This is an optimization exercise on Yosys and OpenROAD, whose aim is small area, a short achievable clock period and few clock cycles per item, not a production implementation. At most, simulation tests tie the RTL to the original design; equivalence was not proved. Some runs may be left out. An edit can pass the tests and still lose a function that they never use. Only the layout flow was run in runs 1 to 3; the RTL was not checked for function there. Power and IR-drop figures of this design are not reliable: the tool's default activity estimate is inflated in some of its runs.

==> flow/design.v, too long to show whole: its modules and the start of the top module <==
// module Mul_Accumulate: 31 lines
// module Mul_Accumulate_0: 216 lines
// module Mul_Accumulate_1: 268 lines
// module Mul_Accumulate_2: 268 lines
// module Mul_Accumulate_3: 268 lines
// module Mul_Accumulate_4: 268 lines
// module Mul_Accumulate_5: 262 lines
// module Mul_Accumulate_6: 216 lines
// module Mul_Accumulate_7: 268 lines
// module Mul_Accumulate_8: 216 lines
// module Mul_Accumulate_9: 268 lines
// module Mul_Accumulate_10: 268 lines
// module Mul_Accumulate_11: 268 lines
// module Mul_Accumulate_12: 268 lines
// module Mul_Accumulate_13: 268 lines
// module Mul_Accumulate_14: 268 lines
// module Mul_Accumulate_15: 216 lines
// module Weight_ROM: 93 lines
// module Full_Connect: 75 lines
module Full_Connect (
    input              aclk,
    input              aresetn,
    input              s_valid,
    input  [31:0]      s_data,
    output             s_ready,
    output             m_valid,
    output [16*32-1:0] m_data
);
  // ...
==> flow/run.sh <==
#!/bin/bash
# synth_recipe.tcl (not shown) runs the flow's synth.tcl, then flattens the netlist and writes it again
# the make line also repeats each setting of config.mk as NAME=value (left out here)
make -C /OpenROAD-flow-scripts/flow DESIGN_CONFIG=/design/flow/config.mk WORK_HOME=/design/flow/orfs CLKGATE_MAP_FILE= SYNTH_SCRIPT=/design/flow/synth_recipe.tcl finish
==> flow/config.mk <==
export PLATFORM = sky130hd
export DESIGN_NAME = Full_Connect
export DESIGN_NICKNAME = Full_Connect
export VERILOG_FILES = /design/flow/design.v
export SDC_FILE = /design/flow/constraint.sdc
export NUM_CORES = 4
export LEC_CHECK = 0
export CAP_MARGIN = 20
export CORE_MARGIN = 2
export CORE_UTILIZATION = 55
export SETUP_SLACK_MARGIN = 4.8
export SLEW_MARGIN = 20
export SYNTH_MEMORY_MAX_BITS = 16384
==> flow/constraint.sdc <==
create_clock -name core_clock -period 8.0 [get_ports {aclk}]
set_input_delay 1.6000 -clock core_clock [delete_from_list [all_inputs] [get_ports {aclk}]]
set_output_delay 1.6000 -clock core_clock [all_outputs]
set_load 0.01 [all_outputs]
==> run_1/port_nets.png <==
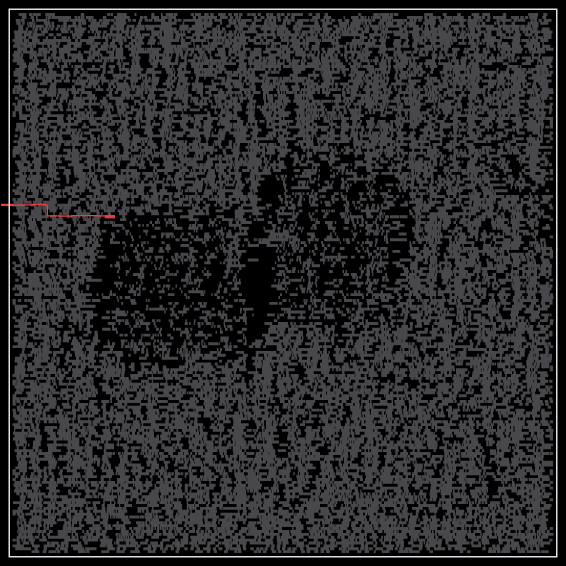
Red is s_ready, direction output, edge left, end cells 1, buffers 1, wire 115 um.

==> run_1/final_routing.png <==
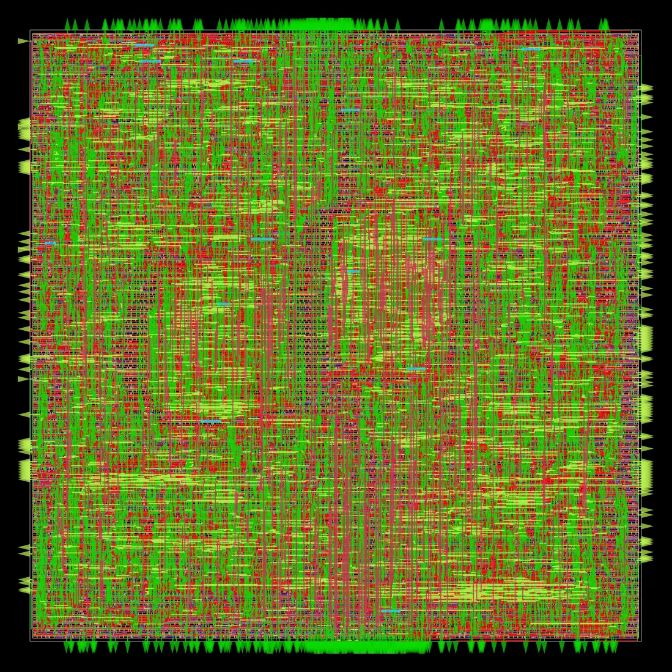
number of vias after detailed routing: 114728
wl on met1: 190000 um
routed wire length per instance: 26.5 um

==> run_1/registers.png <==
Other sequential cells in the stronger gray, the rest of the logic in the fainter gray.
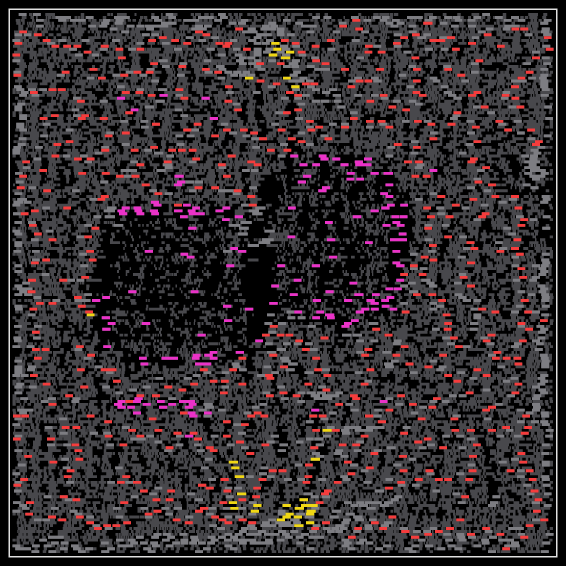
Magenta is sel1, placed flops 161. Red is neuron.Mul_Accumulate.genblk1.u.C, placed flops 512, where all over the die. Yellow is x1, placed flops 32, where a column down the middle.
Another 1074 sequential cells are not colored.

==> impl.org, run 1 <==
** Outcome
- The run finished with no timing, DRC or antenna violations.

** Clock network
- For this design, the CTS-stage hold fixing added 0 buffers.
- TritonCTS clock tree :: yes
- Worst-case clock buffer depth :: 4
- Clock buffers created by TritonCTS :: 212
- CTS built an H-tree with a depth of 4.
- CTS saw around 1800 sinks.

** Finish
- After the last flow step, the layout net total stands at 17369.
- In the final layout, the share of cells above drive strength 1 is 0.0883.
- Most common cell after layout, fill and taps aside :: sky130_fd_sc_hd__fa_1
- Measured on the finished design, the core utilization comes to 0.619.

** Global routing
- The first global-routing pass estimated around 740000 um of wire.
- Summed over all layers, the global routing overflow is 0.
- For this run, the total global-route usage over all layers was measured as 0.366.
- Via count of the first global-routing pass :: between 100k and 150k

** Drt
- The first TritonRoute pass finished after 7 iterations.
- 1st-iter DRT viols :: about 11000
- The final layout contains routed wiring with a total length of 496000 um.
- Per-cell via count in the routed design :: slightly above 6

** Logic synthesis
- In the synthesized netlist the dominant register cell turns out to be sky130_fd_sc_hd__dfxtp_1.
- Sorting the synthesized cells by area gives the leading types as sky130_fd_sc_hd__dfxtp_1 (25%), sky130_fd_sc_hd__fa_1 (23%), sky130_fd_sc_hd__xnor2_1 (8.0%), sky130_fd_sc_hd__xor2_1 (5.2%), sky130_fd_sc_hd__ha_1 (5.2%).
- A synthesized cell averages ~9.4 sq um.
- Counting every instance in the synthesized netlist gives ~15000.
- Fraction of synthesis flops using an asynchronous set or reset pin :: 0.00956
- In this run the cell area of the synthesized design comes to between 100000 and 150000 sq um.
- Area share of the largest cell type after synthesis :: 0.246
- Yosys printed 18 warnings.
- Number of enable flip-flop cells after synthesis :: 0

** Flow run
- Max-cap violations in this run came to 0.

** Timing
- Final setup violation count :: 0
- Headroom to the max-slew limit :: 0.194
- The number of endpoints with negative hold slack in the final report is 0.
- Final period utilization :: 0.408
- The clock arrives with between 40 and 50 ps of skew.
- Worst slew pin tran :: 1210 ps
- The number of pins with negative max-slew slack in the final report was 0.
- Across all hold checks on the routed design, the worst slack comes to 352 ps.
- Setup total negative slack :: 0 ps

** Worst setup path
- Critical setup path kind :: reg -> reg
- For the worst setup path, the data required time is about 9000 ps.
- Data on the critical path arrives at its endpoint at between 4000 and 5000 ps.

** Floorplan
- DIE HEIGHT :: 514 um
- The die covers between 200000 and 300000 sq um.
- For this configuration, the core starts out at a cell density of 0.552.

** Min path
- Cell count of the worst hold path :: 0

** Placement
- Detailed placement finished with a half-perimeter wire length of 332000 um.
- Setup slack after placement :: between 3000 and 4000 ps
## run 1: layout make-up
cell class	count	area (sq um)
fill	21815	98700
sequential	1779	36200
multi-input combinational	10700	98800
antenna	11	27.5
clock buffer	290	6110
timing repair buffer	856	7960
tap	3402	4260
inverter	1537	5850
clock inverter	100	1310
timing repair inverter	10	75.1
## run 1: through the flow
step | cell area [sq um] | std cells
after floorplan | 143000 | 15197
after global placement | 150000 | 18153
after detailed placement | 150000 | 18155
after CTS | 159000 | 18612
after global routing | 161000 | 18680
final | 161000 | 18685
## run 1: synthesized netlist by cell type (all sizes together), types with 104 or more instances
library cell     n
clkbuf         951
a21o           234
nand2          603
ha             590
buf            229
o22ai          728
dfxtp         1762
a22oi          692
and2           127
o21ai          413
xor2           858
nor2b          234
a31oi          104
fa            1648
xnor2         1311
inv           1527
nand2b         950
nor2           463
a21oi          595
nand3          154
## run 1: cells by family (layout without fill, tap and decap cells)
logic type / after synthesis / in the layout / synth area share
and+or+nand+nor: 2893 / 2893 / 0.106
adders and majority gates: 2238 / 2238 / 0.282
other: 0 / 11 / 0
buffers and inverters: 2718 / 2793 / 0.0715
AOI/OAI and AO/OA: 3384 / 3384 / 0.156
xor gates and xnor gates: 2169 / 2169 / 0.133
muxes: 16 / 16 / 0.00174
DFF: 1779 / 1779 / 0.249
## run 1: critical path, stage by stage, from the launching register on
cell	delay, ps
sky130_fd_sc_hd__dfxtp_2	340
sky130_fd_sc_hd__ha_4	260
sky130_fd_sc_hd__a21o_1	220
sky130_fd_sc_hd__a221oi_2	330
sky130_fd_sc_hd__o31ai_4	160
sky130_fd_sc_hd__a311oi_4	240
sky130_fd_sc_hd__buf_6	170
sky130_fd_sc_hd__nor4_4	50
sky130_fd_sc_hd__o41a_1	480
sky130_fd_sc_hd__buf_4	180
sky130_fd_sc_hd__a211o_1	260
sky130_fd_sc_hd__a31o_1	230
sky130_fd_sc_hd__a21oi_2	140
sky130_fd_sc_hd__xnor2_1	120
## run 1: metal layers
layer	track usage	routed length, um	vias to the layer above
met5	0	167	-
met4	0.218	35200	26
met3	0.0685	40700	1465
met2	0.590	229000	5504
met1	0.457	190000	57740
li1	-	-	49993
## run 1: timing repair
| action | in CTS | in global routing |
|---|---|---|
| setup buffers | 56 | 57 |
| endpoints found under the setup margin | 1241 | 614 |
| pin swaps | 59 | 120 |
| gates cloned | 11 | 2 |
| resized for setup | 1046 | 254 |
==> run_1/zoom.png <==
Scale bar: 5 um. Window x 247 to 267, y 247 to 267 um. Cells in gray, sequential cells in the stronger gray; small squares are vias.
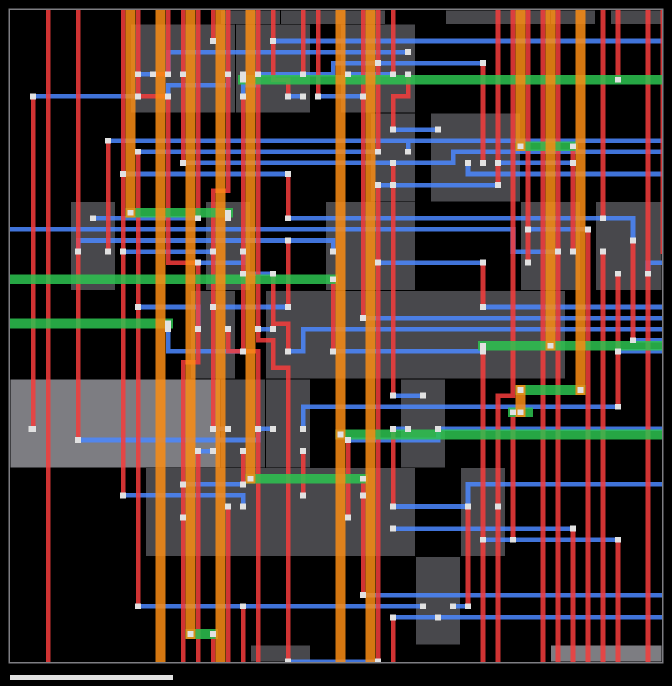

==> run 1 -> run 2 <==
--- a/flow/config.mk
+++ b/flow/config.mk
@@ -8,6 +8,6 @@
 export CAP_MARGIN = 20
 export CORE_MARGIN = 2
-export CORE_UTILIZATION = 55
-export SETUP_SLACK_MARGIN = 4.8
+export CORE_UTILIZATION = 40
+export SETUP_SLACK_MARGIN = 4.5
 export SLEW_MARGIN = 20
 export SYNTH_MEMORY_MAX_BITS = 16384
==> run_2/zoom.png <==
Scale bar: 5 um. Window x 291 to 311, y 291 to 311 um. Cells in gray, sequential cells in the stronger gray; small squares are vias.
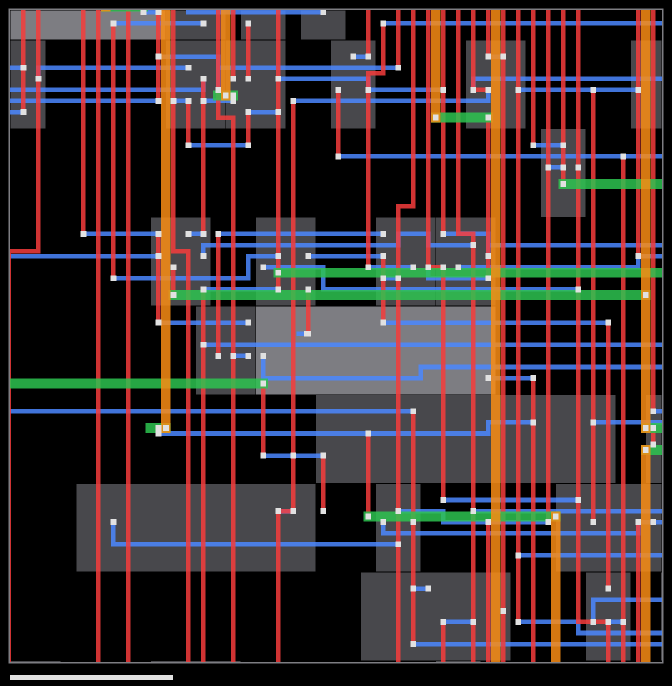
Green is met3. Red is met2. Blue is met1. Orange is met4.
Most frequent: o21ai_0 (6), nand2_1 (4). 18 logic cells have their middle in the window. Sequential cells in the window: 1.

==> run_2/port_nets.png <==
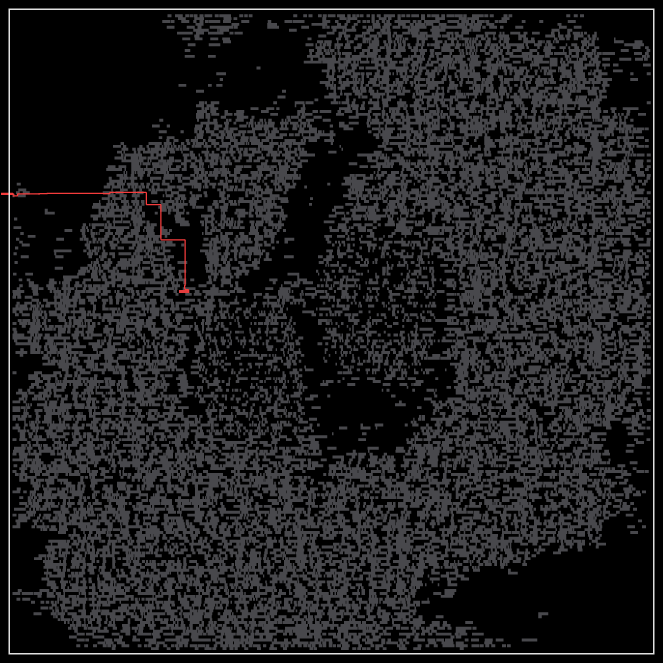
total of buffers placed on input and output ports: 548
number of primary I/O pins: 549

==> impl.org, run 2 <==
** Worst setup path
- Cell repeated most along the worst path :: sky130_fd_sc_hd__fa_1
- Data arrival, critical path :: 4370 ps (+270 ps)
- On the critical path, the stage with the largest delay is an instance of sky130_fd_sc_hd__or2_2.
- Critical setup path kind :: reg -> reg

** Timing
- The setup TNS came to 0 ps (unchanged).
- Final count of hold timing violations :: 0 (unchanged)
- The worst setup skew after layout came to 90.4 ps (+49.8 ps).
- Final period utilization :: 0.444 (+0.0359)
- Worst slew pin tran :: 1340 ps (+129 ps)

** Finish
- Leaving out fill and tap cells, the most frequent cell in the layout is sky130_fd_sc_hd__fa_1.
- The net count of the finished layout came to 17303 (-0.38%).
- The non-filler instance count after layout came to 20018 (+7.1%).
- The proportion of layout cells with a drive suffix above 1 came to 0.0668 (-0.0216).

** Logic synthesis
- Top post-synthesis cells by area :: sky130_fd_sc_hd__dfxtp_1 (25%), sky130_fd_sc_hd__fa_1 (23%), sky130_fd_sc_hd__xnor2_1 (8.0%), sky130_fd_sc_hd__xor2_1 (5.2%), sky130_fd_sc_hd__ha_1 (5.2%)
- Dominant combinational cell family by area after synthesis :: adder cells
- The share of the synthesized netlist area taken by xor and xnor gates came to 0.133 (unchanged).
- Area share of the largest cell type after synthesis :: 0.246 (unchanged)
- In the synthesized netlist the dominant register cell turns out to be sky130_fd_sc_hd__dfxtp_1.
- Multiplexer share of the synthesized area :: 0.00174 (unchanged)
- The mean instance size in the synthesized netlist is 9.42 sq um (unchanged).
- The share of flip-flops with an asynchronous set or reset came to 0.00956 (unchanged).

** Outcome
- The flow ran to the end and the layout has no timing, DRC or antenna violations.

** Global routing
- The combined global-route utilization of all metal layers was 0.263 (-0.102).

** Clock network
- The H-tree depth is 4 (unchanged).

** Drt
- The number of detailed-route iterations in the first pass is 8 (+1).

** Floorplan
- The chip height came to 602 um (+17%).
==> run 2: cell counts after synthesis <==
No cell type changed its count.
==> run 2: repair_timing <==
item	CTS	global route
setup buffers	7	11
hold buffers	0	0
setup endpoints to repair	472	169
pin swaps	8	25
resized for setup	221	83
gates cloned	1	0
==> run 2: cells by family (layout without fill, tap and decap cells) <==
kind of cell    count (synthesis)  in the layout
compound gates               3384           3384
xor+xnor                     2169           2169
fa+ha+maj                    2238           2238
buf+inv                      2718           2735
flops                        1779           1779
mux                            16             16
other cells                     0             53
simple gates                 2893           2893
==> run 2: metrics by stage <==
| step | setup slack (ps) | instance area, sq um |
|---|---|---|
| after floorplan | 4790 | 143000 |
| after global placement | 3780 | 152000 |
| after detailed placement | 3740 | 152000 |
| after CTS | 4480 | 160000 |
| after global routing | 4380 | 161000 |
| final | 4450 | 161000 |
==> run 2: cell type report <==
class / instances / area (sq um) / share of cell area
antenna: 53 / 133 / 0.000824
clock buffer: 311 / 6450 / 0.0401
clock inverter: 99 / 1370 / 0.00848
inverter: 1537 / 5780 / 0.0359
multi-input combinational: 10700 / 97800 / 0.608
sequential: 1779 / 36000 / 0.224
tap: 4751 / 5940 / 0.0369
timing repair buffer: 788 / 7440 / 0.0462
==> run 2: critical path: cells and delay by family (launching register included) <==
kind	cells	cell delay [ps]
buffers and inverters	4	450
and+or+nand+nor	1	630
adders and majority gates	3	1450
DFF	1	410
==> run 2: per-layer routing <==
metal	up-vias	global-route usage	routed length [um]
met2	4637	0.420	221000
met1	55774	0.346	203000
met4	22	0.132	27000
met5	-	0	136
li1	49942	-	-
met3	1045	0.0438	35200
==> run_2/registers.png <==
Other sequential cells in the stronger gray, the rest of the logic in the fainter gray.
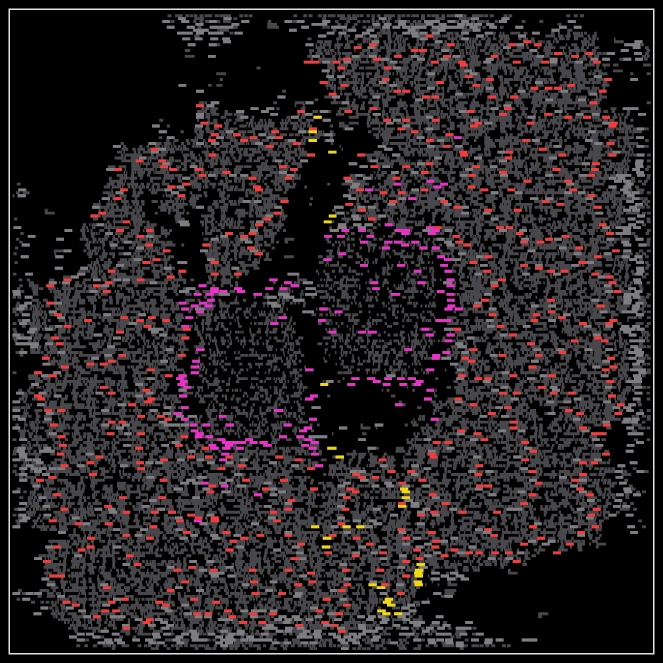

==> run 2 -> run 3 <==
--- a/flow/design.v
+++ b/flow/design.v
@@ -4107,77 +4107,200 @@
     parameter N = 16
 )(
-    input      [5:0]      addr,
-    output reg [12*N-1:0] sel,
-    output     [32*N-1:0] init
+    input  [63:0]     addr,
+    output [12*N-1:0] sel,
+    output [32*N-1:0] init
 );
-    always @(*) begin
-        case (addr)
-            6'd0: sel = 192'h00002800002d02d00000000600200500d005029001001000;
-            6'd1: sel = 192'h001006005005006000029000000005000000029001006001;
-            6'd2: sel = 192'h00603102d005005031149000042009010010032000006000;
-            6'd3: sel = 192'h029028000002001028028029005036005005030006032032;
-            6'd4: sel = 192'h001029006028006006000000002000000006029006000000;
-            6'd5: sel = 192'h00000200500000d02800600000100200000000d006006000;
-            6'd6: sel = 192'h00100000000000002902900600202d035032006029031000;
-            6'd7: sel = 192'h00500000a00803100001100502d015046002029009015000;
-            6'd8: sel = 192'h0010001b6a05a4216d18a02902800805004900d148140168;
-            6'd9: sel = 192'h000028006000000001006005002006005002000001005001;
-            6'd10: sel = 192'h00100119103501000a02800002d00502d181a0a18d169000;
-            6'd11: sel = 192'h02800600100d000029001008006008000035032028005028;
-            6'd12: sel = 192'h02902903100500002903114502900100a069010009029028;
-            6'd13: sel = 192'h00514816914214914503100014214605509004204002d000;
-            6'd14: sel = 192'h02900000d00800200000d000000008000028032001000000;
-            6'd15: sel = 192'h00602900a02800002800500000500d0291b1a29180000002;
-            6'd16: sel = 192'h000191a681ad03100001500100801204504800a192182035;
-            6'd17: sel = 192'h00a14da41b401b1a2903001201006d34034036804d00200d;
-            6'd18: sel = 192'h010015a02a4500d080011005036140168a46b46a6d142005;
-            6'd19: sel = 192'h02d00a04006900100000100901501203216d19200000d005;
-            6'd20: sel = 192'h002a09a4000000100200001004605001204600a14d186186;
-            6'd21: sel = 192'h00902918a185008192a4800014019204104d045002149001;
-            6'd22: sel = 192'h00600504204906902800500d010010011011030011000009;
-            6'd23: sel = 192'h00514d01016d149012005005000032145b42b46a2d028005;
-            6'd24: sel = 192'h1691881a914800501004514800a0400400691411891ad005;
-            6'd25: sel = 192'h08604906804504514600a0550150120550ad04904d14214d;
-            6'd26: sel = 192'h00100616818a06d040028001028031148a35182148006001;
-            6'd27: sel = 192'h02905534d34508005100a01506906d1451a919102901200a;
-            6'd28: sel = 192'h189195006040009001008000046049069069009141192030;
-            6'd29: sel = 192'h050012028001006188a120021b603500d01506d008031002;
-            6'd30: sel = 192'h06d00d08534105204600900903202d00800d00804800a00a;
-            6'd31: sel = 192'h00103000503000505502902d00d005170b46a3614100002d;
-            6'd32: sel = 192'h16914903214200600a03616806d01203214501001101504a;
-            6'd33: sel = 192'h088042011041069048092068002008011012011030190145;
-            6'd34: sel = 192'h008000031000068006195006000000028a48032036002006;
-            6'd35: sel = 192'h00609520923609106800203501004802d00a05008601500a;
-            6'd36: sel = 192'h14200101101000900900a14d01004001200d032000011046;
-            6'd37: sel = 192'h08800a02d006005028010031a4814d00906d00d035189032;
-            6'd38: sel = 192'h0301480000a804914206d00500d002010051091342008008;
-            6'd39: sel = 192'h00000014614814d032030001002031a421b5189028006001;
-            6'd40: sel = 192'h049048009169190195a68036148190175000011009042048;
-            6'd41: sel = 192'h04501200a06904604604d148190169000069010008005028;
-            6'd42: sel = 192'h01001502903602d14016d00000000614503202814d190001;
-            6'd43: sel = 192'h03100d34534208906814903600804d175a0a1ad009015069;
-            6'd44: sel = 192'h04205506900a00a0100281a916d03014802800a042046085;
-            6'd45: sel = 192'h03003202800d00001105502d03000201004600d192a09029;
-            6'd46: sel = 192'h16d18a19104200001003014901101504004a141148149002;
-            6'd47: sel = 192'h0010421921ada401b602d000000032169141149030031005;
-            6'd48: sel = 192'h04106914218a186a48a1003214518902d04600d041048001;
-            6'd49: sel = 192'h02902902801001501200514103002d00001500d008005031;
-            6'd50: sel = 192'h04104d028a4918014100a005031032028011190195a40000;
-            6'd51: sel = 192'h02803201100900000003602d00d00002d191006029009012;
-            6'd52: sel = 192'h04006800100a00802918618918d14214900500904604a00a;
-            6'd53: sel = 192'h19014800000006d05008502d02800a01100a000190a10029;
-            6'd54: sel = 192'h16d14603100d02900d14d02802800d01200214d180149002;
-            6'd55: sel = 192'h02909500d191a1218a00000602914902d18803014002d029;
-            6'd56: sel = 192'h01004900a02d14218d03003503514d0050120ad050010002;
-            6'd57: sel = 192'h14000200500d01101000100603503100800a011068002032;
-            6'd58: sel = 192'h0500a800818614500800900002d03204600a180182036000;
-            6'd59: sel = 192'h02d03200100602900502900000600d001030032028001005;
-            6'd60: sel = 192'h00204600104801202904101203014514801504805501106d;
-            6'd61: sel = 192'h006002002035000051040000009009040050030a01188000;
-            6'd62: sel = 192'h00002d03502d02d029028005035028009000148146000000;
-            6'd63: sel = 192'h00005501000518a02800002800000503618503618900002d;
-            default: sel = 192'h0;
-        endcase
-    end
+    assign sel[0] = |(addr & 64'h98a3bc8287ef0202);
+    assign sel[1] = |(addr & 64'h0358403d68108008);
+    assign sel[2] = |(addr & 64'h98009016839f0000);
+    assign sel[3] = |(addr & 64'h90b02b49ca421900);
+    assign sel[4] = |(addr & 64'h020a002010010008);
+    assign sel[5] = |(addr & 64'h92a22a2090011908);
+    assign sel[6] = |(addr & 64'h1000091302000100);
+    assign sel[7] = |(addr & 64'h0000100000100000);
+    assign sel[8] = |(addr & 64'h0000000202100100);
+    assign sel[9] = |(addr & 64'h0000000000000000);
+    assign sel[10] = |(addr & 64'h0000000000000000);
+    assign sel[11] = |(addr & 64'h0000000000000000);
+    assign sel[12] = |(addr & 64'h18caea3921283ec1);
+    assign sel[13] = |(addr & 64'h061011845e17002e);
+    assign sel[14] = |(addr & 64'h04821a8905182aa6);
+    assign sel[15] = |(addr & 64'h20d9606041a83400);
+    assign sel[16] = |(addr & 64'h15208c1b380000c8);
+    assign sel[17] = |(addr & 64'h0480800021803448);
+    assign sel[18] = |(addr & 64'h0055510002240500);
+    assign sel[19] = |(addr & 64'h2000042211110000);
+    assign sel[20] = |(addr & 64'h2040442213350500);
+    assign sel[21] = |(addr & 64'h0024200000000000);
+    assign sel[22] = |(addr & 64'h0000000000000000);
+    assign sel[23] = |(addr & 64'h0024200000000000);
+    assign sel[24] = |(addr & 64'hb00d0d219bd656c3);
+    assign sel[25] = |(addr & 64'h4410304c00210038);
+    assign sel[26] = |(addr & 64'h5014042c02960438);
+    assign sel[27] = |(addr & 64'h8a0a4f806f961dc0);
+    assign sel[28] = |(addr & 64'h1124a02700410000);
+    assign sel[29] = |(addr & 64'h0a0880a608840840);
+    assign sel[30] = |(addr & 64'h53915440d6162100);
+    assign sel[31] = |(addr & 64'h8464200801018400);
+    assign sel[32] = |(addr & 64'hc4e4644095118500);
+    assign sel[33] = |(addr & 64'h2000004000840000);
+    assign sel[34] = |(addr & 64'h0000000000000000);
+    assign sel[35] = |(addr & 64'h2000000000840000);
+    assign sel[36] = |(addr & 64'h0353e9e23b2081b3);
+    assign sel[37] = |(addr & 64'h88081014849d6c44);
+    assign sel[38] = |(addr & 64'h814b2820a0a40160);
+    assign sel[39] = |(addr & 64'h5153bca0721385b3);
+    assign sel[40] = |(addr & 64'haa84035f8848580c);
+    assign sel[41] = |(addr & 64'ha9800c14a042c89f);
+    assign sel[42] = |(addr & 64'h5040c00823a62000);
+    assign sel[43] = |(addr & 64'h050408c00c080000);
+    assign sel[44] = |(addr & 64'h4444c8800d8e0000);
+    assign sel[45] = |(addr & 64'h0000000080868400);
+    assign sel[46] = |(addr & 64'h0000000000000000);
+    assign sel[47] = |(addr & 64'h0000000080848400);
+    assign sel[48] = |(addr & 64'h901e82f17f689d09);
+    assign sel[49] = |(addr & 64'h07616c0a809402d0);
+    assign sel[50] = |(addr & 64'h901320b1e63c0819);
+    assign sel[51] = |(addr & 64'h06a05a3c5b295100);
+    assign sel[52] = |(addr & 64'h390e04c22440a844);
+    assign sel[53] = |(addr & 64'h080016a01f08d840);
+    assign sel[54] = |(addr & 64'h2001e26591bf1100);
+    assign sel[55] = |(addr & 64'h808800800a00a400);
+    assign sel[56] = |(addr & 64'h80888081888a8400);
+    assign sel[57] = |(addr & 64'h0000080484860000);
+    assign sel[58] = |(addr & 64'h0000000000000000);
+    assign sel[59] = |(addr & 64'h0000080484840000);
+    assign sel[60] = |(addr & 64'h49b98d2a3ae1a649);
+    assign sel[61] = |(addr & 64'h8440009100181080);
+    assign sel[62] = |(addr & 64'h85890d082a8126c9);
+    assign sel[63] = |(addr & 64'h529d902c74049401);
+    assign sel[64] = |(addr & 64'h8060295382582144);
+    assign sel[65] = |(addr & 64'h808d890d900c8440);
+    assign sel[66] = |(addr & 64'h3410dd809fa72180);
+    assign sel[67] = |(addr & 64'h0000000000000000);
+    assign sel[68] = |(addr & 64'h10109d008c860000);
+    assign sel[69] = |(addr & 64'h0000008000020000);
+    assign sel[70] = |(addr & 64'h0000000000000000);
+    assign sel[71] = |(addr & 64'h0000008000000000);
+    assign sel[72] = |(addr & 64'hbbc34aa0fc0294c7);
+    assign sel[73] = |(addr & 64'h0434a44102a92228);
+    assign sel[74] = |(addr & 64'h99424c20e802a6cb);
+    assign sel[75] = |(addr & 64'h69e30a2a5802c944);
+    assign sel[76] = |(addr & 64'h0604d18126f90088);
+    assign sel[77] = |(addr & 64'h460692806c820048);
+    assign sel[78] = |(addr & 64'h11900a3819162000);
+    assign sel[79] = |(addr & 64'h0001010000200000);
+    assign sel[80] = |(addr & 64'h1191032000242000);
+    assign sel[81] = |(addr & 64'h0000000000000000);
+    assign sel[82] = |(addr & 64'h0000000000000000);
+    assign sel[83] = |(addr & 64'h0000000000000000);
+    assign sel[84] = |(addr & 64'h679d50418a0894a8);
+    assign sel[85] = |(addr & 64'h0800008271142a55);
+    assign sel[86] = |(addr & 64'h4f191041b21c8c88);
+    assign sel[87] = |(addr & 64'h24f819618d011580);
+    assign sel[88] = |(addr & 64'h53066218624e0000);
+    assign sel[89] = |(addr & 64'h57e630016c041580);
+    assign sel[90] = |(addr & 64'h0001112118302004);
+    assign sel[91] = |(addr & 64'h0010020020000000);
+    assign sel[92] = |(addr & 64'h0011130020202000);
+    assign sel[93] = |(addr & 64'h0000002000000000);
+    assign sel[94] = |(addr & 64'h0000000000000000);
+    assign sel[95] = |(addr & 64'h0000002000000000);
+    assign sel[96] = |(addr & 64'h413e70f8cecd1388);
+    assign sel[97] = |(addr & 64'h1281090420020041);
+    assign sel[98] = |(addr & 64'h43ac295c8ac412c1);
+    assign sel[99] = |(addr & 64'h80787213c1480908);
+    assign sel[100] = |(addr & 64'h110109280a120000);
+    assign sel[101] = |(addr & 64'h8169392b80000108);
+    assign sel[102] = |(addr & 64'h0002421303001000);
+    assign sel[103] = |(addr & 64'h0010100000000000);
+    assign sel[104] = |(addr & 64'h0012521101001000);
+    assign sel[105] = |(addr & 64'h0000000000000000);
+    assign sel[106] = |(addr & 64'h0000000000000000);
+    assign sel[107] = |(addr & 64'h0000000000000000);
+    assign sel[108] = |(addr & 64'h1e62ae44c1cdf8c6);
+    assign sel[109] = |(addr & 64'h001c001b2a000320);
+    assign sel[110] = |(addr & 64'h007aa64501c1c220);
+    assign sel[111] = |(addr & 64'h4c449f50de20454e);
+    assign sel[112] = |(addr & 64'h010960a720073080);
+    assign sel[113] = |(addr & 64'h4908d5c18402344a);
+    assign sel[114] = |(addr & 64'h30402f4001200004);
+    assign sel[115] = |(addr & 64'h0030000600000100);
+    assign sel[116] = |(addr & 64'h00500c0400000104);
+    assign sel[117] = |(addr & 64'h0001010020200000);
+    assign sel[118] = |(addr & 64'h0000000000000000);
+    assign sel[119] = |(addr & 64'h0001010020200000);
+    assign sel[120] = |(addr & 64'h7954211098023b44);
+    assign sel[121] = |(addr & 64'h008282c542b00410);
+    assign sel[122] = |(addr & 64'h09408304c2002110);
+    assign sel[123] = |(addr & 64'hd5d1083b20429d68);
+    assign sel[124] = |(addr & 64'h2222f18089a00004);
+    assign sel[125] = |(addr & 64'hd01088a80042996c);
+    assign sel[126] = |(addr & 64'h20250e4ace002100);
+    assign sel[127] = |(addr & 64'h0180810020240000);
+    assign sel[128] = |(addr & 64'h0184854022202100);
+    assign sel[129] = |(addr & 64'h0001000000020000);
+    assign sel[130] = |(addr & 64'h0000000000000000);
+    assign sel[131] = |(addr & 64'h0001000000020000);
+    assign sel[132] = |(addr & 64'h4e620cfa97df20ad);
+    assign sel[133] = |(addr & 64'h9181120160004112);
+    assign sel[134] = |(addr & 64'h442306a1a7040037);
+    assign sel[135] = |(addr & 64'hc8701cd614e42021);
+    assign sel[136] = |(addr & 64'h1282010840030480);
+    assign sel[137] = |(addr & 64'h4860040604430081);
+    assign sel[138] = |(addr & 64'h052082c646c02100);
+    assign sel[139] = |(addr & 64'h8005090808020000);
+    assign sel[140] = |(addr & 64'h8505018000822000);
+    assign sel[141] = |(addr & 64'h0080800000000100);
+    assign sel[142] = |(addr & 64'h0000000000000000);
+    assign sel[143] = |(addr & 64'h0080800000000100);
+    assign sel[144] = |(addr & 64'he3cca3026aed1d07);
+    assign sel[145] = |(addr & 64'h0c115c2904002008);
+    assign sel[146] = |(addr & 64'hef40a4280aa51d07);
+    assign sel[147] = |(addr & 64'h535db3c005c9c891);
+    assign sel[148] = |(addr & 64'h2082041880000400);
+    assign sel[149] = |(addr & 64'h6100874880898411);
+    assign sel[150] = |(addr & 64'h10044b835bce2000);
+    assign sel[151] = |(addr & 64'h0481804004210000);
+    assign sel[152] = |(addr & 64'h048189814da32000);
+    assign sel[153] = |(addr & 64'h0004080848060100);
+    assign sel[154] = |(addr & 64'h0000000000000000);
+    assign sel[155] = |(addr & 64'h0004000000060100);
+    assign sel[156] = |(addr & 64'h5ad85d3ec9027c26);
+    assign sel[157] = |(addr & 64'h2101828110648390);
+    assign sel[158] = |(addr & 64'h428008a0d8004336);
+    assign sel[159] = |(addr & 64'h058637282f21e084);
+    assign sel[160] = |(addr & 64'hc048c01700801500);
+    assign sel[161] = |(addr & 64'h4046342527013104);
+    assign sel[162] = |(addr & 64'h000118800e5b2000);
+    assign sel[163] = |(addr & 64'h0000c00041200500);
+    assign sel[164] = |(addr & 64'h0001c8800d202500);
+    assign sel[165] = |(addr & 64'h0000080808170000);
+    assign sel[166] = |(addr & 64'h0000000000000000);
+    assign sel[167] = |(addr & 64'h0000000000170000);
+    assign sel[168] = |(addr & 64'hc1871c195af79414);
+    assign sel[169] = |(addr & 64'h3a48e22224080822);
+    assign sel[170] = |(addr & 64'hd0c41c085cc60802);
+    assign sel[171] = |(addr & 64'h4537496143bab219);
+    assign sel[172] = |(addr & 64'h88883608b8050004);
+    assign sel[173] = |(addr & 64'h4c1b20008020921d);
+    assign sel[174] = |(addr & 64'h917591430a822000);
+    assign sel[175] = |(addr & 64'h0480400811010000);
+    assign sel[176] = |(addr & 64'h0060404111832000);
+    assign sel[177] = |(addr & 64'h0000000000100000);
+    assign sel[178] = |(addr & 64'h0000000000000000);
+    assign sel[179] = |(addr & 64'h0000000000100000);
+    assign sel[180] = |(addr & 64'h08c7cb01dda875da);
+    assign sel[181] = |(addr & 64'h3000101802528004);
+    assign sel[182] = |(addr & 64'h2840420842c8a084);
+    assign sel[183] = |(addr & 64'h08ca4127592a5808);
+    assign sel[184] = |(addr & 64'h05202c4020040000);
+    assign sel[185] = |(addr & 64'h08ca684149085808);
+    assign sel[186] = |(addr & 64'h0655531161000000);
+    assign sel[187] = |(addr & 64'h0020002212000000);
+    assign sel[188] = |(addr & 64'h0260401111000000);
+    assign sel[189] = |(addr & 64'h0000000000000000);
+    assign sel[190] = |(addr & 64'h0000000000000000);
+    assign sel[191] = |(addr & 64'h0000000000000000);
     assign init[31:0] = 32'h00000095;
     assign init[63:32] = 32'h000001f0;
@@ -4208,6 +4331,5 @@
     localparam N = 16;
     reg         busy;        
-    reg  [5:0]  cnt;         
-    reg  [5:0]  cntn;        
+    reg  [63:0] pos;         
     reg         ready;       
     reg         l1, l2, l3;  
@@ -4215,5 +4337,5 @@
     reg  [31:0] x1, x1n;     
     reg  [12*N-1:0] sel1;
-    wire [12*N-1:0] sel, seln;
+    wire [12*N-1:0] sel;
     wire [32*N-1:0] init;
     wire take = busy | s_valid;
@@ -4223,6 +4345,5 @@
             busy  <= 1'b0;
             ready <= 1'b1;
-            cnt   <= 6'd0;
-            cntn  <= 6'h3f;
+            pos   <= 64'd1;
             l1   <= 1'b0;
             l2   <= 1'b0;
@@ -4231,10 +4352,9 @@
         else begin
             if (take) begin
-                cnt   <= cnt + 6'd1;
-                cntn  <= ~(cnt + 6'd1);
-                busy  <= (cnt != 6'd63);
-                ready <= (cnt == 6'd63);
+                pos   <= {pos[62:0], pos[63]};
+                busy  <= !pos[63];
+                ready <= pos[63];
             end
-            l1 <= take & (cnt == 6'd63);
+            l1 <= take & pos[63];
             l2 <= l1;
             l3 <= l2;
@@ -4242,18 +4362,13 @@
     end
     Weight_ROM #(.N(N)) Weight_ROM (
-        .addr(cnt),
+        .addr(pos),
         .sel(sel),
         .init(init)
     );
-    Weight_ROM #(.N(N)) Weight_ROM_n (
-        .addr(~cntn),
-        .sel(seln),
-        .init()
-    );
     always @(posedge aclk) begin
         x1   <= s_data;
         x1n  <= ~s_data;
-        sel1 <= {seln[12*N-1:6*N], sel[6*N-1:0]};
-        f1   <= (cnt == 6'd0);
+        sel1 <= sel;
+        f1   <= pos[0];
     end
     genvar i;
--- a/flow/config.mk
+++ b/flow/config.mk
@@ -9,5 +9,5 @@
 export CORE_MARGIN = 2
 export CORE_UTILIZATION = 40
-export SETUP_SLACK_MARGIN = 4.5
+export SETUP_SLACK_MARGIN = 4.8
 export SLEW_MARGIN = 20
 export SYNTH_MEMORY_MAX_BITS = 16384
==> run_3/registers.png <==
Other sequential cells in the stronger gray, the rest of the logic in the fainter gray.
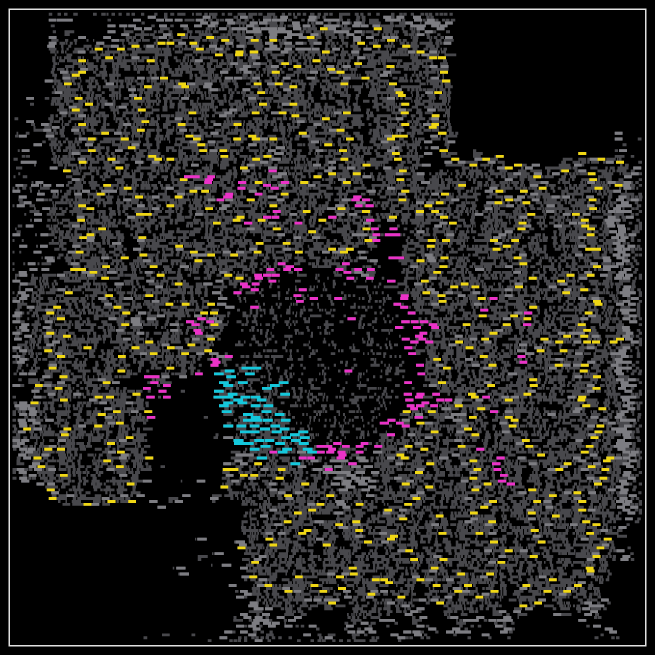
Sequential Area: 37400 sq um
post-layout util: 0.456

==> run_3/zoom.png <==
Scale bar: 5 um. Window x 288 to 308, y 288 to 308 um. Cells in gray, sequential cells in the stronger gray; small squares are vias.
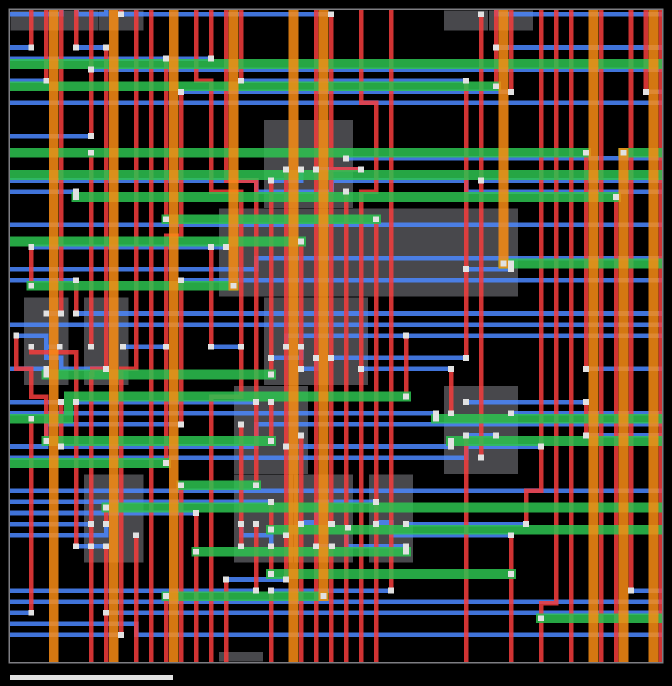

==> impl.org, run 3 <==
** Logic synthesis
- Warning count from the yosys run :: 17
- Largest area contributor in the netlist :: sky130_fd_sc_hd__dfxtp_1
- Number of enable flip-flop cells after synthesis :: 0
- Area share of the largest cell type after synthesis :: 0.252 (+0.00562)
- Ranked by total cell area, the synthesized netlist is headed by sky130_fd_sc_hd__dfxtp_1 (25%), sky130_fd_sc_hd__fa_1 (24%), sky130_fd_sc_hd__xnor2_1 (8.0%), sky130_fd_sc_hd__xor2_1 (5.5%), sky130_fd_sc_hd__ha_1 (5.0%).
- Counting distinct cell types in the post-synthesis netlist gives 89.
- Avg Cell Area, Syn :: 9.69 sq um (+2.8%)
- Cell with the most instances after synthesis :: sky130_fd_sc_hd__dfxtp_1
- For this run, the leading register cell type out of synthesis is sky130_fd_sc_hd__dfxtp_1.
- The number of nets in the synthesized netlist is approximately 17000.
- By count the netlist is led by sky130_fd_sc_hd__dfxtp_1 (1762), sky130_fd_sc_hd__fa_1 (1648), sky130_fd_sc_hd__inv_1 (1515).
- Fraction of synthesis flops using an asynchronous set or reset pin :: 0.0372 (+0.0276)
- Mapped Cells :: ~14000

** Floorplan
- Area of the core :: about 350000 sq um
- The total I/O pin count was 549 (unchanged).
- DIE HEIGHT :: 596 um (-1.1%)
- Effective utilization at floorplan :: 0.401
- Width of the die :: 596 um

** Worst setup path
- Startpoint kind of the worst setup timing path :: flop
- The worst setup path is captured at a flop.
- At the worst endpoint, the required time is roughly 8600 ps.
- Critical setup path kind :: reg -> reg
- Data arrival, critical path :: 4000 ps (-370 ps)

** Drt
- 1st-iter DRT viols :: between 9000 and 10000
- After detailed routing, the number of remaining DRC violations is 0.
- Wirelength, routed :: around 480000 um
- Number of nets still failing antenna checks after routing :: 0
- Pre-antenna DRT Iters :: 7 (-1)

** Timing
- The slew of the pin with the lowest slew margin came to 1270 ps (-69.0 ps).
- The final critical-path share of the clock period came to 0.422 (-0.0212).
- Setup repair after global routing could not meet its margin everywhere.
- For this run, the top clock speed supported by timing is about 300 MHz.
- The worst setup skew after layout is 116 ps (+25.7 ps).
- Worst Slack Setup Final :: 4620 ps (+170 ps)
- Post-layout minimum cycle time :: around 3400 ps
- The number of endpoints with negative hold slack in the final report was 0 (unchanged).
- Setup total negative slack :: 0 ps (unchanged)

** Clock network
- TritonCTS built the clock tree.
- H-tree depth reported by CTS :: 4 (unchanged)
- Later-pin clock latency in the skew report :: 1000 ps

** Flow run
- Number of max-cap violations :: 0

** Finish
- Count of placed standard cells in the final layout, fillers left out :: 19255 (-3.8%)
- The library cell used most frequently in the layout, excluding fill and tap cells, is sky130_fd_sc_hd__fa_1.
- The net count of the finished layout came to 16685 (-3.6%).
- The proportion of layout cells with a drive suffix above 1 is 0.0975 (+0.0307).
- Combined area of the multi-input logic cells :: 94400 sq um (-3.5%)
- The filler cells instantiated in the layout total ~33000.

** Placement
- The worst slack after detailed placement came to 3690 ps (-53.6 ps).
- The number of port buffers was 548 (unchanged).
- Cell total after placement :: roughly 19000
- Placer congestion estimate :: 1.09
- HPWL after detailed placement :: approximately 330000 um

** Global routing
- Combined global-route utilization of all metal layers :: 0.266 (+0.00226)
- Number of antenna violations at the first check in global routing :: 49
- Largest net degree at the start of global routing :: around 160

** Outcome
- The run finished with no timing, DRC or antenna violations.

** Min path
- Cell count of the worst hold path :: 0
run 3: per-stage QoR:
step / hold slack [ps] / cell area [sq um]
finish: 350 / 159000
global route: 365 / 159000
CTS: 352 / 158000
detailed placement: 340 / 149000
global placement: 340 / 149000
floorplan: 331 / 140000
run 3: cells by family (layout without fill, tap and decap cells):
kind of cell               after synthesis  count (layout)  synth area share
DFF                                   1830            1830             0.264
buffers and inverters                 2625            2801            0.0704
muxes                                   64              64           0.00514
AOI/OAI and AO/OA                     2619            2619             0.125
other                                    0              26                 0
adders and majority gates             2204            2204             0.285
xor gates and xnor gates              2155            2155             0.135
and+or+nand+nor                       2957            2957             0.116
run 3: what timing repair did:
| item | in CTS | in global routing |
|---|---|---|
| buffers inserted | 38 | 40 |
| resized for setup | 1238 | 214 |
| pin swaps | 47 | 92 |
| cloned | 5 | 6 |
| setup endpoints to repair | 1356 | 407 |
| hold buffers | 0 | 0 |
run 3: cell type report:
type                       instances  share of cell area
antenna                           26            0.000409
timing repair buffer             851              0.0477
multi-input combinational       9999               0.594
timing repair inverter             9            0.000425
sequential                      1830               0.235
clock buffer                     296              0.0396
tap                             4599              0.0362
clock inverter                   114             0.00990
inverter                        1531              0.0366
run 3: layer usage:
layer,global-route usage,wire [um],up-vias
met5,0,119,-
li1,-,-,47376
met2,0.400,207000,4547
met3,0.0587,41600,951
met4,0.110,23500,18
met1,0.368,207000,53516
run 3: critical path: stages, from the launching register on:
cell and delay [ps]:
sky130_fd_sc_hd__dfrtp_1 770, sky130_fd_sc_hd__buf_4 410, sky130_fd_sc_hd__nor2_1 410, sky130_fd_sc_hd__nand2_1 160, sky130_fd_sc_hd__nor4_1 720, sky130_fd_sc_hd__nand4_1 590
==> run_3/final_routing.png <==
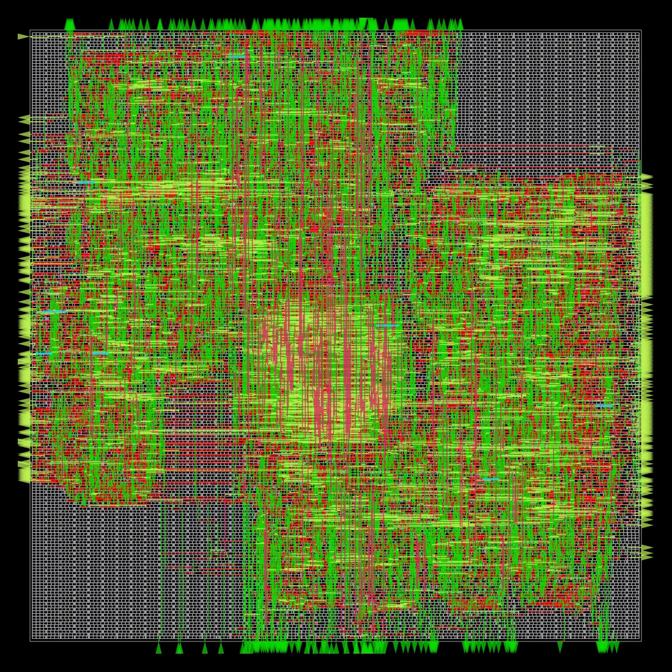

## Run 4: large edit since run 3, in outline
flow/design.v: 4388 -> 4397 lines; modules unchanged: 2
  Mul_Accumulate_0: edited, 216 -> 216 lines
  Mul_Accumulate_1: edited, 268 -> 268 lines
  Mul_Accumulate_2: edited, 268 -> 268 lines
  Mul_Accumulate_3: edited, 268 -> 268 lines
  Mul_Accumulate_4: edited, 268 -> 268 lines
  Mul_Accumulate_5: edited, 262 -> 262 lines
  Mul_Accumulate_6: edited, 216 -> 216 lines
  Mul_Accumulate_7: edited, 268 -> 268 lines
  Mul_Accumulate_8: edited, 216 -> 216 lines
  Mul_Accumulate_9: edited, 268 -> 268 lines
  Mul_Accumulate_10: edited, 268 -> 268 lines
  Mul_Accumulate_11: edited, 268 -> 268 lines
  Mul_Accumulate_12: edited, 268 -> 268 lines
  Mul_Accumulate_13: edited, 268 -> 268 lines
  Mul_Accumulate_14: edited, 268 -> 268 lines
  Mul_Accumulate_15: edited, 216 -> 216 lines
  Full_Connect: edited, 67 -> 76 lines
==> module Mul_Accumulate_8 as of run 4 <==
module Mul_Accumulate_8 (
    input             clk,
    input             first,
    input      [31:0] init,
    input      [11:0] sel,
    input      [31:0] data,
    output reg [31:0] Dout
);
    wire [32:0] dx = {data, 1'b0};
    wire [31:0] p0;
    genvar j0;
    generate
        for (j0 = 0; j0 < 32; j0 = j0 + 1) begin : row0
            assign p0[j0] = ((sel[0] & dx[j0+1]) | (sel[1] & dx[j0])) ^ sel[2];
        end
    endgenerate
    wire [29:0] p1;
    genvar j1;
    generate
        for (j1 = 0; j1 < 30; j1 = j1 + 1) begin : row1
            assign p1[j1] = ((sel[3] & dx[j1+1]) | (sel[4] & dx[j1])) ^ sel[5];
        end
    endgenerate
    wire [27:0] p2;
    genvar j2;
    generate
        for (j2 = 0; j2 < 28; j2 = j2 + 1) begin : row2
            assign p2[j2] = ((sel[6] & dx[j2+1]) | (sel[7] & dx[j2])) ^ sel[8];
        end
    endgenerate
    reg  [31:0] S, C;
    wire [31:0] a = first ? init : S;
    wire [31:0] b = first ? 32'd0 : C;
    wire s1 = p0[4] ^ p1[2];
    wire c2 = p0[4] & p1[2];
    wire s3 = p0[5] ^ p1[3] ^ p2[1];
    wire c4 = (p0[5] & p1[3]) | (p0[5] & p2[1]) | (p1[3] & p2[1]);
    wire s5 = p0[6] ^ p1[4] ^ p2[2];
    wire c6 = (p0[6] & p1[4]) | (p0[6] & p2[2]) | (p1[4] & p2[2]);
    wire s7 = p0[7] ^ p1[5] ^ p2[3];
    wire c8 = (p0[7] & p1[5]) | (p0[7] & p2[3]) | (p1[5] & p2[3]);
    wire s9 = p0[8] ^ p1[6] ^ p2[4];
    wire c10 = (p0[8] & p1[6]) | (p0[8] & p2[4]) | (p1[6] & p2[4]);
    wire s11 = p0[9] ^ p1[7] ^ p2[5];
    wire c12 = (p0[9] & p1[7]) | (p0[9] & p2[5]) | (p1[7] & p2[5]);
    wire s13 = p0[10] ^ p1[8] ^ p2[6];
    wire c14 = (p0[10] & p1[8]) | (p0[10] & p2[6]) | (p1[8] & p2[6]);
    wire s15 = p0[11] ^ p1[9] ^ p2[7];
    wire c16 = (p0[11] & p1[9]) | (p0[11] & p2[7]) | (p1[9] & p2[7]);
    wire s17 = p0[12] ^ p1[10] ^ p2[8];
    wire c18 = (p0[12] & p1[10]) | (p0[12] & p2[8]) | (p1[10] & p2[8]);
    wire s19 = p0[13] ^ p1[11] ^ p2[9];
    wire c20 = (p0[13] & p1[11]) | (p0[13] & p2[9]) | (p1[11] & p2[9]);
    wire s21 = p0[14] ^ p1[12] ^ p2[10];
    wire c22 = (p0[14] & p1[12]) | (p0[14] & p2[10]) | (p1[12] & p2[10]);
    wire s23 = p0[15] ^ p1[13] ^ p2[11];
    wire c24 = (p0[15] & p1[13]) | (p0[15] & p2[11]) | (p1[13] & p2[11]);
    wire s25 = p0[16] ^ p1[14] ^ p2[12];
    wire c26 = (p0[16] & p1[14]) | (p0[16] & p2[12]) | (p1[14] & p2[12]);
    wire s27 = p0[17] ^ p1[15] ^ p2[13];
    wire c28 = (p0[17] & p1[15]) | (p0[17] & p2[13]) | (p1[15] & p2[13]);
    wire s29 = p0[18] ^ p1[16] ^ p2[14];
    wire c30 = (p0[18] & p1[16]) | (p0[18] & p2[14]) | (p1[16] & p2[14]);
    wire s31 = p0[19] ^ p1[17] ^ p2[15];
    wire c32 = (p0[19] & p1[17]) | (p0[19] & p2[15]) | (p1[17] & p2[15]);
    wire s33 = p0[20] ^ p1[18] ^ p2[16];
    wire c34 = (p0[20] & p1[18]) | (p0[20] & p2[16]) | (p1[18] & p2[16]);
    wire s35 = p0[21] ^ p1[19] ^ p2[17];
    wire c36 = (p0[21] & p1[19]) | (p0[21] & p2[17]) | (p1[19] & p2[17]);
    wire s37 = p0[22] ^ p1[20] ^ p2[18];
    wire c38 = (p0[22] & p1[20]) | (p0[22] & p2[18]) | (p1[20] & p2[18]);
    wire s39 = p0[23] ^ p1[21] ^ p2[19];
    wire c40 = (p0[23] & p1[21]) | (p0[23] & p2[19]) | (p1[21] & p2[19]);
    wire s41 = p0[24] ^ p1[22] ^ p2[20];
    wire c42 = (p0[24] & p1[22]) | (p0[24] & p2[20]) | (p1[22] & p2[20]);
    wire s43 = p0[25] ^ p1[23] ^ p2[21];
    wire c44 = (p0[25] & p1[23]) | (p0[25] & p2[21]) | (p1[23] & p2[21]);
    wire s45 = p0[26] ^ p1[24] ^ p2[22];
    wire c46 = (p0[26] & p1[24]) | (p0[26] & p2[22]) | (p1[24] & p2[22]);
    wire s47 = p0[27] ^ p1[25] ^ p2[23];
    wire c48 = (p0[27] & p1[25]) | (p0[27] & p2[23]) | (p1[25] & p2[23]);
    wire s49 = p0[28] ^ p1[26] ^ p2[24];
    wire c50 = (p0[28] & p1[26]) | (p0[28] & p2[24]) | (p1[26] & p2[24]);
    wire s51 = p0[29] ^ p1[27] ^ p2[25];
    wire c52 = (p0[29] & p1[27]) | (p0[29] & p2[25]) | (p1[27] & p2[25]);
    wire s53 = p0[30] ^ p1[28] ^ p2[26];
    wire c54 = (p0[30] & p1[28]) | (p0[30] & p2[26]) | (p1[28] & p2[26]);
    wire s55 = p0[31] ^ p1[29] ^ p2[27];
    wire s57 = p0[2] ^ p1[0];
    wire c58 = p0[2] & p1[0];
    wire s59 = p0[3] ^ p1[1] ^ a[3];
    wire c60 = (p0[3] & p1[1]) | (p0[3] & a[3]) | (p1[1] & a[3]);
    wire s61 = p2[0] ^ a[4] ^ b[4];
    wire c62 = (p2[0] & a[4]) | (p2[0] & b[4]) | (a[4] & b[4]);
    wire s63 = a[5] ^ b[5] ^ c2;
    wire c64 = (a[5] & b[5]) | (a[5] & c2) | (b[5] & c2);
    wire s65 = a[6] ^ b[6] ^ c4;
    wire c66 = (a[6] & b[6]) | (a[6] & c4) | (b[6] & c4);
    wire s67 = a[7] ^ b[7] ^ c6;
    wire c68 = (a[7] & b[7]) | (a[7] & c6) | (b[7] & c6);
    wire s69 = a[8] ^ b[8] ^ c8;
    wire c70 = (a[8] & b[8]) | (a[8] & c8) | (b[8] & c8);
    wire s71 = a[9] ^ b[9] ^ c10;
    wire c72 = (a[9] & b[9]) | (a[9] & c10) | (b[9] & c10);
    wire s73 = a[10] ^ b[10] ^ c12;
    wire c74 = (a[10] & b[10]) | (a[10] & c12) | (b[10] & c12);
    wire s75 = a[11] ^ b[11] ^ c14;
    wire c76 = (a[11] & b[11]) | (a[11] & c14) | (b[11] & c14);
    wire s77 = a[12] ^ b[12] ^ c16;
    wire c78 = (a[12] & b[12]) | (a[12] & c16) | (b[12] & c16);
    wire s79 = a[13] ^ b[13] ^ c18;
    wire c80 = (a[13] & b[13]) | (a[13] & c18) | (b[13] & c18);
    wire s81 = a[14] ^ b[14] ^ c20;
    wire c82 = (a[14] & b[14]) | (a[14] & c20) | (b[14] & c20);
    wire s83 = a[15] ^ b[15] ^ c22;
    wire c84 = (a[15] & b[15]) | (a[15] & c22) | (b[15] & c22);
    wire s85 = a[16] ^ b[16] ^ c24;
    wire c86 = (a[16] & b[16]) | (a[16] & c24) | (b[16] & c24);
    wire s87 = a[17] ^ b[17] ^ c26;
    wire c88 = (a[17] & b[17]) | (a[17] & c26) | (b[17] & c26);
    wire s89 = a[18] ^ b[18] ^ c28;
    wire c90 = (a[18] & b[18]) | (a[18] & c28) | (b[18] & c28);
    wire s91 = a[19] ^ b[19] ^ c30;
    wire c92 = (a[19] & b[19]) | (a[19] & c30) | (b[19] & c30);
    wire s93 = a[20] ^ b[20] ^ c32;
    wire c94 = (a[20] & b[20]) | (a[20] & c32) | (b[20] & c32);
    wire s95 = a[21] ^ b[21] ^ c34;
    wire c96 = (a[21] & b[21]) | (a[21] & c34) | (b[21] & c34);
    wire s97 = a[22] ^ b[22] ^ c36;
    wire c98 = (a[22] & b[22]) | (a[22] & c36) | (b[22] & c36);
    wire s99 = a[23] ^ b[23] ^ c38;
    wire c100 = (a[23] & b[23]) | (a[23] & c38) | (b[23] & c38);
    wire s101 = a[24] ^ b[24] ^ c40;
    wire c102 = (a[24] & b[24]) | (a[24] & c40) | (b[24] & c40);
    wire s103 = a[25] ^ b[25] ^ c42;
    wire c104 = (a[25] & b[25]) | (a[25] & c42) | (b[25] & c42);
    wire s105 = a[26] ^ b[26] ^ c44;
    wire c106 = (a[26] & b[26]) | (a[26] & c44) | (b[26] & c44);
    wire s107 = a[27] ^ b[27] ^ c46;
    wire c108 = (a[27] & b[27]) | (a[27] & c46) | (b[27] & c46);
    wire s109 = a[28] ^ b[28] ^ c48;
    wire c110 = (a[28] & b[28]) | (a[28] & c48) | (b[28] & c48);
    wire s111 = a[29] ^ b[29] ^ c50;
    wire c112 = (a[29] & b[29]) | (a[29] & c50) | (b[29] & c50);
    wire s113 = a[30] ^ b[30] ^ c52;
    wire c114 = (a[30] & b[30]) | (a[30] & c52) | (b[30] & c52);
    wire s115 = a[31] ^ b[31] ^ c54;
    wire s117 = p0[0] ^ a[0];
    wire c118 = p0[0] & a[0];
    wire s119 = p0[1] ^ a[1] ^ b[1];
    wire c120 = (p0[1] & a[1]) | (p0[1] & b[1]) | (a[1] & b[1]);
    wire s121 = a[2] ^ b[2] ^ s57;
    wire c122 = (a[2] & b[2]) | (a[2] & s57) | (b[2] & s57);
    wire s123 = b[3] ^ c58 ^ s59;
    wire c124 = (b[3] & c58) | (b[3] & s59) | (c58 & s59);
    wire s125 = s1 ^ c60 ^ s61;
    wire c126 = (s1 & c60) | (s1 & s61) | (c60 & s61);
    wire s127 = s3 ^ c62 ^ s63;
    wire c128 = (s3 & c62) | (s3 & s63) | (c62 & s63);
    wire s129 = s5 ^ c64 ^ s65;
    wire c130 = (s5 & c64) | (s5 & s65) | (c64 & s65);
    wire s131 = s7 ^ c66 ^ s67;
    wire c132 = (s7 & c66) | (s7 & s67) | (c66 & s67);
    wire s133 = s9 ^ c68 ^ s69;
    wire c134 = (s9 & c68) | (s9 & s69) | (c68 & s69);
    wire s135 = s11 ^ c70 ^ s71;
    wire c136 = (s11 & c70) | (s11 & s71) | (c70 & s71);
    wire s137 = s13 ^ c72 ^ s73;
    wire c138 = (s13 & c72) | (s13 & s73) | (c72 & s73);
    wire s139 = s15 ^ c74 ^ s75;
    wire c140 = (s15 & c74) | (s15 & s75) | (c74 & s75);
    wire s141 = s17 ^ c76 ^ s77;
    wire c142 = (s17 & c76) | (s17 & s77) | (c76 & s77);
    wire s143 = s19 ^ c78 ^ s79;
    wire c144 = (s19 & c78) | (s19 & s79) | (c78 & s79);
    wire s145 = s21 ^ c80 ^ s81;
    wire c146 = (s21 & c80) | (s21 & s81) | (c80 & s81);
    wire s147 = s23 ^ c82 ^ s83;
    wire c148 = (s23 & c82) | (s23 & s83) | (c82 & s83);
    wire s149 = s25 ^ c84 ^ s85;
    wire c150 = (s25 & c84) | (s25 & s85) | (c84 & s85);
    wire s151 = s27 ^ c86 ^ s87;
    wire c152 = (s27 & c86) | (s27 & s87) | (c86 & s87);
    wire s153 = s29 ^ c88 ^ s89;
    wire c154 = (s29 & c88) | (s29 & s89) | (c88 & s89);
    wire s155 = s31 ^ c90 ^ s91;
    wire c156 = (s31 & c90) | (s31 & s91) | (c90 & s91);
    wire s157 = s33 ^ c92 ^ s93;
    wire c158 = (s33 & c92) | (s33 & s93) | (c92 & s93);
    wire s159 = s35 ^ c94 ^ s95;
    wire c160 = (s35 & c94) | (s35 & s95) | (c94 & s95);
    wire s161 = s37 ^ c96 ^ s97;
    wire c162 = (s37 & c96) | (s37 & s97) | (c96 & s97);
    wire s163 = s39 ^ c98 ^ s99;
    wire c164 = (s39 & c98) | (s39 & s99) | (c98 & s99);
    wire s165 = s41 ^ c100 ^ s101;
    wire c166 = (s41 & c100) | (s41 & s101) | (c100 & s101);
    wire s167 = s43 ^ c102 ^ s103;
    wire c168 = (s43 & c102) | (s43 & s103) | (c102 & s103);
    wire s169 = s45 ^ c104 ^ s105;
    wire c170 = (s45 & c104) | (s45 & s105) | (c104 & s105);
    wire s171 = s47 ^ c106 ^ s107;
    wire c172 = (s47 & c106) | (s47 & s107) | (c106 & s107);
    wire s173 = s49 ^ c108 ^ s109;
    wire c174 = (s49 & c108) | (s49 & s109) | (c108 & s109);
    wire s175 = s51 ^ c110 ^ s111;
    wire c176 = (s51 & c110) | (s51 & s111) | (c110 & s111);
    wire s177 = s53 ^ c112 ^ s113;
    wire c178 = (s53 & c112) | (s53 & s113) | (c112 & s113);
    wire s179 = s55 ^ c114 ^ s115;
    always @(posedge clk) begin
        S    <= {c178, c176, c174, c172, c170, c168, c166, c164, c162, c160, c158, c156, c154, c152, c150, c148, c146, c144, c142, c140, c138, c136, c134, c132, c130, c128, c126, c124, c122, c120, c118, b[0]};
        C    <= {s179, s177, s175, s173, s171, s169, s167, s165, s163, s161, s159, s157, s155, s153, s151, s149, s147, s145, s143, s141, s139, s137, s135, s133, s131, s129, s127, s125, s123, s121, s119, s117};
        Dout <= S + C;
    end
endmodule
==> module Full_Connect as of run 4 <==
module Full_Connect (
    input              aclk,
    input              aresetn,
    input              s_valid,
    input  [31:0]      s_data,
    output             s_ready,
    output             m_valid,
    output [16*32-1:0] m_data
);
    localparam N = 16;
    reg         busy;        
    reg  [63:0] pos;         
    reg  [63:0] posn;        
    reg         ready;       
    reg         l1, l2, l3;  
    reg         f1, f1n;     
    reg  [31:0] x1, x1n;     
    reg  [12*N-1:0] sel1;
    wire [12*N-1:0] sel, seln;
    wire [32*N-1:0] init;
    wire take = busy | s_valid;
    assign s_ready = ready;
    always @(posedge aclk or negedge aresetn) begin
        if (!aresetn) begin
            busy  <= 1'b0;
            ready <= 1'b1;
            pos   <= 64'd1;
            posn  <= ~64'd1;
            l1   <= 1'b0;
            l2   <= 1'b0;
            l3   <= 1'b0;
        end
        else begin
            if (take) begin
                pos   <= {pos[62:0], pos[63]};
                posn  <= {posn[62:0], posn[63]};
                busy  <= !pos[63];
                ready <= pos[63];
            end
            l1 <= take & pos[63];
            l2 <= l1;
            l3 <= l2;
        end
    end
    Weight_ROM #(.N(N)) Weight_ROM (
        .addr(pos),
        .sel(sel),
        .init(init)
    );
    Weight_ROM #(.N(N)) Weight_ROM_n (
        .addr(~posn),
        .sel(seln),
        .init()
    );
    always @(posedge aclk) begin
        x1   <= s_data;
        x1n  <= ~s_data;
        sel1 <= {seln[12*N-1:6*N], sel[6*N-1:0]};
        f1   <= pos[0];
        f1n  <= !pos[0];
    end
    genvar i;
    generate
        for (i = 0; i < N; i = i + 1) begin : neuron
            Mul_Accumulate #(.IDX(i)) Mul_Accumulate (
                .clk(aclk),
                .first(i < N/2 ? f1 : !f1n),
                .init(init[32*i+31:32*i]),
                .sel(sel1[12*i+11:12*i]),
                .data(i < N/2 ? x1 : ~x1n),
                .Dout(m_data[32*i+31:32*i])
            );
        end
    endgenerate
    assign m_valid = l3;
endmodule
==> run_4/final_routing.png <==
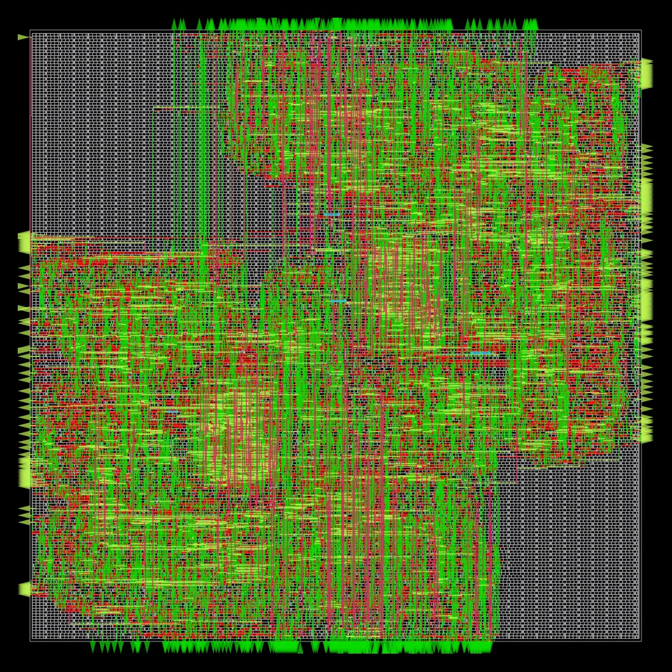
routed wire length per instance: 23.5 um
wirelength, routed: 461000 um

==> impl.org, run 4 <==
** Worst setup path
- The worst path buffer plus inverter count is 1 (unchanged).
- The required time of the critical path came to 6400 ps (-2220 ps).
- Depth of the critical timing path with buffers and inverters included :: 1 (-4)
- The worst stage delay on the critical path is 650 ps (-120 ps).
- Data arrival, critical path :: 1740 ps (-2260 ps)

** Clock network
- TritonCTS clock tree :: yes
- The clock latency reported for the late side of the worst-skew pair came to 950 ps (-50 ps).
- The H-tree depth is 4 (unchanged).

** Timing
- Setup repair after global routing could not meet its margin everywhere.
- The slew of the pin with the lowest slew margin came to 1200 ps (-67.8 ps).
- Final period utilization :: 0.417 (-0.00500)
- Worst Slack Setup Final :: 4660 ps (+40.0 ps)

** Logic synthesis
- The count of warnings emitted by yosys is 17 (unchanged).
- Number of enable flip-flop cells after synthesis :: 0 (unchanged)
- Yosys instantiated no cell more often than sky130_fd_sc_hd__dfxtp_1.
- Synthesized Nets :: 17036 (+2.1%)
- Area share of the largest cell type after synthesis :: 0.247 (-0.00501)
- Fraction of synthesis flops using an asynchronous set or reset pin :: 0.0697 (+0.0325)

** Floorplan
- Area of the core :: 356000 sq um (+1.9%)
- The total I/O pin count was 549 (unchanged).
- Width of the die :: 602 um (+1.0%)
- The initial core utilization came to 0.402 (+0.000563).
- DIE HEIGHT :: 602 um (+1.0%)

** Placement
- The worst slack after detailed placement was 3530 ps (-157 ps).
- HPWL after detailed placement :: 317000 um (-3.6%)
- Placer congestion estimate :: 1.01 (-7.3%)

** Flow run
- The number of max-capacitance violations reported came to 0 (unchanged).

** Drt
- Number of nets still failing antenna checks after routing :: 0 (unchanged)
- 1st-iter DRT viols :: 8893 (-4.1%)

** Finish
- The net count of the finished layout was 16891 (+1.2%).
- The number of fillers in the final layout is 34146 (+3.2%).

** Outcome
- The run finished with no timing, DRC or antenna violations.
Testbench counts for the RTL of run 4, summed over its fixed seeds: cycles 24,600, items 384.
==> run_4/registers.png <==
Other sequential cells in the stronger gray, the rest of the logic in the fainter gray.
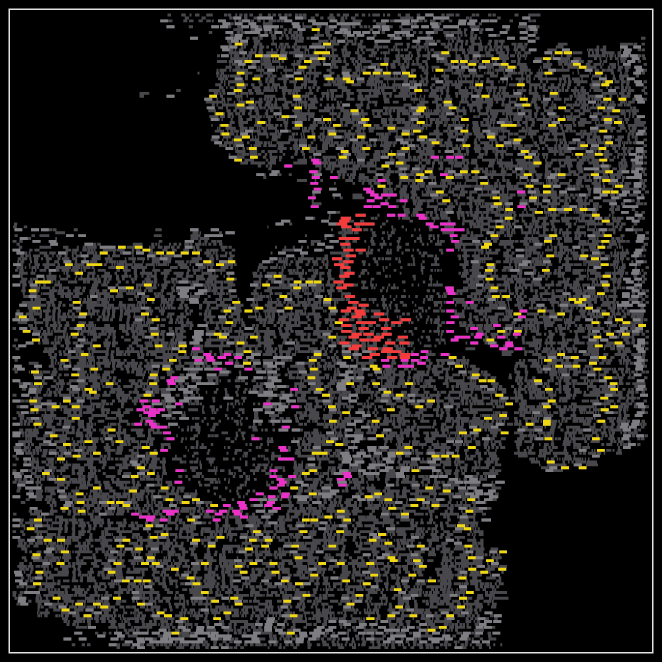
post-layout util: 0.453
Sequential Area: 39200 sq um
fraction of area in registers: 0.243

[run 4: repair_timing]
action	CTS	global route
setup buffers	18	38
pin swaps	24	56
cloned	4	12
hold buffers	0	0
setup endpoints to repair	1237	477
resized for setup	1259	163
[run 4: logic make-up (layout without fill, tap and decap cells)]
kind of cell	count (synthesis)	after routing	synth area share
fa+ha+maj	2204	2204	0.279
other cells	0	18	0
flops	1895	1895	0.271
simple gates	2995	2995	0.107
buf+inv	2646	2696	0.0696
compound gates	2779	2779	0.131
xor+xnor	2148	2148	0.132
mux	130	130	0.0102
[run 4: area by class of cell]
class | instances | share of cell area
Clock inverter | 133 | 0.0110
Antenna cell | 18 | 0.000280
Tap cell | 4751 | 0.0369
Clock buffer | 293 | 0.0398
Multi-Input combinational cell | 10256 | 0.590
Inverter | 1494 | 0.0356
Timing Repair Buffer | 763 | 0.0427
Timing Repair inverter | 13 | 0.000606
Sequential cell | 1895 | 0.243
[run 4: through the flow]
stage | cell area, sq um | hold slack [ps]
6_report | 161000 | 355
5_1_grt | 161000 | 367
4_1_cts | 160000 | 358
3_5_place_dp | 151000 | 338
3_3_place_gp | 151000 | 346
2_1_floorplan | 143000 | 331
[run 4: metal layers]
layer  vias up  track usage  share of wire
li1      48543            -              -
met5         -            0        0.00012
met1     53923        0.320           0.41
met4         8        0.140          0.065
met3       969       0.0370          0.065
met2      3916        0.403           0.46
==> run_4/zoom.png <==
Scale bar: 5 um. Window x 291 to 311, y 291 to 311 um. Cells in gray, sequential cells in the stronger gray; small squares are vias.
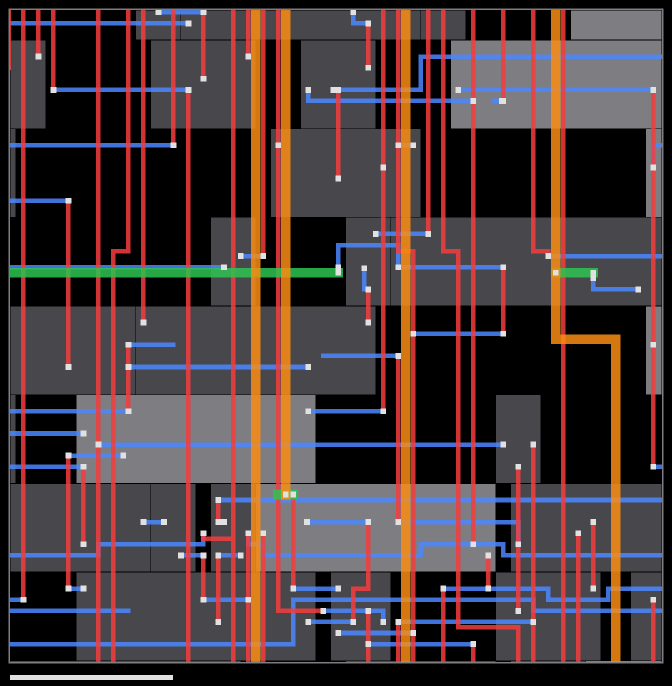

==> run 4 -> run 5 <==
--- a/flow/design.v
+++ b/flow/design.v
@@ -4333,5 +4333,5 @@
     reg  [63:0] pos;         
     reg  [63:0] posn;        
-    reg         ready;       
+    reg         nready;      
     reg         l1, l2, l3;  
     reg         f1, f1n;     
@@ -4341,9 +4341,9 @@
     wire [32*N-1:0] init;
     wire take = busy | s_valid;
-    assign s_ready = ready;
+    assign s_ready = !nready;
     always @(posedge aclk or negedge aresetn) begin
         if (!aresetn) begin
             busy  <= 1'b0;
-            ready <= 1'b1;
+            nready <= 1'b0;
             pos   <= 64'd1;
             posn  <= ~64'd1;
@@ -4357,5 +4357,5 @@
                 posn  <= {posn[62:0], posn[63]};
                 busy  <= !pos[63];
-                ready <= pos[63];
+                nready <= !(pos[63] | pos[62]);
             end
             l1 <= take & pos[63];
==> run_5/zoom.png <==
Scale bar: 5 um. Window x 289 to 309, y 289 to 309 um. Cells in gray, sequential cells in the stronger gray; small squares are vias.
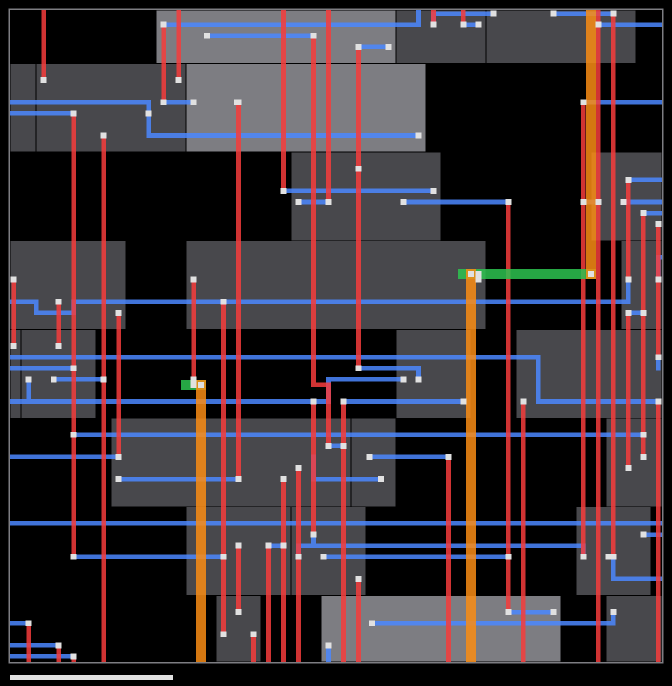
Orange is met4. Red is met2. Green is met3. Blue is met1.
Most frequent: nand2b_1 (5), ha_1 (3), dfxtp_1 (3). Sequential cells in the window: 3. 20 logic cells have their middle in the window.

==> run_5/final_routing.png <==
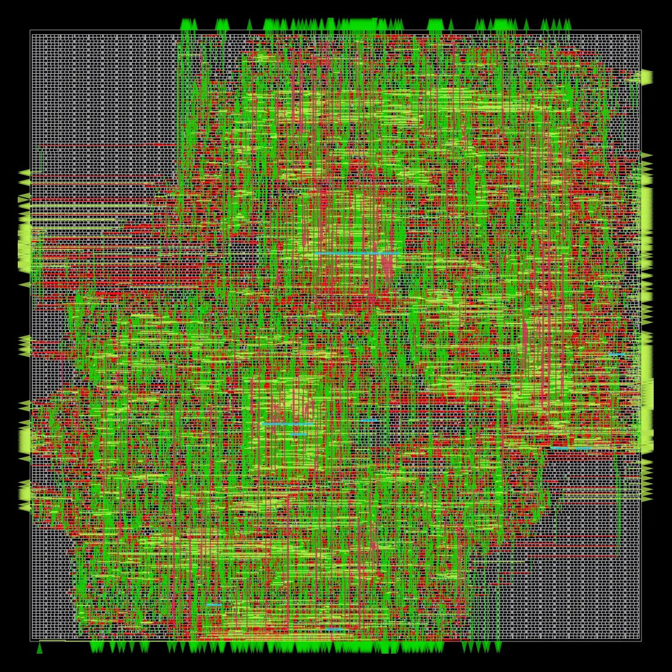
wirelength, routed: 471000 um
wire length on met3: 39200 um
total met2 wirelength after detailed routing: 202000 um
routed wire length per instance: 24.5 um

==> impl.org, run 5 <==
** Outcome
- The flow ran to the end and the layout has no timing, DRC or antenna violations.

** Logic synthesis
- The share of flip-flops with an asynchronous set or reset came to 0.0701 (+0.000491).
- Cell with the most instances after synthesis :: sky130_fd_sc_hd__dfxtp_1
- After synthesis, the most frequently instantiated cells are sky130_fd_sc_hd__dfxtp_1 (1763), sky130_fd_sc_hd__fa_1 (1648), sky130_fd_sc_hd__inv_1 (1477).
- The share of the synthesized area in the top cell type is 0.251 (+0.00366).
- The count of warnings emitted by yosys is 17 (unchanged).
- Number of enable flip-flop cells after synthesis :: 0 (unchanged)
- Synthesized Nets :: 16715 (-1.9%)
- Cell Area, Synth :: roughly 140000 sq um

** Floorplan
- Effective utilization at floorplan :: 0.402 (+0.000569)
- DIE AREA :: between 300000 and 400000 sq um
- DIE HEIGHT :: 597 um (-0.73%)
- Width of the die :: 597 um (-0.73%)
- The core region area was 350000 sq um (-1.6%).

** Placement
- The half-perimeter wire length after placement was 318000 um (+0.38%).
- The final weighted congestion of routability-driven global placement was 0.982 (-3.0%).
- Instance area after placement :: 149000 sq um (-1.4%)

** Finish
- Filler Cell Count :: 33075 (-3.1%)
- Post-layout util :: 0.457 (+0.00430)
- The finished layout cell area came to 160000 sq um (-0.66%).
- # nets final :: 16653 (-1.4%)

** Clock network
- The tree built by TritonCTS fans out to between 1500 and 2000 sinks.
- H-tree depth reported by CTS :: 4 (unchanged)
- Hold-fix buffer count after cts :: 0 (unchanged)
- TritonCTS clock tree :: yes
- Later-pin clock latency in the skew report :: 970 ps (+20 ps)

** Flow run
- The number of max-capacitance violations reported came to 0 (unchanged).

** Worst setup path
- Critical path required time :: 8790 ps (+2390 ps)
- The signal arrival time at the worst endpoint is 4000 ps (+2260 ps).

** Timing
- Setup clock skew after layout :: 81.5 ps
- Final period utilization :: 0.402 (-0.0157)
- Final count of hold timing violations :: 0
- Worst slew pin tran :: 1150 ps (-50.4 ps)
- Setup repair after global routing could not meet its margin everywhere.

** Drt
- The final antenna-violating net count is 0 (unchanged).
- 1st-iter DRT viols :: 8797 (-1.1%)
Testbench counts for the RTL of run 5, summed over its fixed seeds: cycles 24,600, items 384.
==> run 5: changes by cell type after synthesis, moves of 23 or more <==
cell	delta
sky130_fd_sc_hd__nand2b_1	+23
sky130_fd_sc_hd__a211oi_1	-26
sky130_fd_sc_hd__clkbuf_1	-42
sky130_fd_sc_hd__buf_1	+23
sky130_fd_sc_hd__nor2_1	-48
sky130_fd_sc_hd__nand3_1	-55
sky130_fd_sc_hd__xor2_1	+23
sky130_fd_sc_hd__a21o_1	-39
sky130_fd_sc_hd__o21ai_1	+25
==> run 5: repair_timing <==
item,4_1_cts,5_1_grt
setup buffers,33,74
endpoints found under the hold margin,0,0
pin swaps,36,117
endpoints found under the setup margin,1097,499
cloned,3,14
gates resized for setup,1546,203
==> run 5: layout make-up <==
class / instances / area, sq um / area share
timing repair buffer: 818 / 7280 / 0.0456
sequential: 1896 / 39300 / 0.246
clock buffer: 314 / 6530 / 0.0409
multi-input combinational: 9959 / 93500 / 0.585
clock inverter: 115 / 1610 / 0.0101
timing repair inverter: 15 / 113 / 0.000704
inverter: 1495 / 5730 / 0.0358
antenna: 19 / 47.5 / 0.000297
tap: 4599 / 5750 / 0.0360
==> run 5: cells by family (layout without fill, tap and decap cells) <==
family / after synthesis / in the layout / share of synthesized area
compound gates: 2628 / 2628 / 0.124
xor+xnor: 2172 / 2172 / 0.135
fa+ha+maj: 2204 / 2204 / 0.284
buf+inv: 2621 / 2757 / 0.0698
flops: 1896 / 1896 / 0.275
mux: 123 / 123 / 0.00982
other cells: 0 / 19 / 0
simple gates: 2832 / 2832 / 0.103
==> run 5: layer usage <==
metal | routed length (um) | track usage | vias up
li1 | - | - | 47343
met1 | 209000 | 0.366 | 53340
met2 | 202000 | 0.381 | 4193
met3 | 39200 | 0.0518 | 874
met4 | 20600 | 0.0964 | 18
met5 | 223 | 0 | -
==> run 5: through the flow <==
step | hold slack (ps) | setup WS (ps)
floorplan | 331 | 4840
global placement | 346 | 3800
detailed placement | 351 | 3790
CTS | 364 | 4670
global route | 374 | 4650
finish | 357 | 4790
==> run 5: worst max-delay path, cell delays in order (launching register included) <==
cell                        delay (ps)
sky130_fd_sc_hd__dfxtp_1           320
sky130_fd_sc_hd__ha_1              260
sky130_fd_sc_hd__a2111oi_4         390
sky130_fd_sc_hd__o21a_1            220
sky130_fd_sc_hd__o21ai_2            90
sky130_fd_sc_hd__o21ba_4           220
sky130_fd_sc_hd__a41oi_4           300
sky130_fd_sc_hd__a211oi_4          130
sky130_fd_sc_hd__o41ai_4           450
sky130_fd_sc_hd__nand2b_1           90
sky130_fd_sc_hd__a21o_1            200
sky130_fd_sc_hd__a221oi_2          250
sky130_fd_sc_hd__xnor2_1            90
==> run_5/registers.png <==
Other sequential cells in the stronger gray, the rest of the logic in the fainter gray.
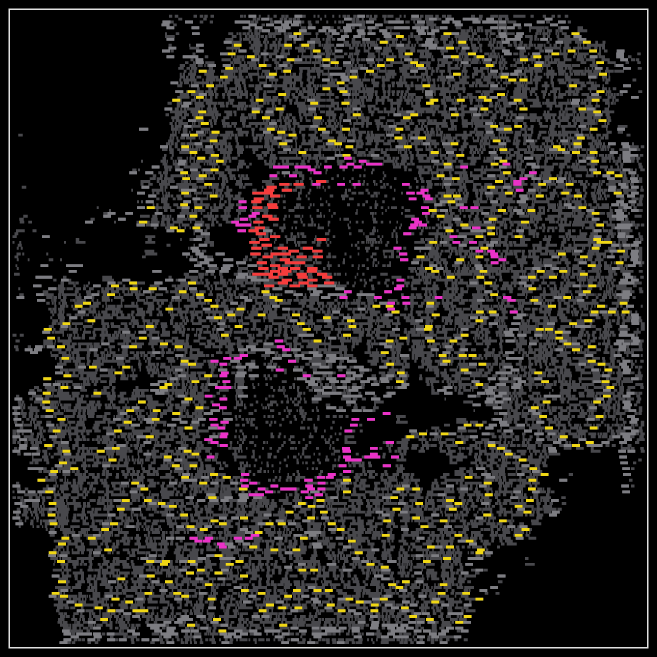

==> run 5 -> run 6 <==
--- a/flow/config.mk
+++ b/flow/config.mk
@@ -9,5 +9,5 @@
 export CORE_MARGIN = 2
 export CORE_UTILIZATION = 40
-export SETUP_SLACK_MARGIN = 4.8
+export SETUP_SLACK_MARGIN = 5.0
 export SLEW_MARGIN = 20
 export SYNTH_MEMORY_MAX_BITS = 16384
==> run_6/registers.png <==
Other sequential cells in the stronger gray, the rest of the logic in the fainter gray.
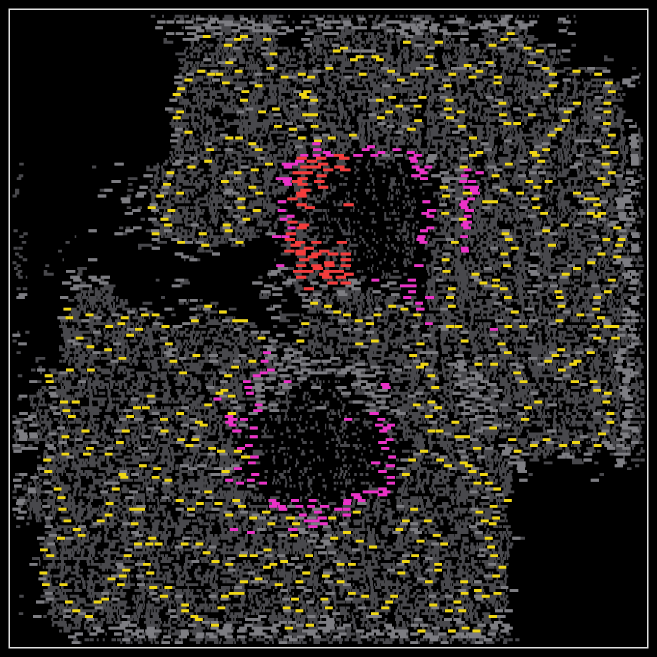
Magenta is neuron.Mul_Accumulate.genblk1.u.sel, placed flops 161. Yellow is neuron.Mul_Accumulate.genblk1.u.C, placed flops 512, where all over the die. Red is posn, placed flops 64.

==> run_6/port_nets.png <==
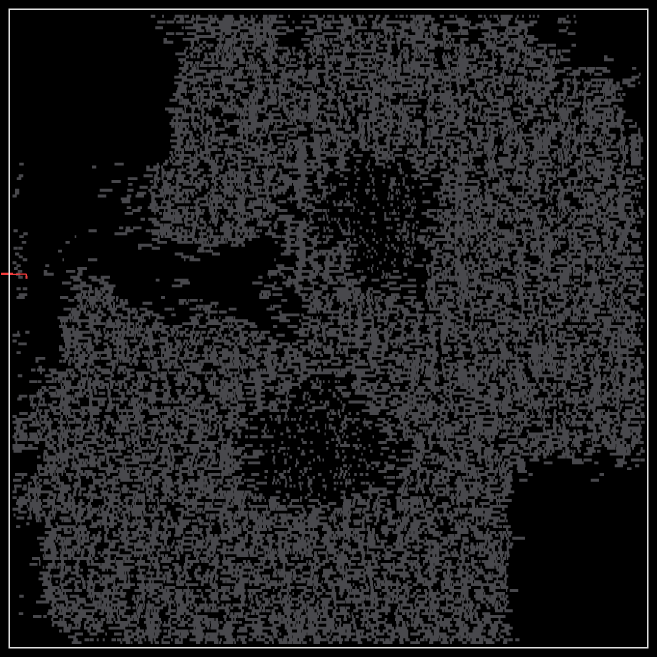
Red is s_ready, direction output, edge left, end cells 1, buffers 1, wire 18.9 um.

==> impl.org, run 6 <==
** Finish
- # nets final :: 16802 (+0.89%)
- Filler Cell Count :: 32754 (-0.97%)

** Worst setup path
- Crit-path cells :: inv_2, buf_6
- Depth of the critical timing path with buffers and inverters included :: 2 (-10)
- The worst stage delay on the critical path is 490 ps (+40 ps).
- The required time of the critical path came to 6400 ps (-2390 ps).
- Crit-path slowest cell :: sky130_fd_sc_hd__dfrtp_2
- The signal arrival time at the worst endpoint was 1600 ps (-2400 ps).
- Family with the most delay on the worst path :: flip-flops
- The worst path buffer plus inverter count came to 2 (+2).

** Drt
- The DRC violation total after the first TritonRoute iteration is 8425 (-4.2%).
- The total wire length after detailed routing was 469000 um (-0.50%).
- The average wire per cell in the routed design came to 24.2 um (-1.3%).
- Number of nets still failing antenna checks after routing :: 0 (unchanged)

** Global routing
- Total congestion overflow :: 0
- The number of global-route vias before repair is 109861.

** Clock network
- H-tree depth reported by CTS :: 4 (unchanged)
- Hold-fix buffer count after cts :: 0 (unchanged)
- Later-pin clock latency in the skew report :: 980 ps (about the same)
- TritonCTS built the clock tree.
- Number of clock sinks :: 1896 (unchanged)
- Clock Tree Root :: sky130_fd_sc_hd__clkbuf_16

** Logic synthesis
- The count of warnings emitted by yosys was 17 (unchanged).
- Cell with the most instances after synthesis :: sky130_fd_sc_hd__dfxtp_1
- Area share of the largest cell type after synthesis :: 0.251 (unchanged)
- Synthesis produced a netlist whose cell count is 14476.
- The synthesized netlist net count came to 16715 (unchanged).
- After synthesis, the mean cell area works out to 9.73 sq um.
- The count of flip-flops with a built-in enable after synthesis came to 0 (unchanged).
- Cell Area, Synth :: 141000 sq um (unchanged)
- Leading cell types by count after synthesis :: sky130_fd_sc_hd__dfxtp_1 (1763), sky130_fd_sc_hd__fa_1 (1648), sky130_fd_sc_hd__inv_1 (1477)
- Fraction of synthesis flops using an asynchronous set or reset pin :: 0.0701 (unchanged)

** Timing
- Worst Slack Setup Final :: 4800 ps (+8.93 ps)
- Unrepaired setup endpoints after global routing :: yes
- Final period utilization :: 0.401 (-0.00112)
- Final count of hold timing violations :: 0 (unchanged)
- The slew of the pin with the lowest slew margin was 1110 ps (-35.3 ps).
- Setup clock skew after layout :: 80.0 ps (-1.49 ps)

** Placement
- During placement, the flow inserted port buffers numbering 548.
- HPWL after detailed placement :: 313000 um (-1.8%)
- The worst slack after detailed placement is 4190 ps (+407 ps).
- The final weighted congestion of routability-driven global placement came to 0.987 (+0.54%).

** Floorplan
- The chip height is 597 um (unchanged).
- The core region area was 350000 sq um (unchanged).
- The initial core utilization is 0.402 (unchanged).
- Width of the die :: 597 um (unchanged)
- DIE AREA :: 357000 sq um (unchanged)

** Outcome
- The run finished with no timing, DRC or antenna violations.

** Flow run
- The number of max-capacitance violations reported came to 0 (unchanged).
[run 6: layout make-up]
| cell class | instances | area (sq um) | share of cell area |
|---|---|---|---|
| multi-input cells | 9959 | 94700 | 0.578 |
| flip-flops and latches | 1896 | 39600 | 0.242 |
| well taps | 4599 | 5750 | 0.0352 |
| clock inverters | 136 | 1920 | 0.0117 |
| diodes | 20 | 50.0 | 0.000306 |
| repair buffers | 959 | 9260 | 0.0566 |
| inverters | 1495 | 5720 | 0.0349 |
| clock buffers | 295 | 6480 | 0.0396 |
| repair inverters | 23 | 173 | 0.00106 |
[run 6: logic make-up after synthesis]
| kind of cell | Yosys count | share of synthesized area |
|---|---|---|
| AND/OR/NAND/NOR | 2832 | 0.103 |
| AO/OA/AOI/OAI | 2628 | 0.124 |
| buffers and inverters | 2621 | 0.0698 |
| adder cells (fa/ha/maj) | 2204 | 0.284 |
| XOR/XNOR | 2172 | 0.135 |
| flip-flops | 1896 | 0.275 |
| multiplexers | 123 | 0.00982 |
[run 6: metal layers]
layer	global-route usage	up-vias	share of wire
met5	0	-	0.00028
li1	-	47669	-
met1	0.354	53955	0.43
met3	0.0508	853	0.081
met4	0.101	16	0.044
met2	0.396	4156	0.44
[run 6: timing repair]
| action | CTS | global route |
|---|---|---|
| gates resized for setup | 3166 | 492 |
| pin swaps | 155 | 227 |
| endpoints found under the setup margin | 1424 | 1097 |
| setup buffers | 128 | 103 |
| cloned | 22 | 7 |
[run 6: through the flow]
stage	instances	hold slack [ps]	util	cell area, sq um
3_3_place_gp	18670	339	0.427	149000
3_5_place_dp	18671	344	0.427	149000
2_1_floorplan	14476	331	-	141000
4_1_cts	19252	357	0.459	161000
6_report	19382	352	0.468	164000
5_1_grt	19369	370	0.468	164000
==> run_6/final_routing.png <==
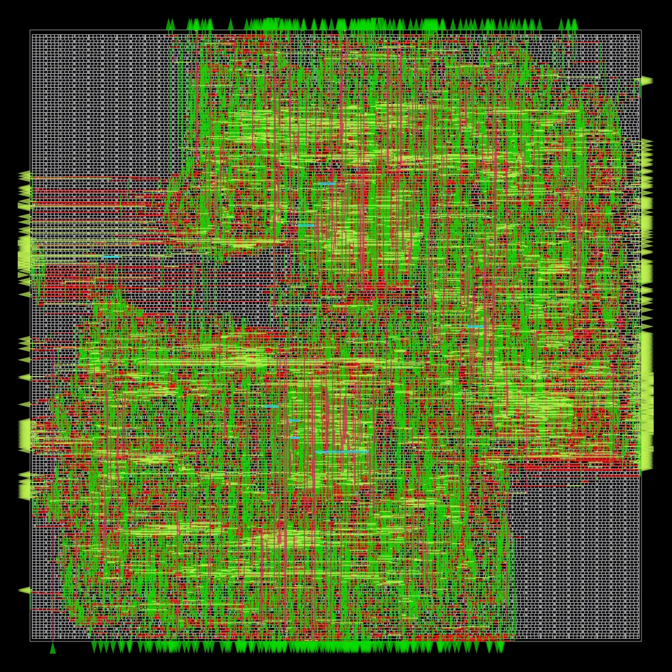

==> run 6 -> run 7 <==
--- a/flow/design.v
+++ b/flow/design.v
@@ -4336,5 +4336,5 @@
     reg         l1, l2, l3;  
     reg         f1, f1n;     
-    reg  [31:0] x1, x1n;     
+    reg  [31:0] x1;          
     reg  [12*N-1:0] sel1;
     wire [12*N-1:0] sel, seln;
@@ -4376,5 +4376,4 @@
     always @(posedge aclk) begin
         x1   <= s_data;
-        x1n  <= ~s_data;
         sel1 <= {seln[12*N-1:6*N], sel[6*N-1:0]};
         f1   <= pos[0];
@@ -4389,5 +4388,5 @@
                 .init(init[32*i+31:32*i]),
                 .sel(sel1[12*i+11:12*i]),
-                .data(i < N/2 ? x1 : ~x1n),
+                .data(x1),
                 .Dout(m_data[32*i+31:32*i])
             );
==> run_7/final_routing.png <==
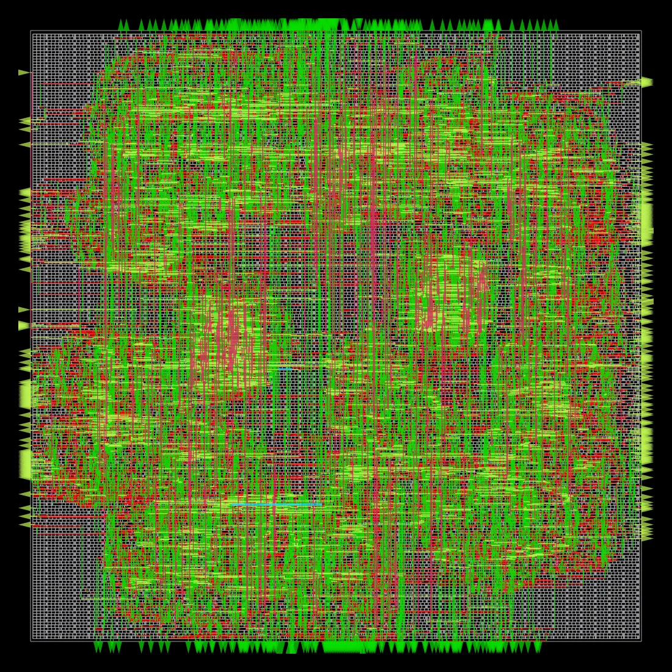
wire length on met3: 37200 um
routed wire length per instance: 25.5 um
number of vias after detailed routing: 108146
wl on met1: 201000 um
wirelength, routed: 499000 um

==> run_7/registers.png <==
Other sequential cells in the stronger gray, the rest of the logic in the fainter gray.
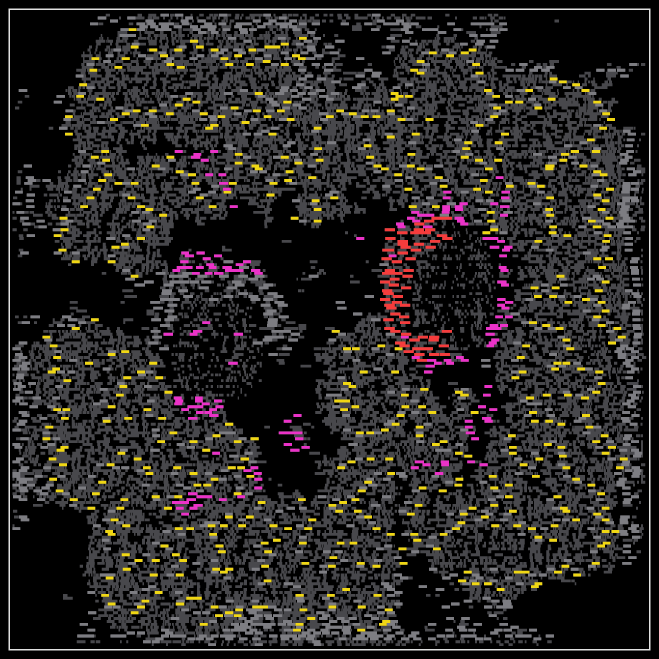
Yellow is neuron.Mul_Accumulate.genblk1.u.C, placed flops 512, where all over the die. Red is posn, placed flops 64. Magenta is neuron.Mul_Accumulate.genblk1.u.sel, placed flops 161.
Another 1127 sequential cells are not colored.
fraction of area in registers: 0.235
post-layout util: 0.468

==> impl.org, run 7 <==
** Drt
- Number of nets still failing antenna checks after routing :: 0 (unchanged)

** Timing
- The number of endpoints with negative hold slack in the final report came to 0 (unchanged).
- The final critical-path share of the clock period was 0.396 (-0.00486).
- Setup clock skew after layout :: 67.4 ps (-12.6 ps)
- The slew of the pin with the lowest slew margin came to 1140 ps (+25.6 ps).
- Setup repair after global routing could not meet its margin everywhere.

** Floorplan
- Width of the die :: 599 um (+0.29%)
- The initial core utilization was 0.402 (-0.000748).
- The chip height was 599 um (+0.29%).

** Flow run
- The number of max-capacitance violations reported is 0 (unchanged).

** Global routing
- Total congestion overflow :: 0 (unchanged)
- Via count of the first global-routing pass :: 111476 (+1.5%)

** Clock network
- In this run the clock root is driven by a sky130_fd_sc_hd__clkbuf_16.
- TritonCTS built the clock tree.
- Number of clock sinks :: 1864 (-1.7%)
- Later-pin clock latency in the skew report :: 970 ps (about the same)
- The H-tree depth is 4 (unchanged).

** Placement
- Instance area after placement :: 150000 sq um (+0.70%)
- Placer congestion estimate :: 1.02 (+2.9%)
- Cell total after placement :: 18861 (+1.0%)
- Total of buffers placed on input and output ports :: 548 (unchanged)
- The half-perimeter wire length after placement came to 310000 um (-1.1%).

** Finish
- Final non-filler cell area :: 165000 sq um (+0.81%)
- The net count of the finished layout is 16876 (+0.44%).

** Outcome
- The run finished with no timing, DRC or antenna violations.

** Logic synthesis
- The mean instance size in the synthesized netlist came to 9.74 sq um (+0.15%).
- The count of flip-flops with a built-in enable after synthesis came to 0 (unchanged).
- Cell Area, Synth :: 142000 sq um (+0.59%)

** Worst setup path
- The signal arrival time at the worst endpoint is 3870 ps (+2270 ps).
Testbench counts for the RTL of run 7, summed over its fixed seeds: cycles 24,600, items 384.
-- run 7: cell count changes in the layout (fill, tap and decap cells not counted), moves of 43 or more --
cell                         change
sky130_fd_sc_hd__clkinvlp_4     -51
sky130_fd_sc_hd__xnor2_1       -287
sky130_fd_sc_hd__nand2b_1       +48
sky130_fd_sc_hd__nor2_1         +64
sky130_fd_sc_hd__nor2b_1        -43
sky130_fd_sc_hd__a22oi_1       +662
sky130_fd_sc_hd__o22ai_1       -694
sky130_fd_sc_hd__xor2_1        +254
sky130_fd_sc_hd__nand3_1        +48
-- run 7: worst max-delay path: stages (launching register included) --
cell and delay (ps):
sky130_fd_sc_hd__dfrtp_1 640, sky130_fd_sc_hd__nor2_1 790, sky130_fd_sc_hd__nand2_1 130, sky130_fd_sc_hd__nor4_1 890, sky130_fd_sc_hd__nand4_1 480
-- run 7: cell families after synthesis --
logic type / share of synthesized area
AND/OR/NAND/NOR: 0.107
adder cells (fa/ha/maj): 0.282
XOR/XNOR: 0.133
multiplexers: 0.00975
flip-flops: 0.269
buffers and inverters: 0.0682
AO/OA/AOI/OAI: 0.132
-- run 7: cell type report --
cell class / count / area [sq um] / share of cell area
Inverter: 1422 / 5340 / 0.0324
Antenna cell: 10 / 25.0 / 0.000152
Multi-Input combinational cell: 10104 / 96400 / 0.584
Clock buffer: 298 / 6520 / 0.0395
Clock inverter: 137 / 1550 / 0.00939
Timing Repair Buffer: 1011 / 10400 / 0.0629
Sequential cell: 1864 / 38800 / 0.235
Tap cell: 4730 / 5920 / 0.0359
-- run 7: routing by layer --
layer	track usage	up-vias
met3	0.0412	1155
met2	0.433	4482
li1	-	48087
met1	0.350	54418
met5	0	-
met4	0.138	4
-- run 7: what timing repair did --
| action | in CTS | in global routing |
|---|---|---|
| gates cloned | 8 | 17 |
| setup endpoints to repair | 1552 | 947 |
| resized for setup | 2975 | 553 |
| buffers inserted | 174 | 70 |
| pin swaps | 139 | 197 |
| hold buffers | 0 | 0 |
-- run 7: metrics by stage --
stage | worst slack [ps] | util | hold slack [ps]
finish | 4830 | 0.468 | 362
global route | 4700 | 0.468 | 387
CTS | 4710 | 0.458 | 365
detailed placement | 3730 | 0.427 | 345
global placement | 3750 | 0.427 | 338
floorplan | 5000 | - | 331
==> run_7/port_nets.png <==
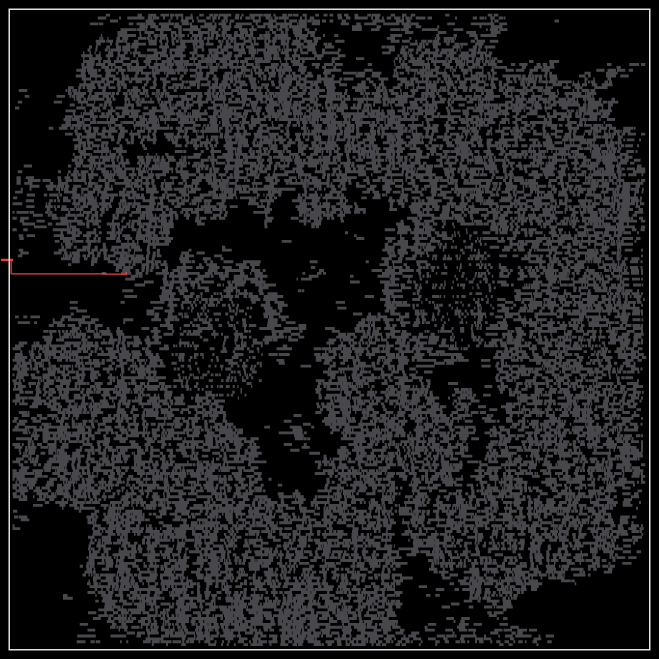

==> run 7 -> run 8 <==
--- a/flow/design.v
+++ b/flow/design.v
@@ -4332,20 +4332,18 @@
     reg         busy;        
     reg  [63:0] pos;         
-    reg  [63:0] posn;        
-    reg         nready;      
+    reg         ready;       
     reg         l1, l2, l3;  
     reg         f1, f1n;     
-    reg  [31:0] x1;          
+    reg  [31:0] x1, x1n;     
     reg  [12*N-1:0] sel1;
-    wire [12*N-1:0] sel, seln;
+    wire [12*N-1:0] sel;
     wire [32*N-1:0] init;
     wire take = busy | s_valid;
-    assign s_ready = !nready;
+    assign s_ready = ready;
     always @(posedge aclk or negedge aresetn) begin
         if (!aresetn) begin
             busy  <= 1'b0;
-            nready <= 1'b0;
+            ready <= 1'b1;
             pos   <= 64'd1;
-            posn  <= ~64'd1;
             l1   <= 1'b0;
             l2   <= 1'b0;
@@ -4355,7 +4353,6 @@
             if (take) begin
                 pos   <= {pos[62:0], pos[63]};
-                posn  <= {posn[62:0], posn[63]};
                 busy  <= !pos[63];
-                nready <= !(pos[63] | pos[62]);
+                ready <= pos[63];
             end
             l1 <= take & pos[63];
@@ -4369,12 +4366,8 @@
         .init(init)
     );
-    Weight_ROM #(.N(N)) Weight_ROM_n (
-        .addr(~posn),
-        .sel(seln),
-        .init()
-    );
     always @(posedge aclk) begin
         x1   <= s_data;
-        sel1 <= {seln[12*N-1:6*N], sel[6*N-1:0]};
+        x1n  <= ~s_data;
+        sel1 <= sel;
         f1   <= pos[0];
         f1n  <= !pos[0];
@@ -4388,5 +4381,5 @@
                 .init(init[32*i+31:32*i]),
                 .sel(sel1[12*i+11:12*i]),
-                .data(x1),
+                .data(i < N/2 ? x1 : ~x1n),
                 .Dout(m_data[32*i+31:32*i])
             );
--- a/flow/config.mk
+++ b/flow/config.mk
@@ -9,5 +9,5 @@
 export CORE_MARGIN = 2
 export CORE_UTILIZATION = 40
-export SETUP_SLACK_MARGIN = 5.0
+export SETUP_SLACK_MARGIN = 4.8
 export SLEW_MARGIN = 20
 export SYNTH_MEMORY_MAX_BITS = 16384
==> run_8/port_nets.png <==
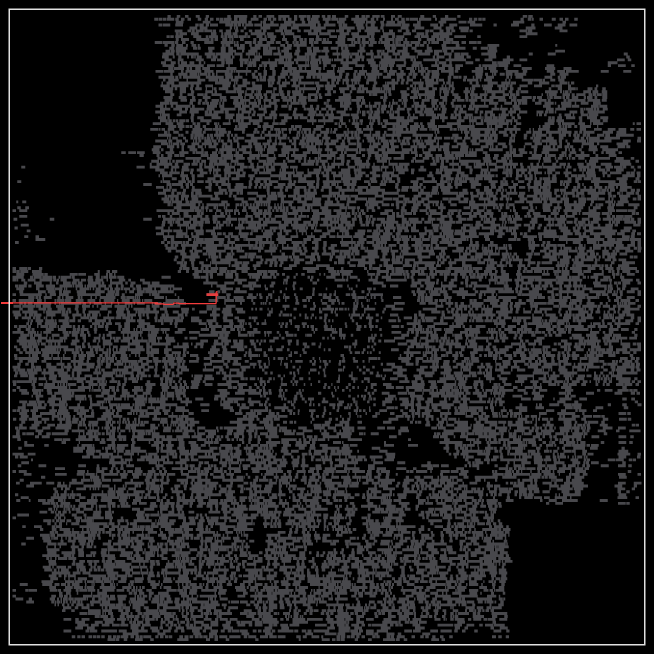
Red is s_ready, direction output, edge left, end cells 1, buffers 1, wire 209 um.

==> impl.org, run 8 <==
** Outcome
- The run finished with no timing, DRC or antenna violations.

** Clock network
- Clock Tree Root :: sky130_fd_sc_hd__clkbuf_16
- H-tree depth reported by CTS :: 4 (unchanged)

** Drt
- The average wire per cell in the routed design came to 24.8 um (-2.6%).
- The total wire length after detailed routing was 479000 um (-4.1%).
- Number of vias after detailed routing :: 107192 (-0.88%)
- Number of nets still failing antenna checks after routing :: 0 (unchanged)

** Placement
- The placed instance count came to 18744 (-0.62%).
- The final weighted congestion of routability-driven global placement came to 1.05 (+3.2%).
- The number of port buffers was 548 (unchanged).
- Instance area after placement :: 148000 sq um (-1.5%)

** Logic synthesis
- Multiplexer share of the synthesized area :: 0.00557 (-0.00418)
- Number of enable flip-flop cells after synthesis :: 0 (unchanged)
- Cell Area, Synth :: 140000 sq um (-1.4%)
- The post-synthesis compound-gate area fraction is 0.130 (-0.00171).

** Timing
- Setup clock skew after layout :: 113 ps (+46.0 ps)
- Final period utilization :: 0.424 (+0.0282)
- Final count of hold timing violations :: 0 (unchanged)

** Floorplan
- Effective utilization at floorplan :: 0.403 (+0.000980)
- The die width is 595 um (-0.72%).

** Worst setup path
- The signal arrival time at the worst endpoint was 4120 ps (+250 ps).

** Global routing
- Total congestion overflow :: 0 (unchanged)
- Via count of the first global-routing pass :: 109896 (-1.4%)

** Finish
- Final non-filler cell area :: 159000 sq um (-3.9%)

** Flow run
- Number of max-cap violations :: 0 (unchanged)

** Power
Testbench counts for the RTL of run 8, summed over its fixed seeds: cycles 24,600, items 384.
==> run_8/registers.png <==
Other sequential cells in the stronger gray, the rest of the logic in the fainter gray.
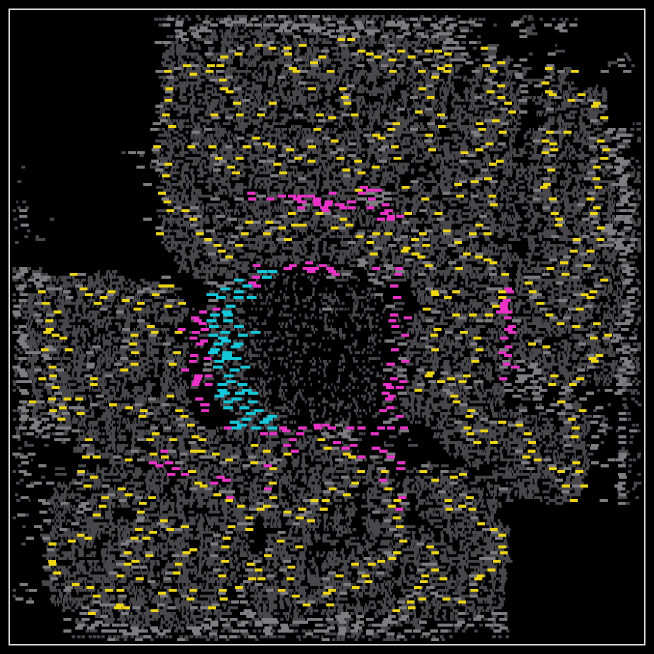
Magenta is neuron.Mul_Accumulate.genblk1.u.sel, placed flops 161. Yellow is neuron.Mul_Accumulate.genblk1.u.C, placed flops 512, where all over the die. Cyan is pos, placed flops 64.
Another 1094 sequential cells are not colored.

[run 8: critical path: stages, from the launching register on]
cell	delay, ps
sky130_fd_sc_hd__dfrtp_1	520
sky130_fd_sc_hd__buf_4	280
sky130_fd_sc_hd__nor2_1	250
sky130_fd_sc_hd__nand2_1	90
sky130_fd_sc_hd__nor3_1	1020
sky130_fd_sc_hd__nand4_1	320
sky130_fd_sc_hd__or4_1	680
[run 8: routing by layer]
layer  up-vias  part of all wire  wire (um)  global-route usage
met5         -           0.00026        124                   0
met4        20             0.054      25900               0.119
met3      1130             0.088      41900              0.0582
met2      4684              0.43     207000               0.396
met1     53674              0.42     203000               0.353
li1      47684                 -          -                   -
[run 8: stage by stage]
stage | setup WS (ps) | hold WS (ps)
floorplan | 4940 | 331
global placement | 3860 | 333
detailed placement | 3910 | 346
CTS | 4570 | 351
global route | 4710 | 368
finish | 4610 | 349
[run 8: repair_timing]
item / in CTS / in global routing
buffers inserted: 24 / 41
pin swaps: 32 / 55
endpoints found under the hold margin: 0 / 0
endpoints found under the setup margin: 1088 / 564
cloned: 8 / 10
resized for setup: 999 / 195
[run 8: cell families (layout without fill, tap and decap cells)]
kind of cell | count (synthesis) | after routing
compound gates | 2706 | 2706
fa+ha+maj | 2204 | 2204
xor+xnor | 2152 | 2152
other cells | 0 | 19
buf+inv | 2641 | 2737
simple gates | 2966 | 2966
mux | 70 | 70
flops | 1831 | 1831
[run 8: area by class of cell]
type	instances	area, sq um	share of cell area
repair buffers	805	7640	0.0482
flip-flops and latches	1831	37400	0.236
clock buffers	280	6220	0.0393
clock inverters	135	1890	0.0119
well taps	4578	5730	0.0361
multi-input cells	10098	93800	0.591
diodes	19	47.5	0.000300
inverters	1501	5750	0.0363
repair inverters	16	120	0.000758

separate check: timing with driven ports:
The flow's constraints put no driver on any port. The routed layouts listed below were extracted and timed again, unchanged, in two steps. Step 1, drivers: a clkbuf_16 drives aclk and a buf_2 each remaining input, both assumed. Step 2 adds t to the input delays and takes it off the output delays; t is the mean of the earliest and latest rising clock arrival at the registers after step 1. Input paths then give back, and output paths get back, about the clock's delay inside the block. Slacks: ideal ports / drivers / drivers and shift; pairs: ideal ports / drivers.
run	shift t [ns]	setup slack, ns	latest minus earliest clock arrival (ns)
run 1	1.004	4.738 / 4.672 / 4.618	0.045 / 0.044
run 2	1.006	4.451 / 4.451 / 4.451	0.113 / 0.113
run 3	1.063	4.621 / 4.611 / 4.340	0.118 / 0.118
run 4	1.024	4.661 / 4.550 / 3.882	0.094 / 0.093
run 5	1.048	4.786 / 4.692 / 4.172	0.090 / 0.090
run 6	1.050	4.795 / 4.680 / 4.169	0.085 / 0.085
run 7	1.043	4.834 / 4.755 / 4.185	0.075 / 0.075
run 8	1.034	4.609 / 4.609 / 4.325	0.114 / 0.114
After both steps every run listed still meets setup and hold. The setup slack of run 4, which loses most, moves by -0.111 ns with the drivers and by -0.779 ns with both steps.
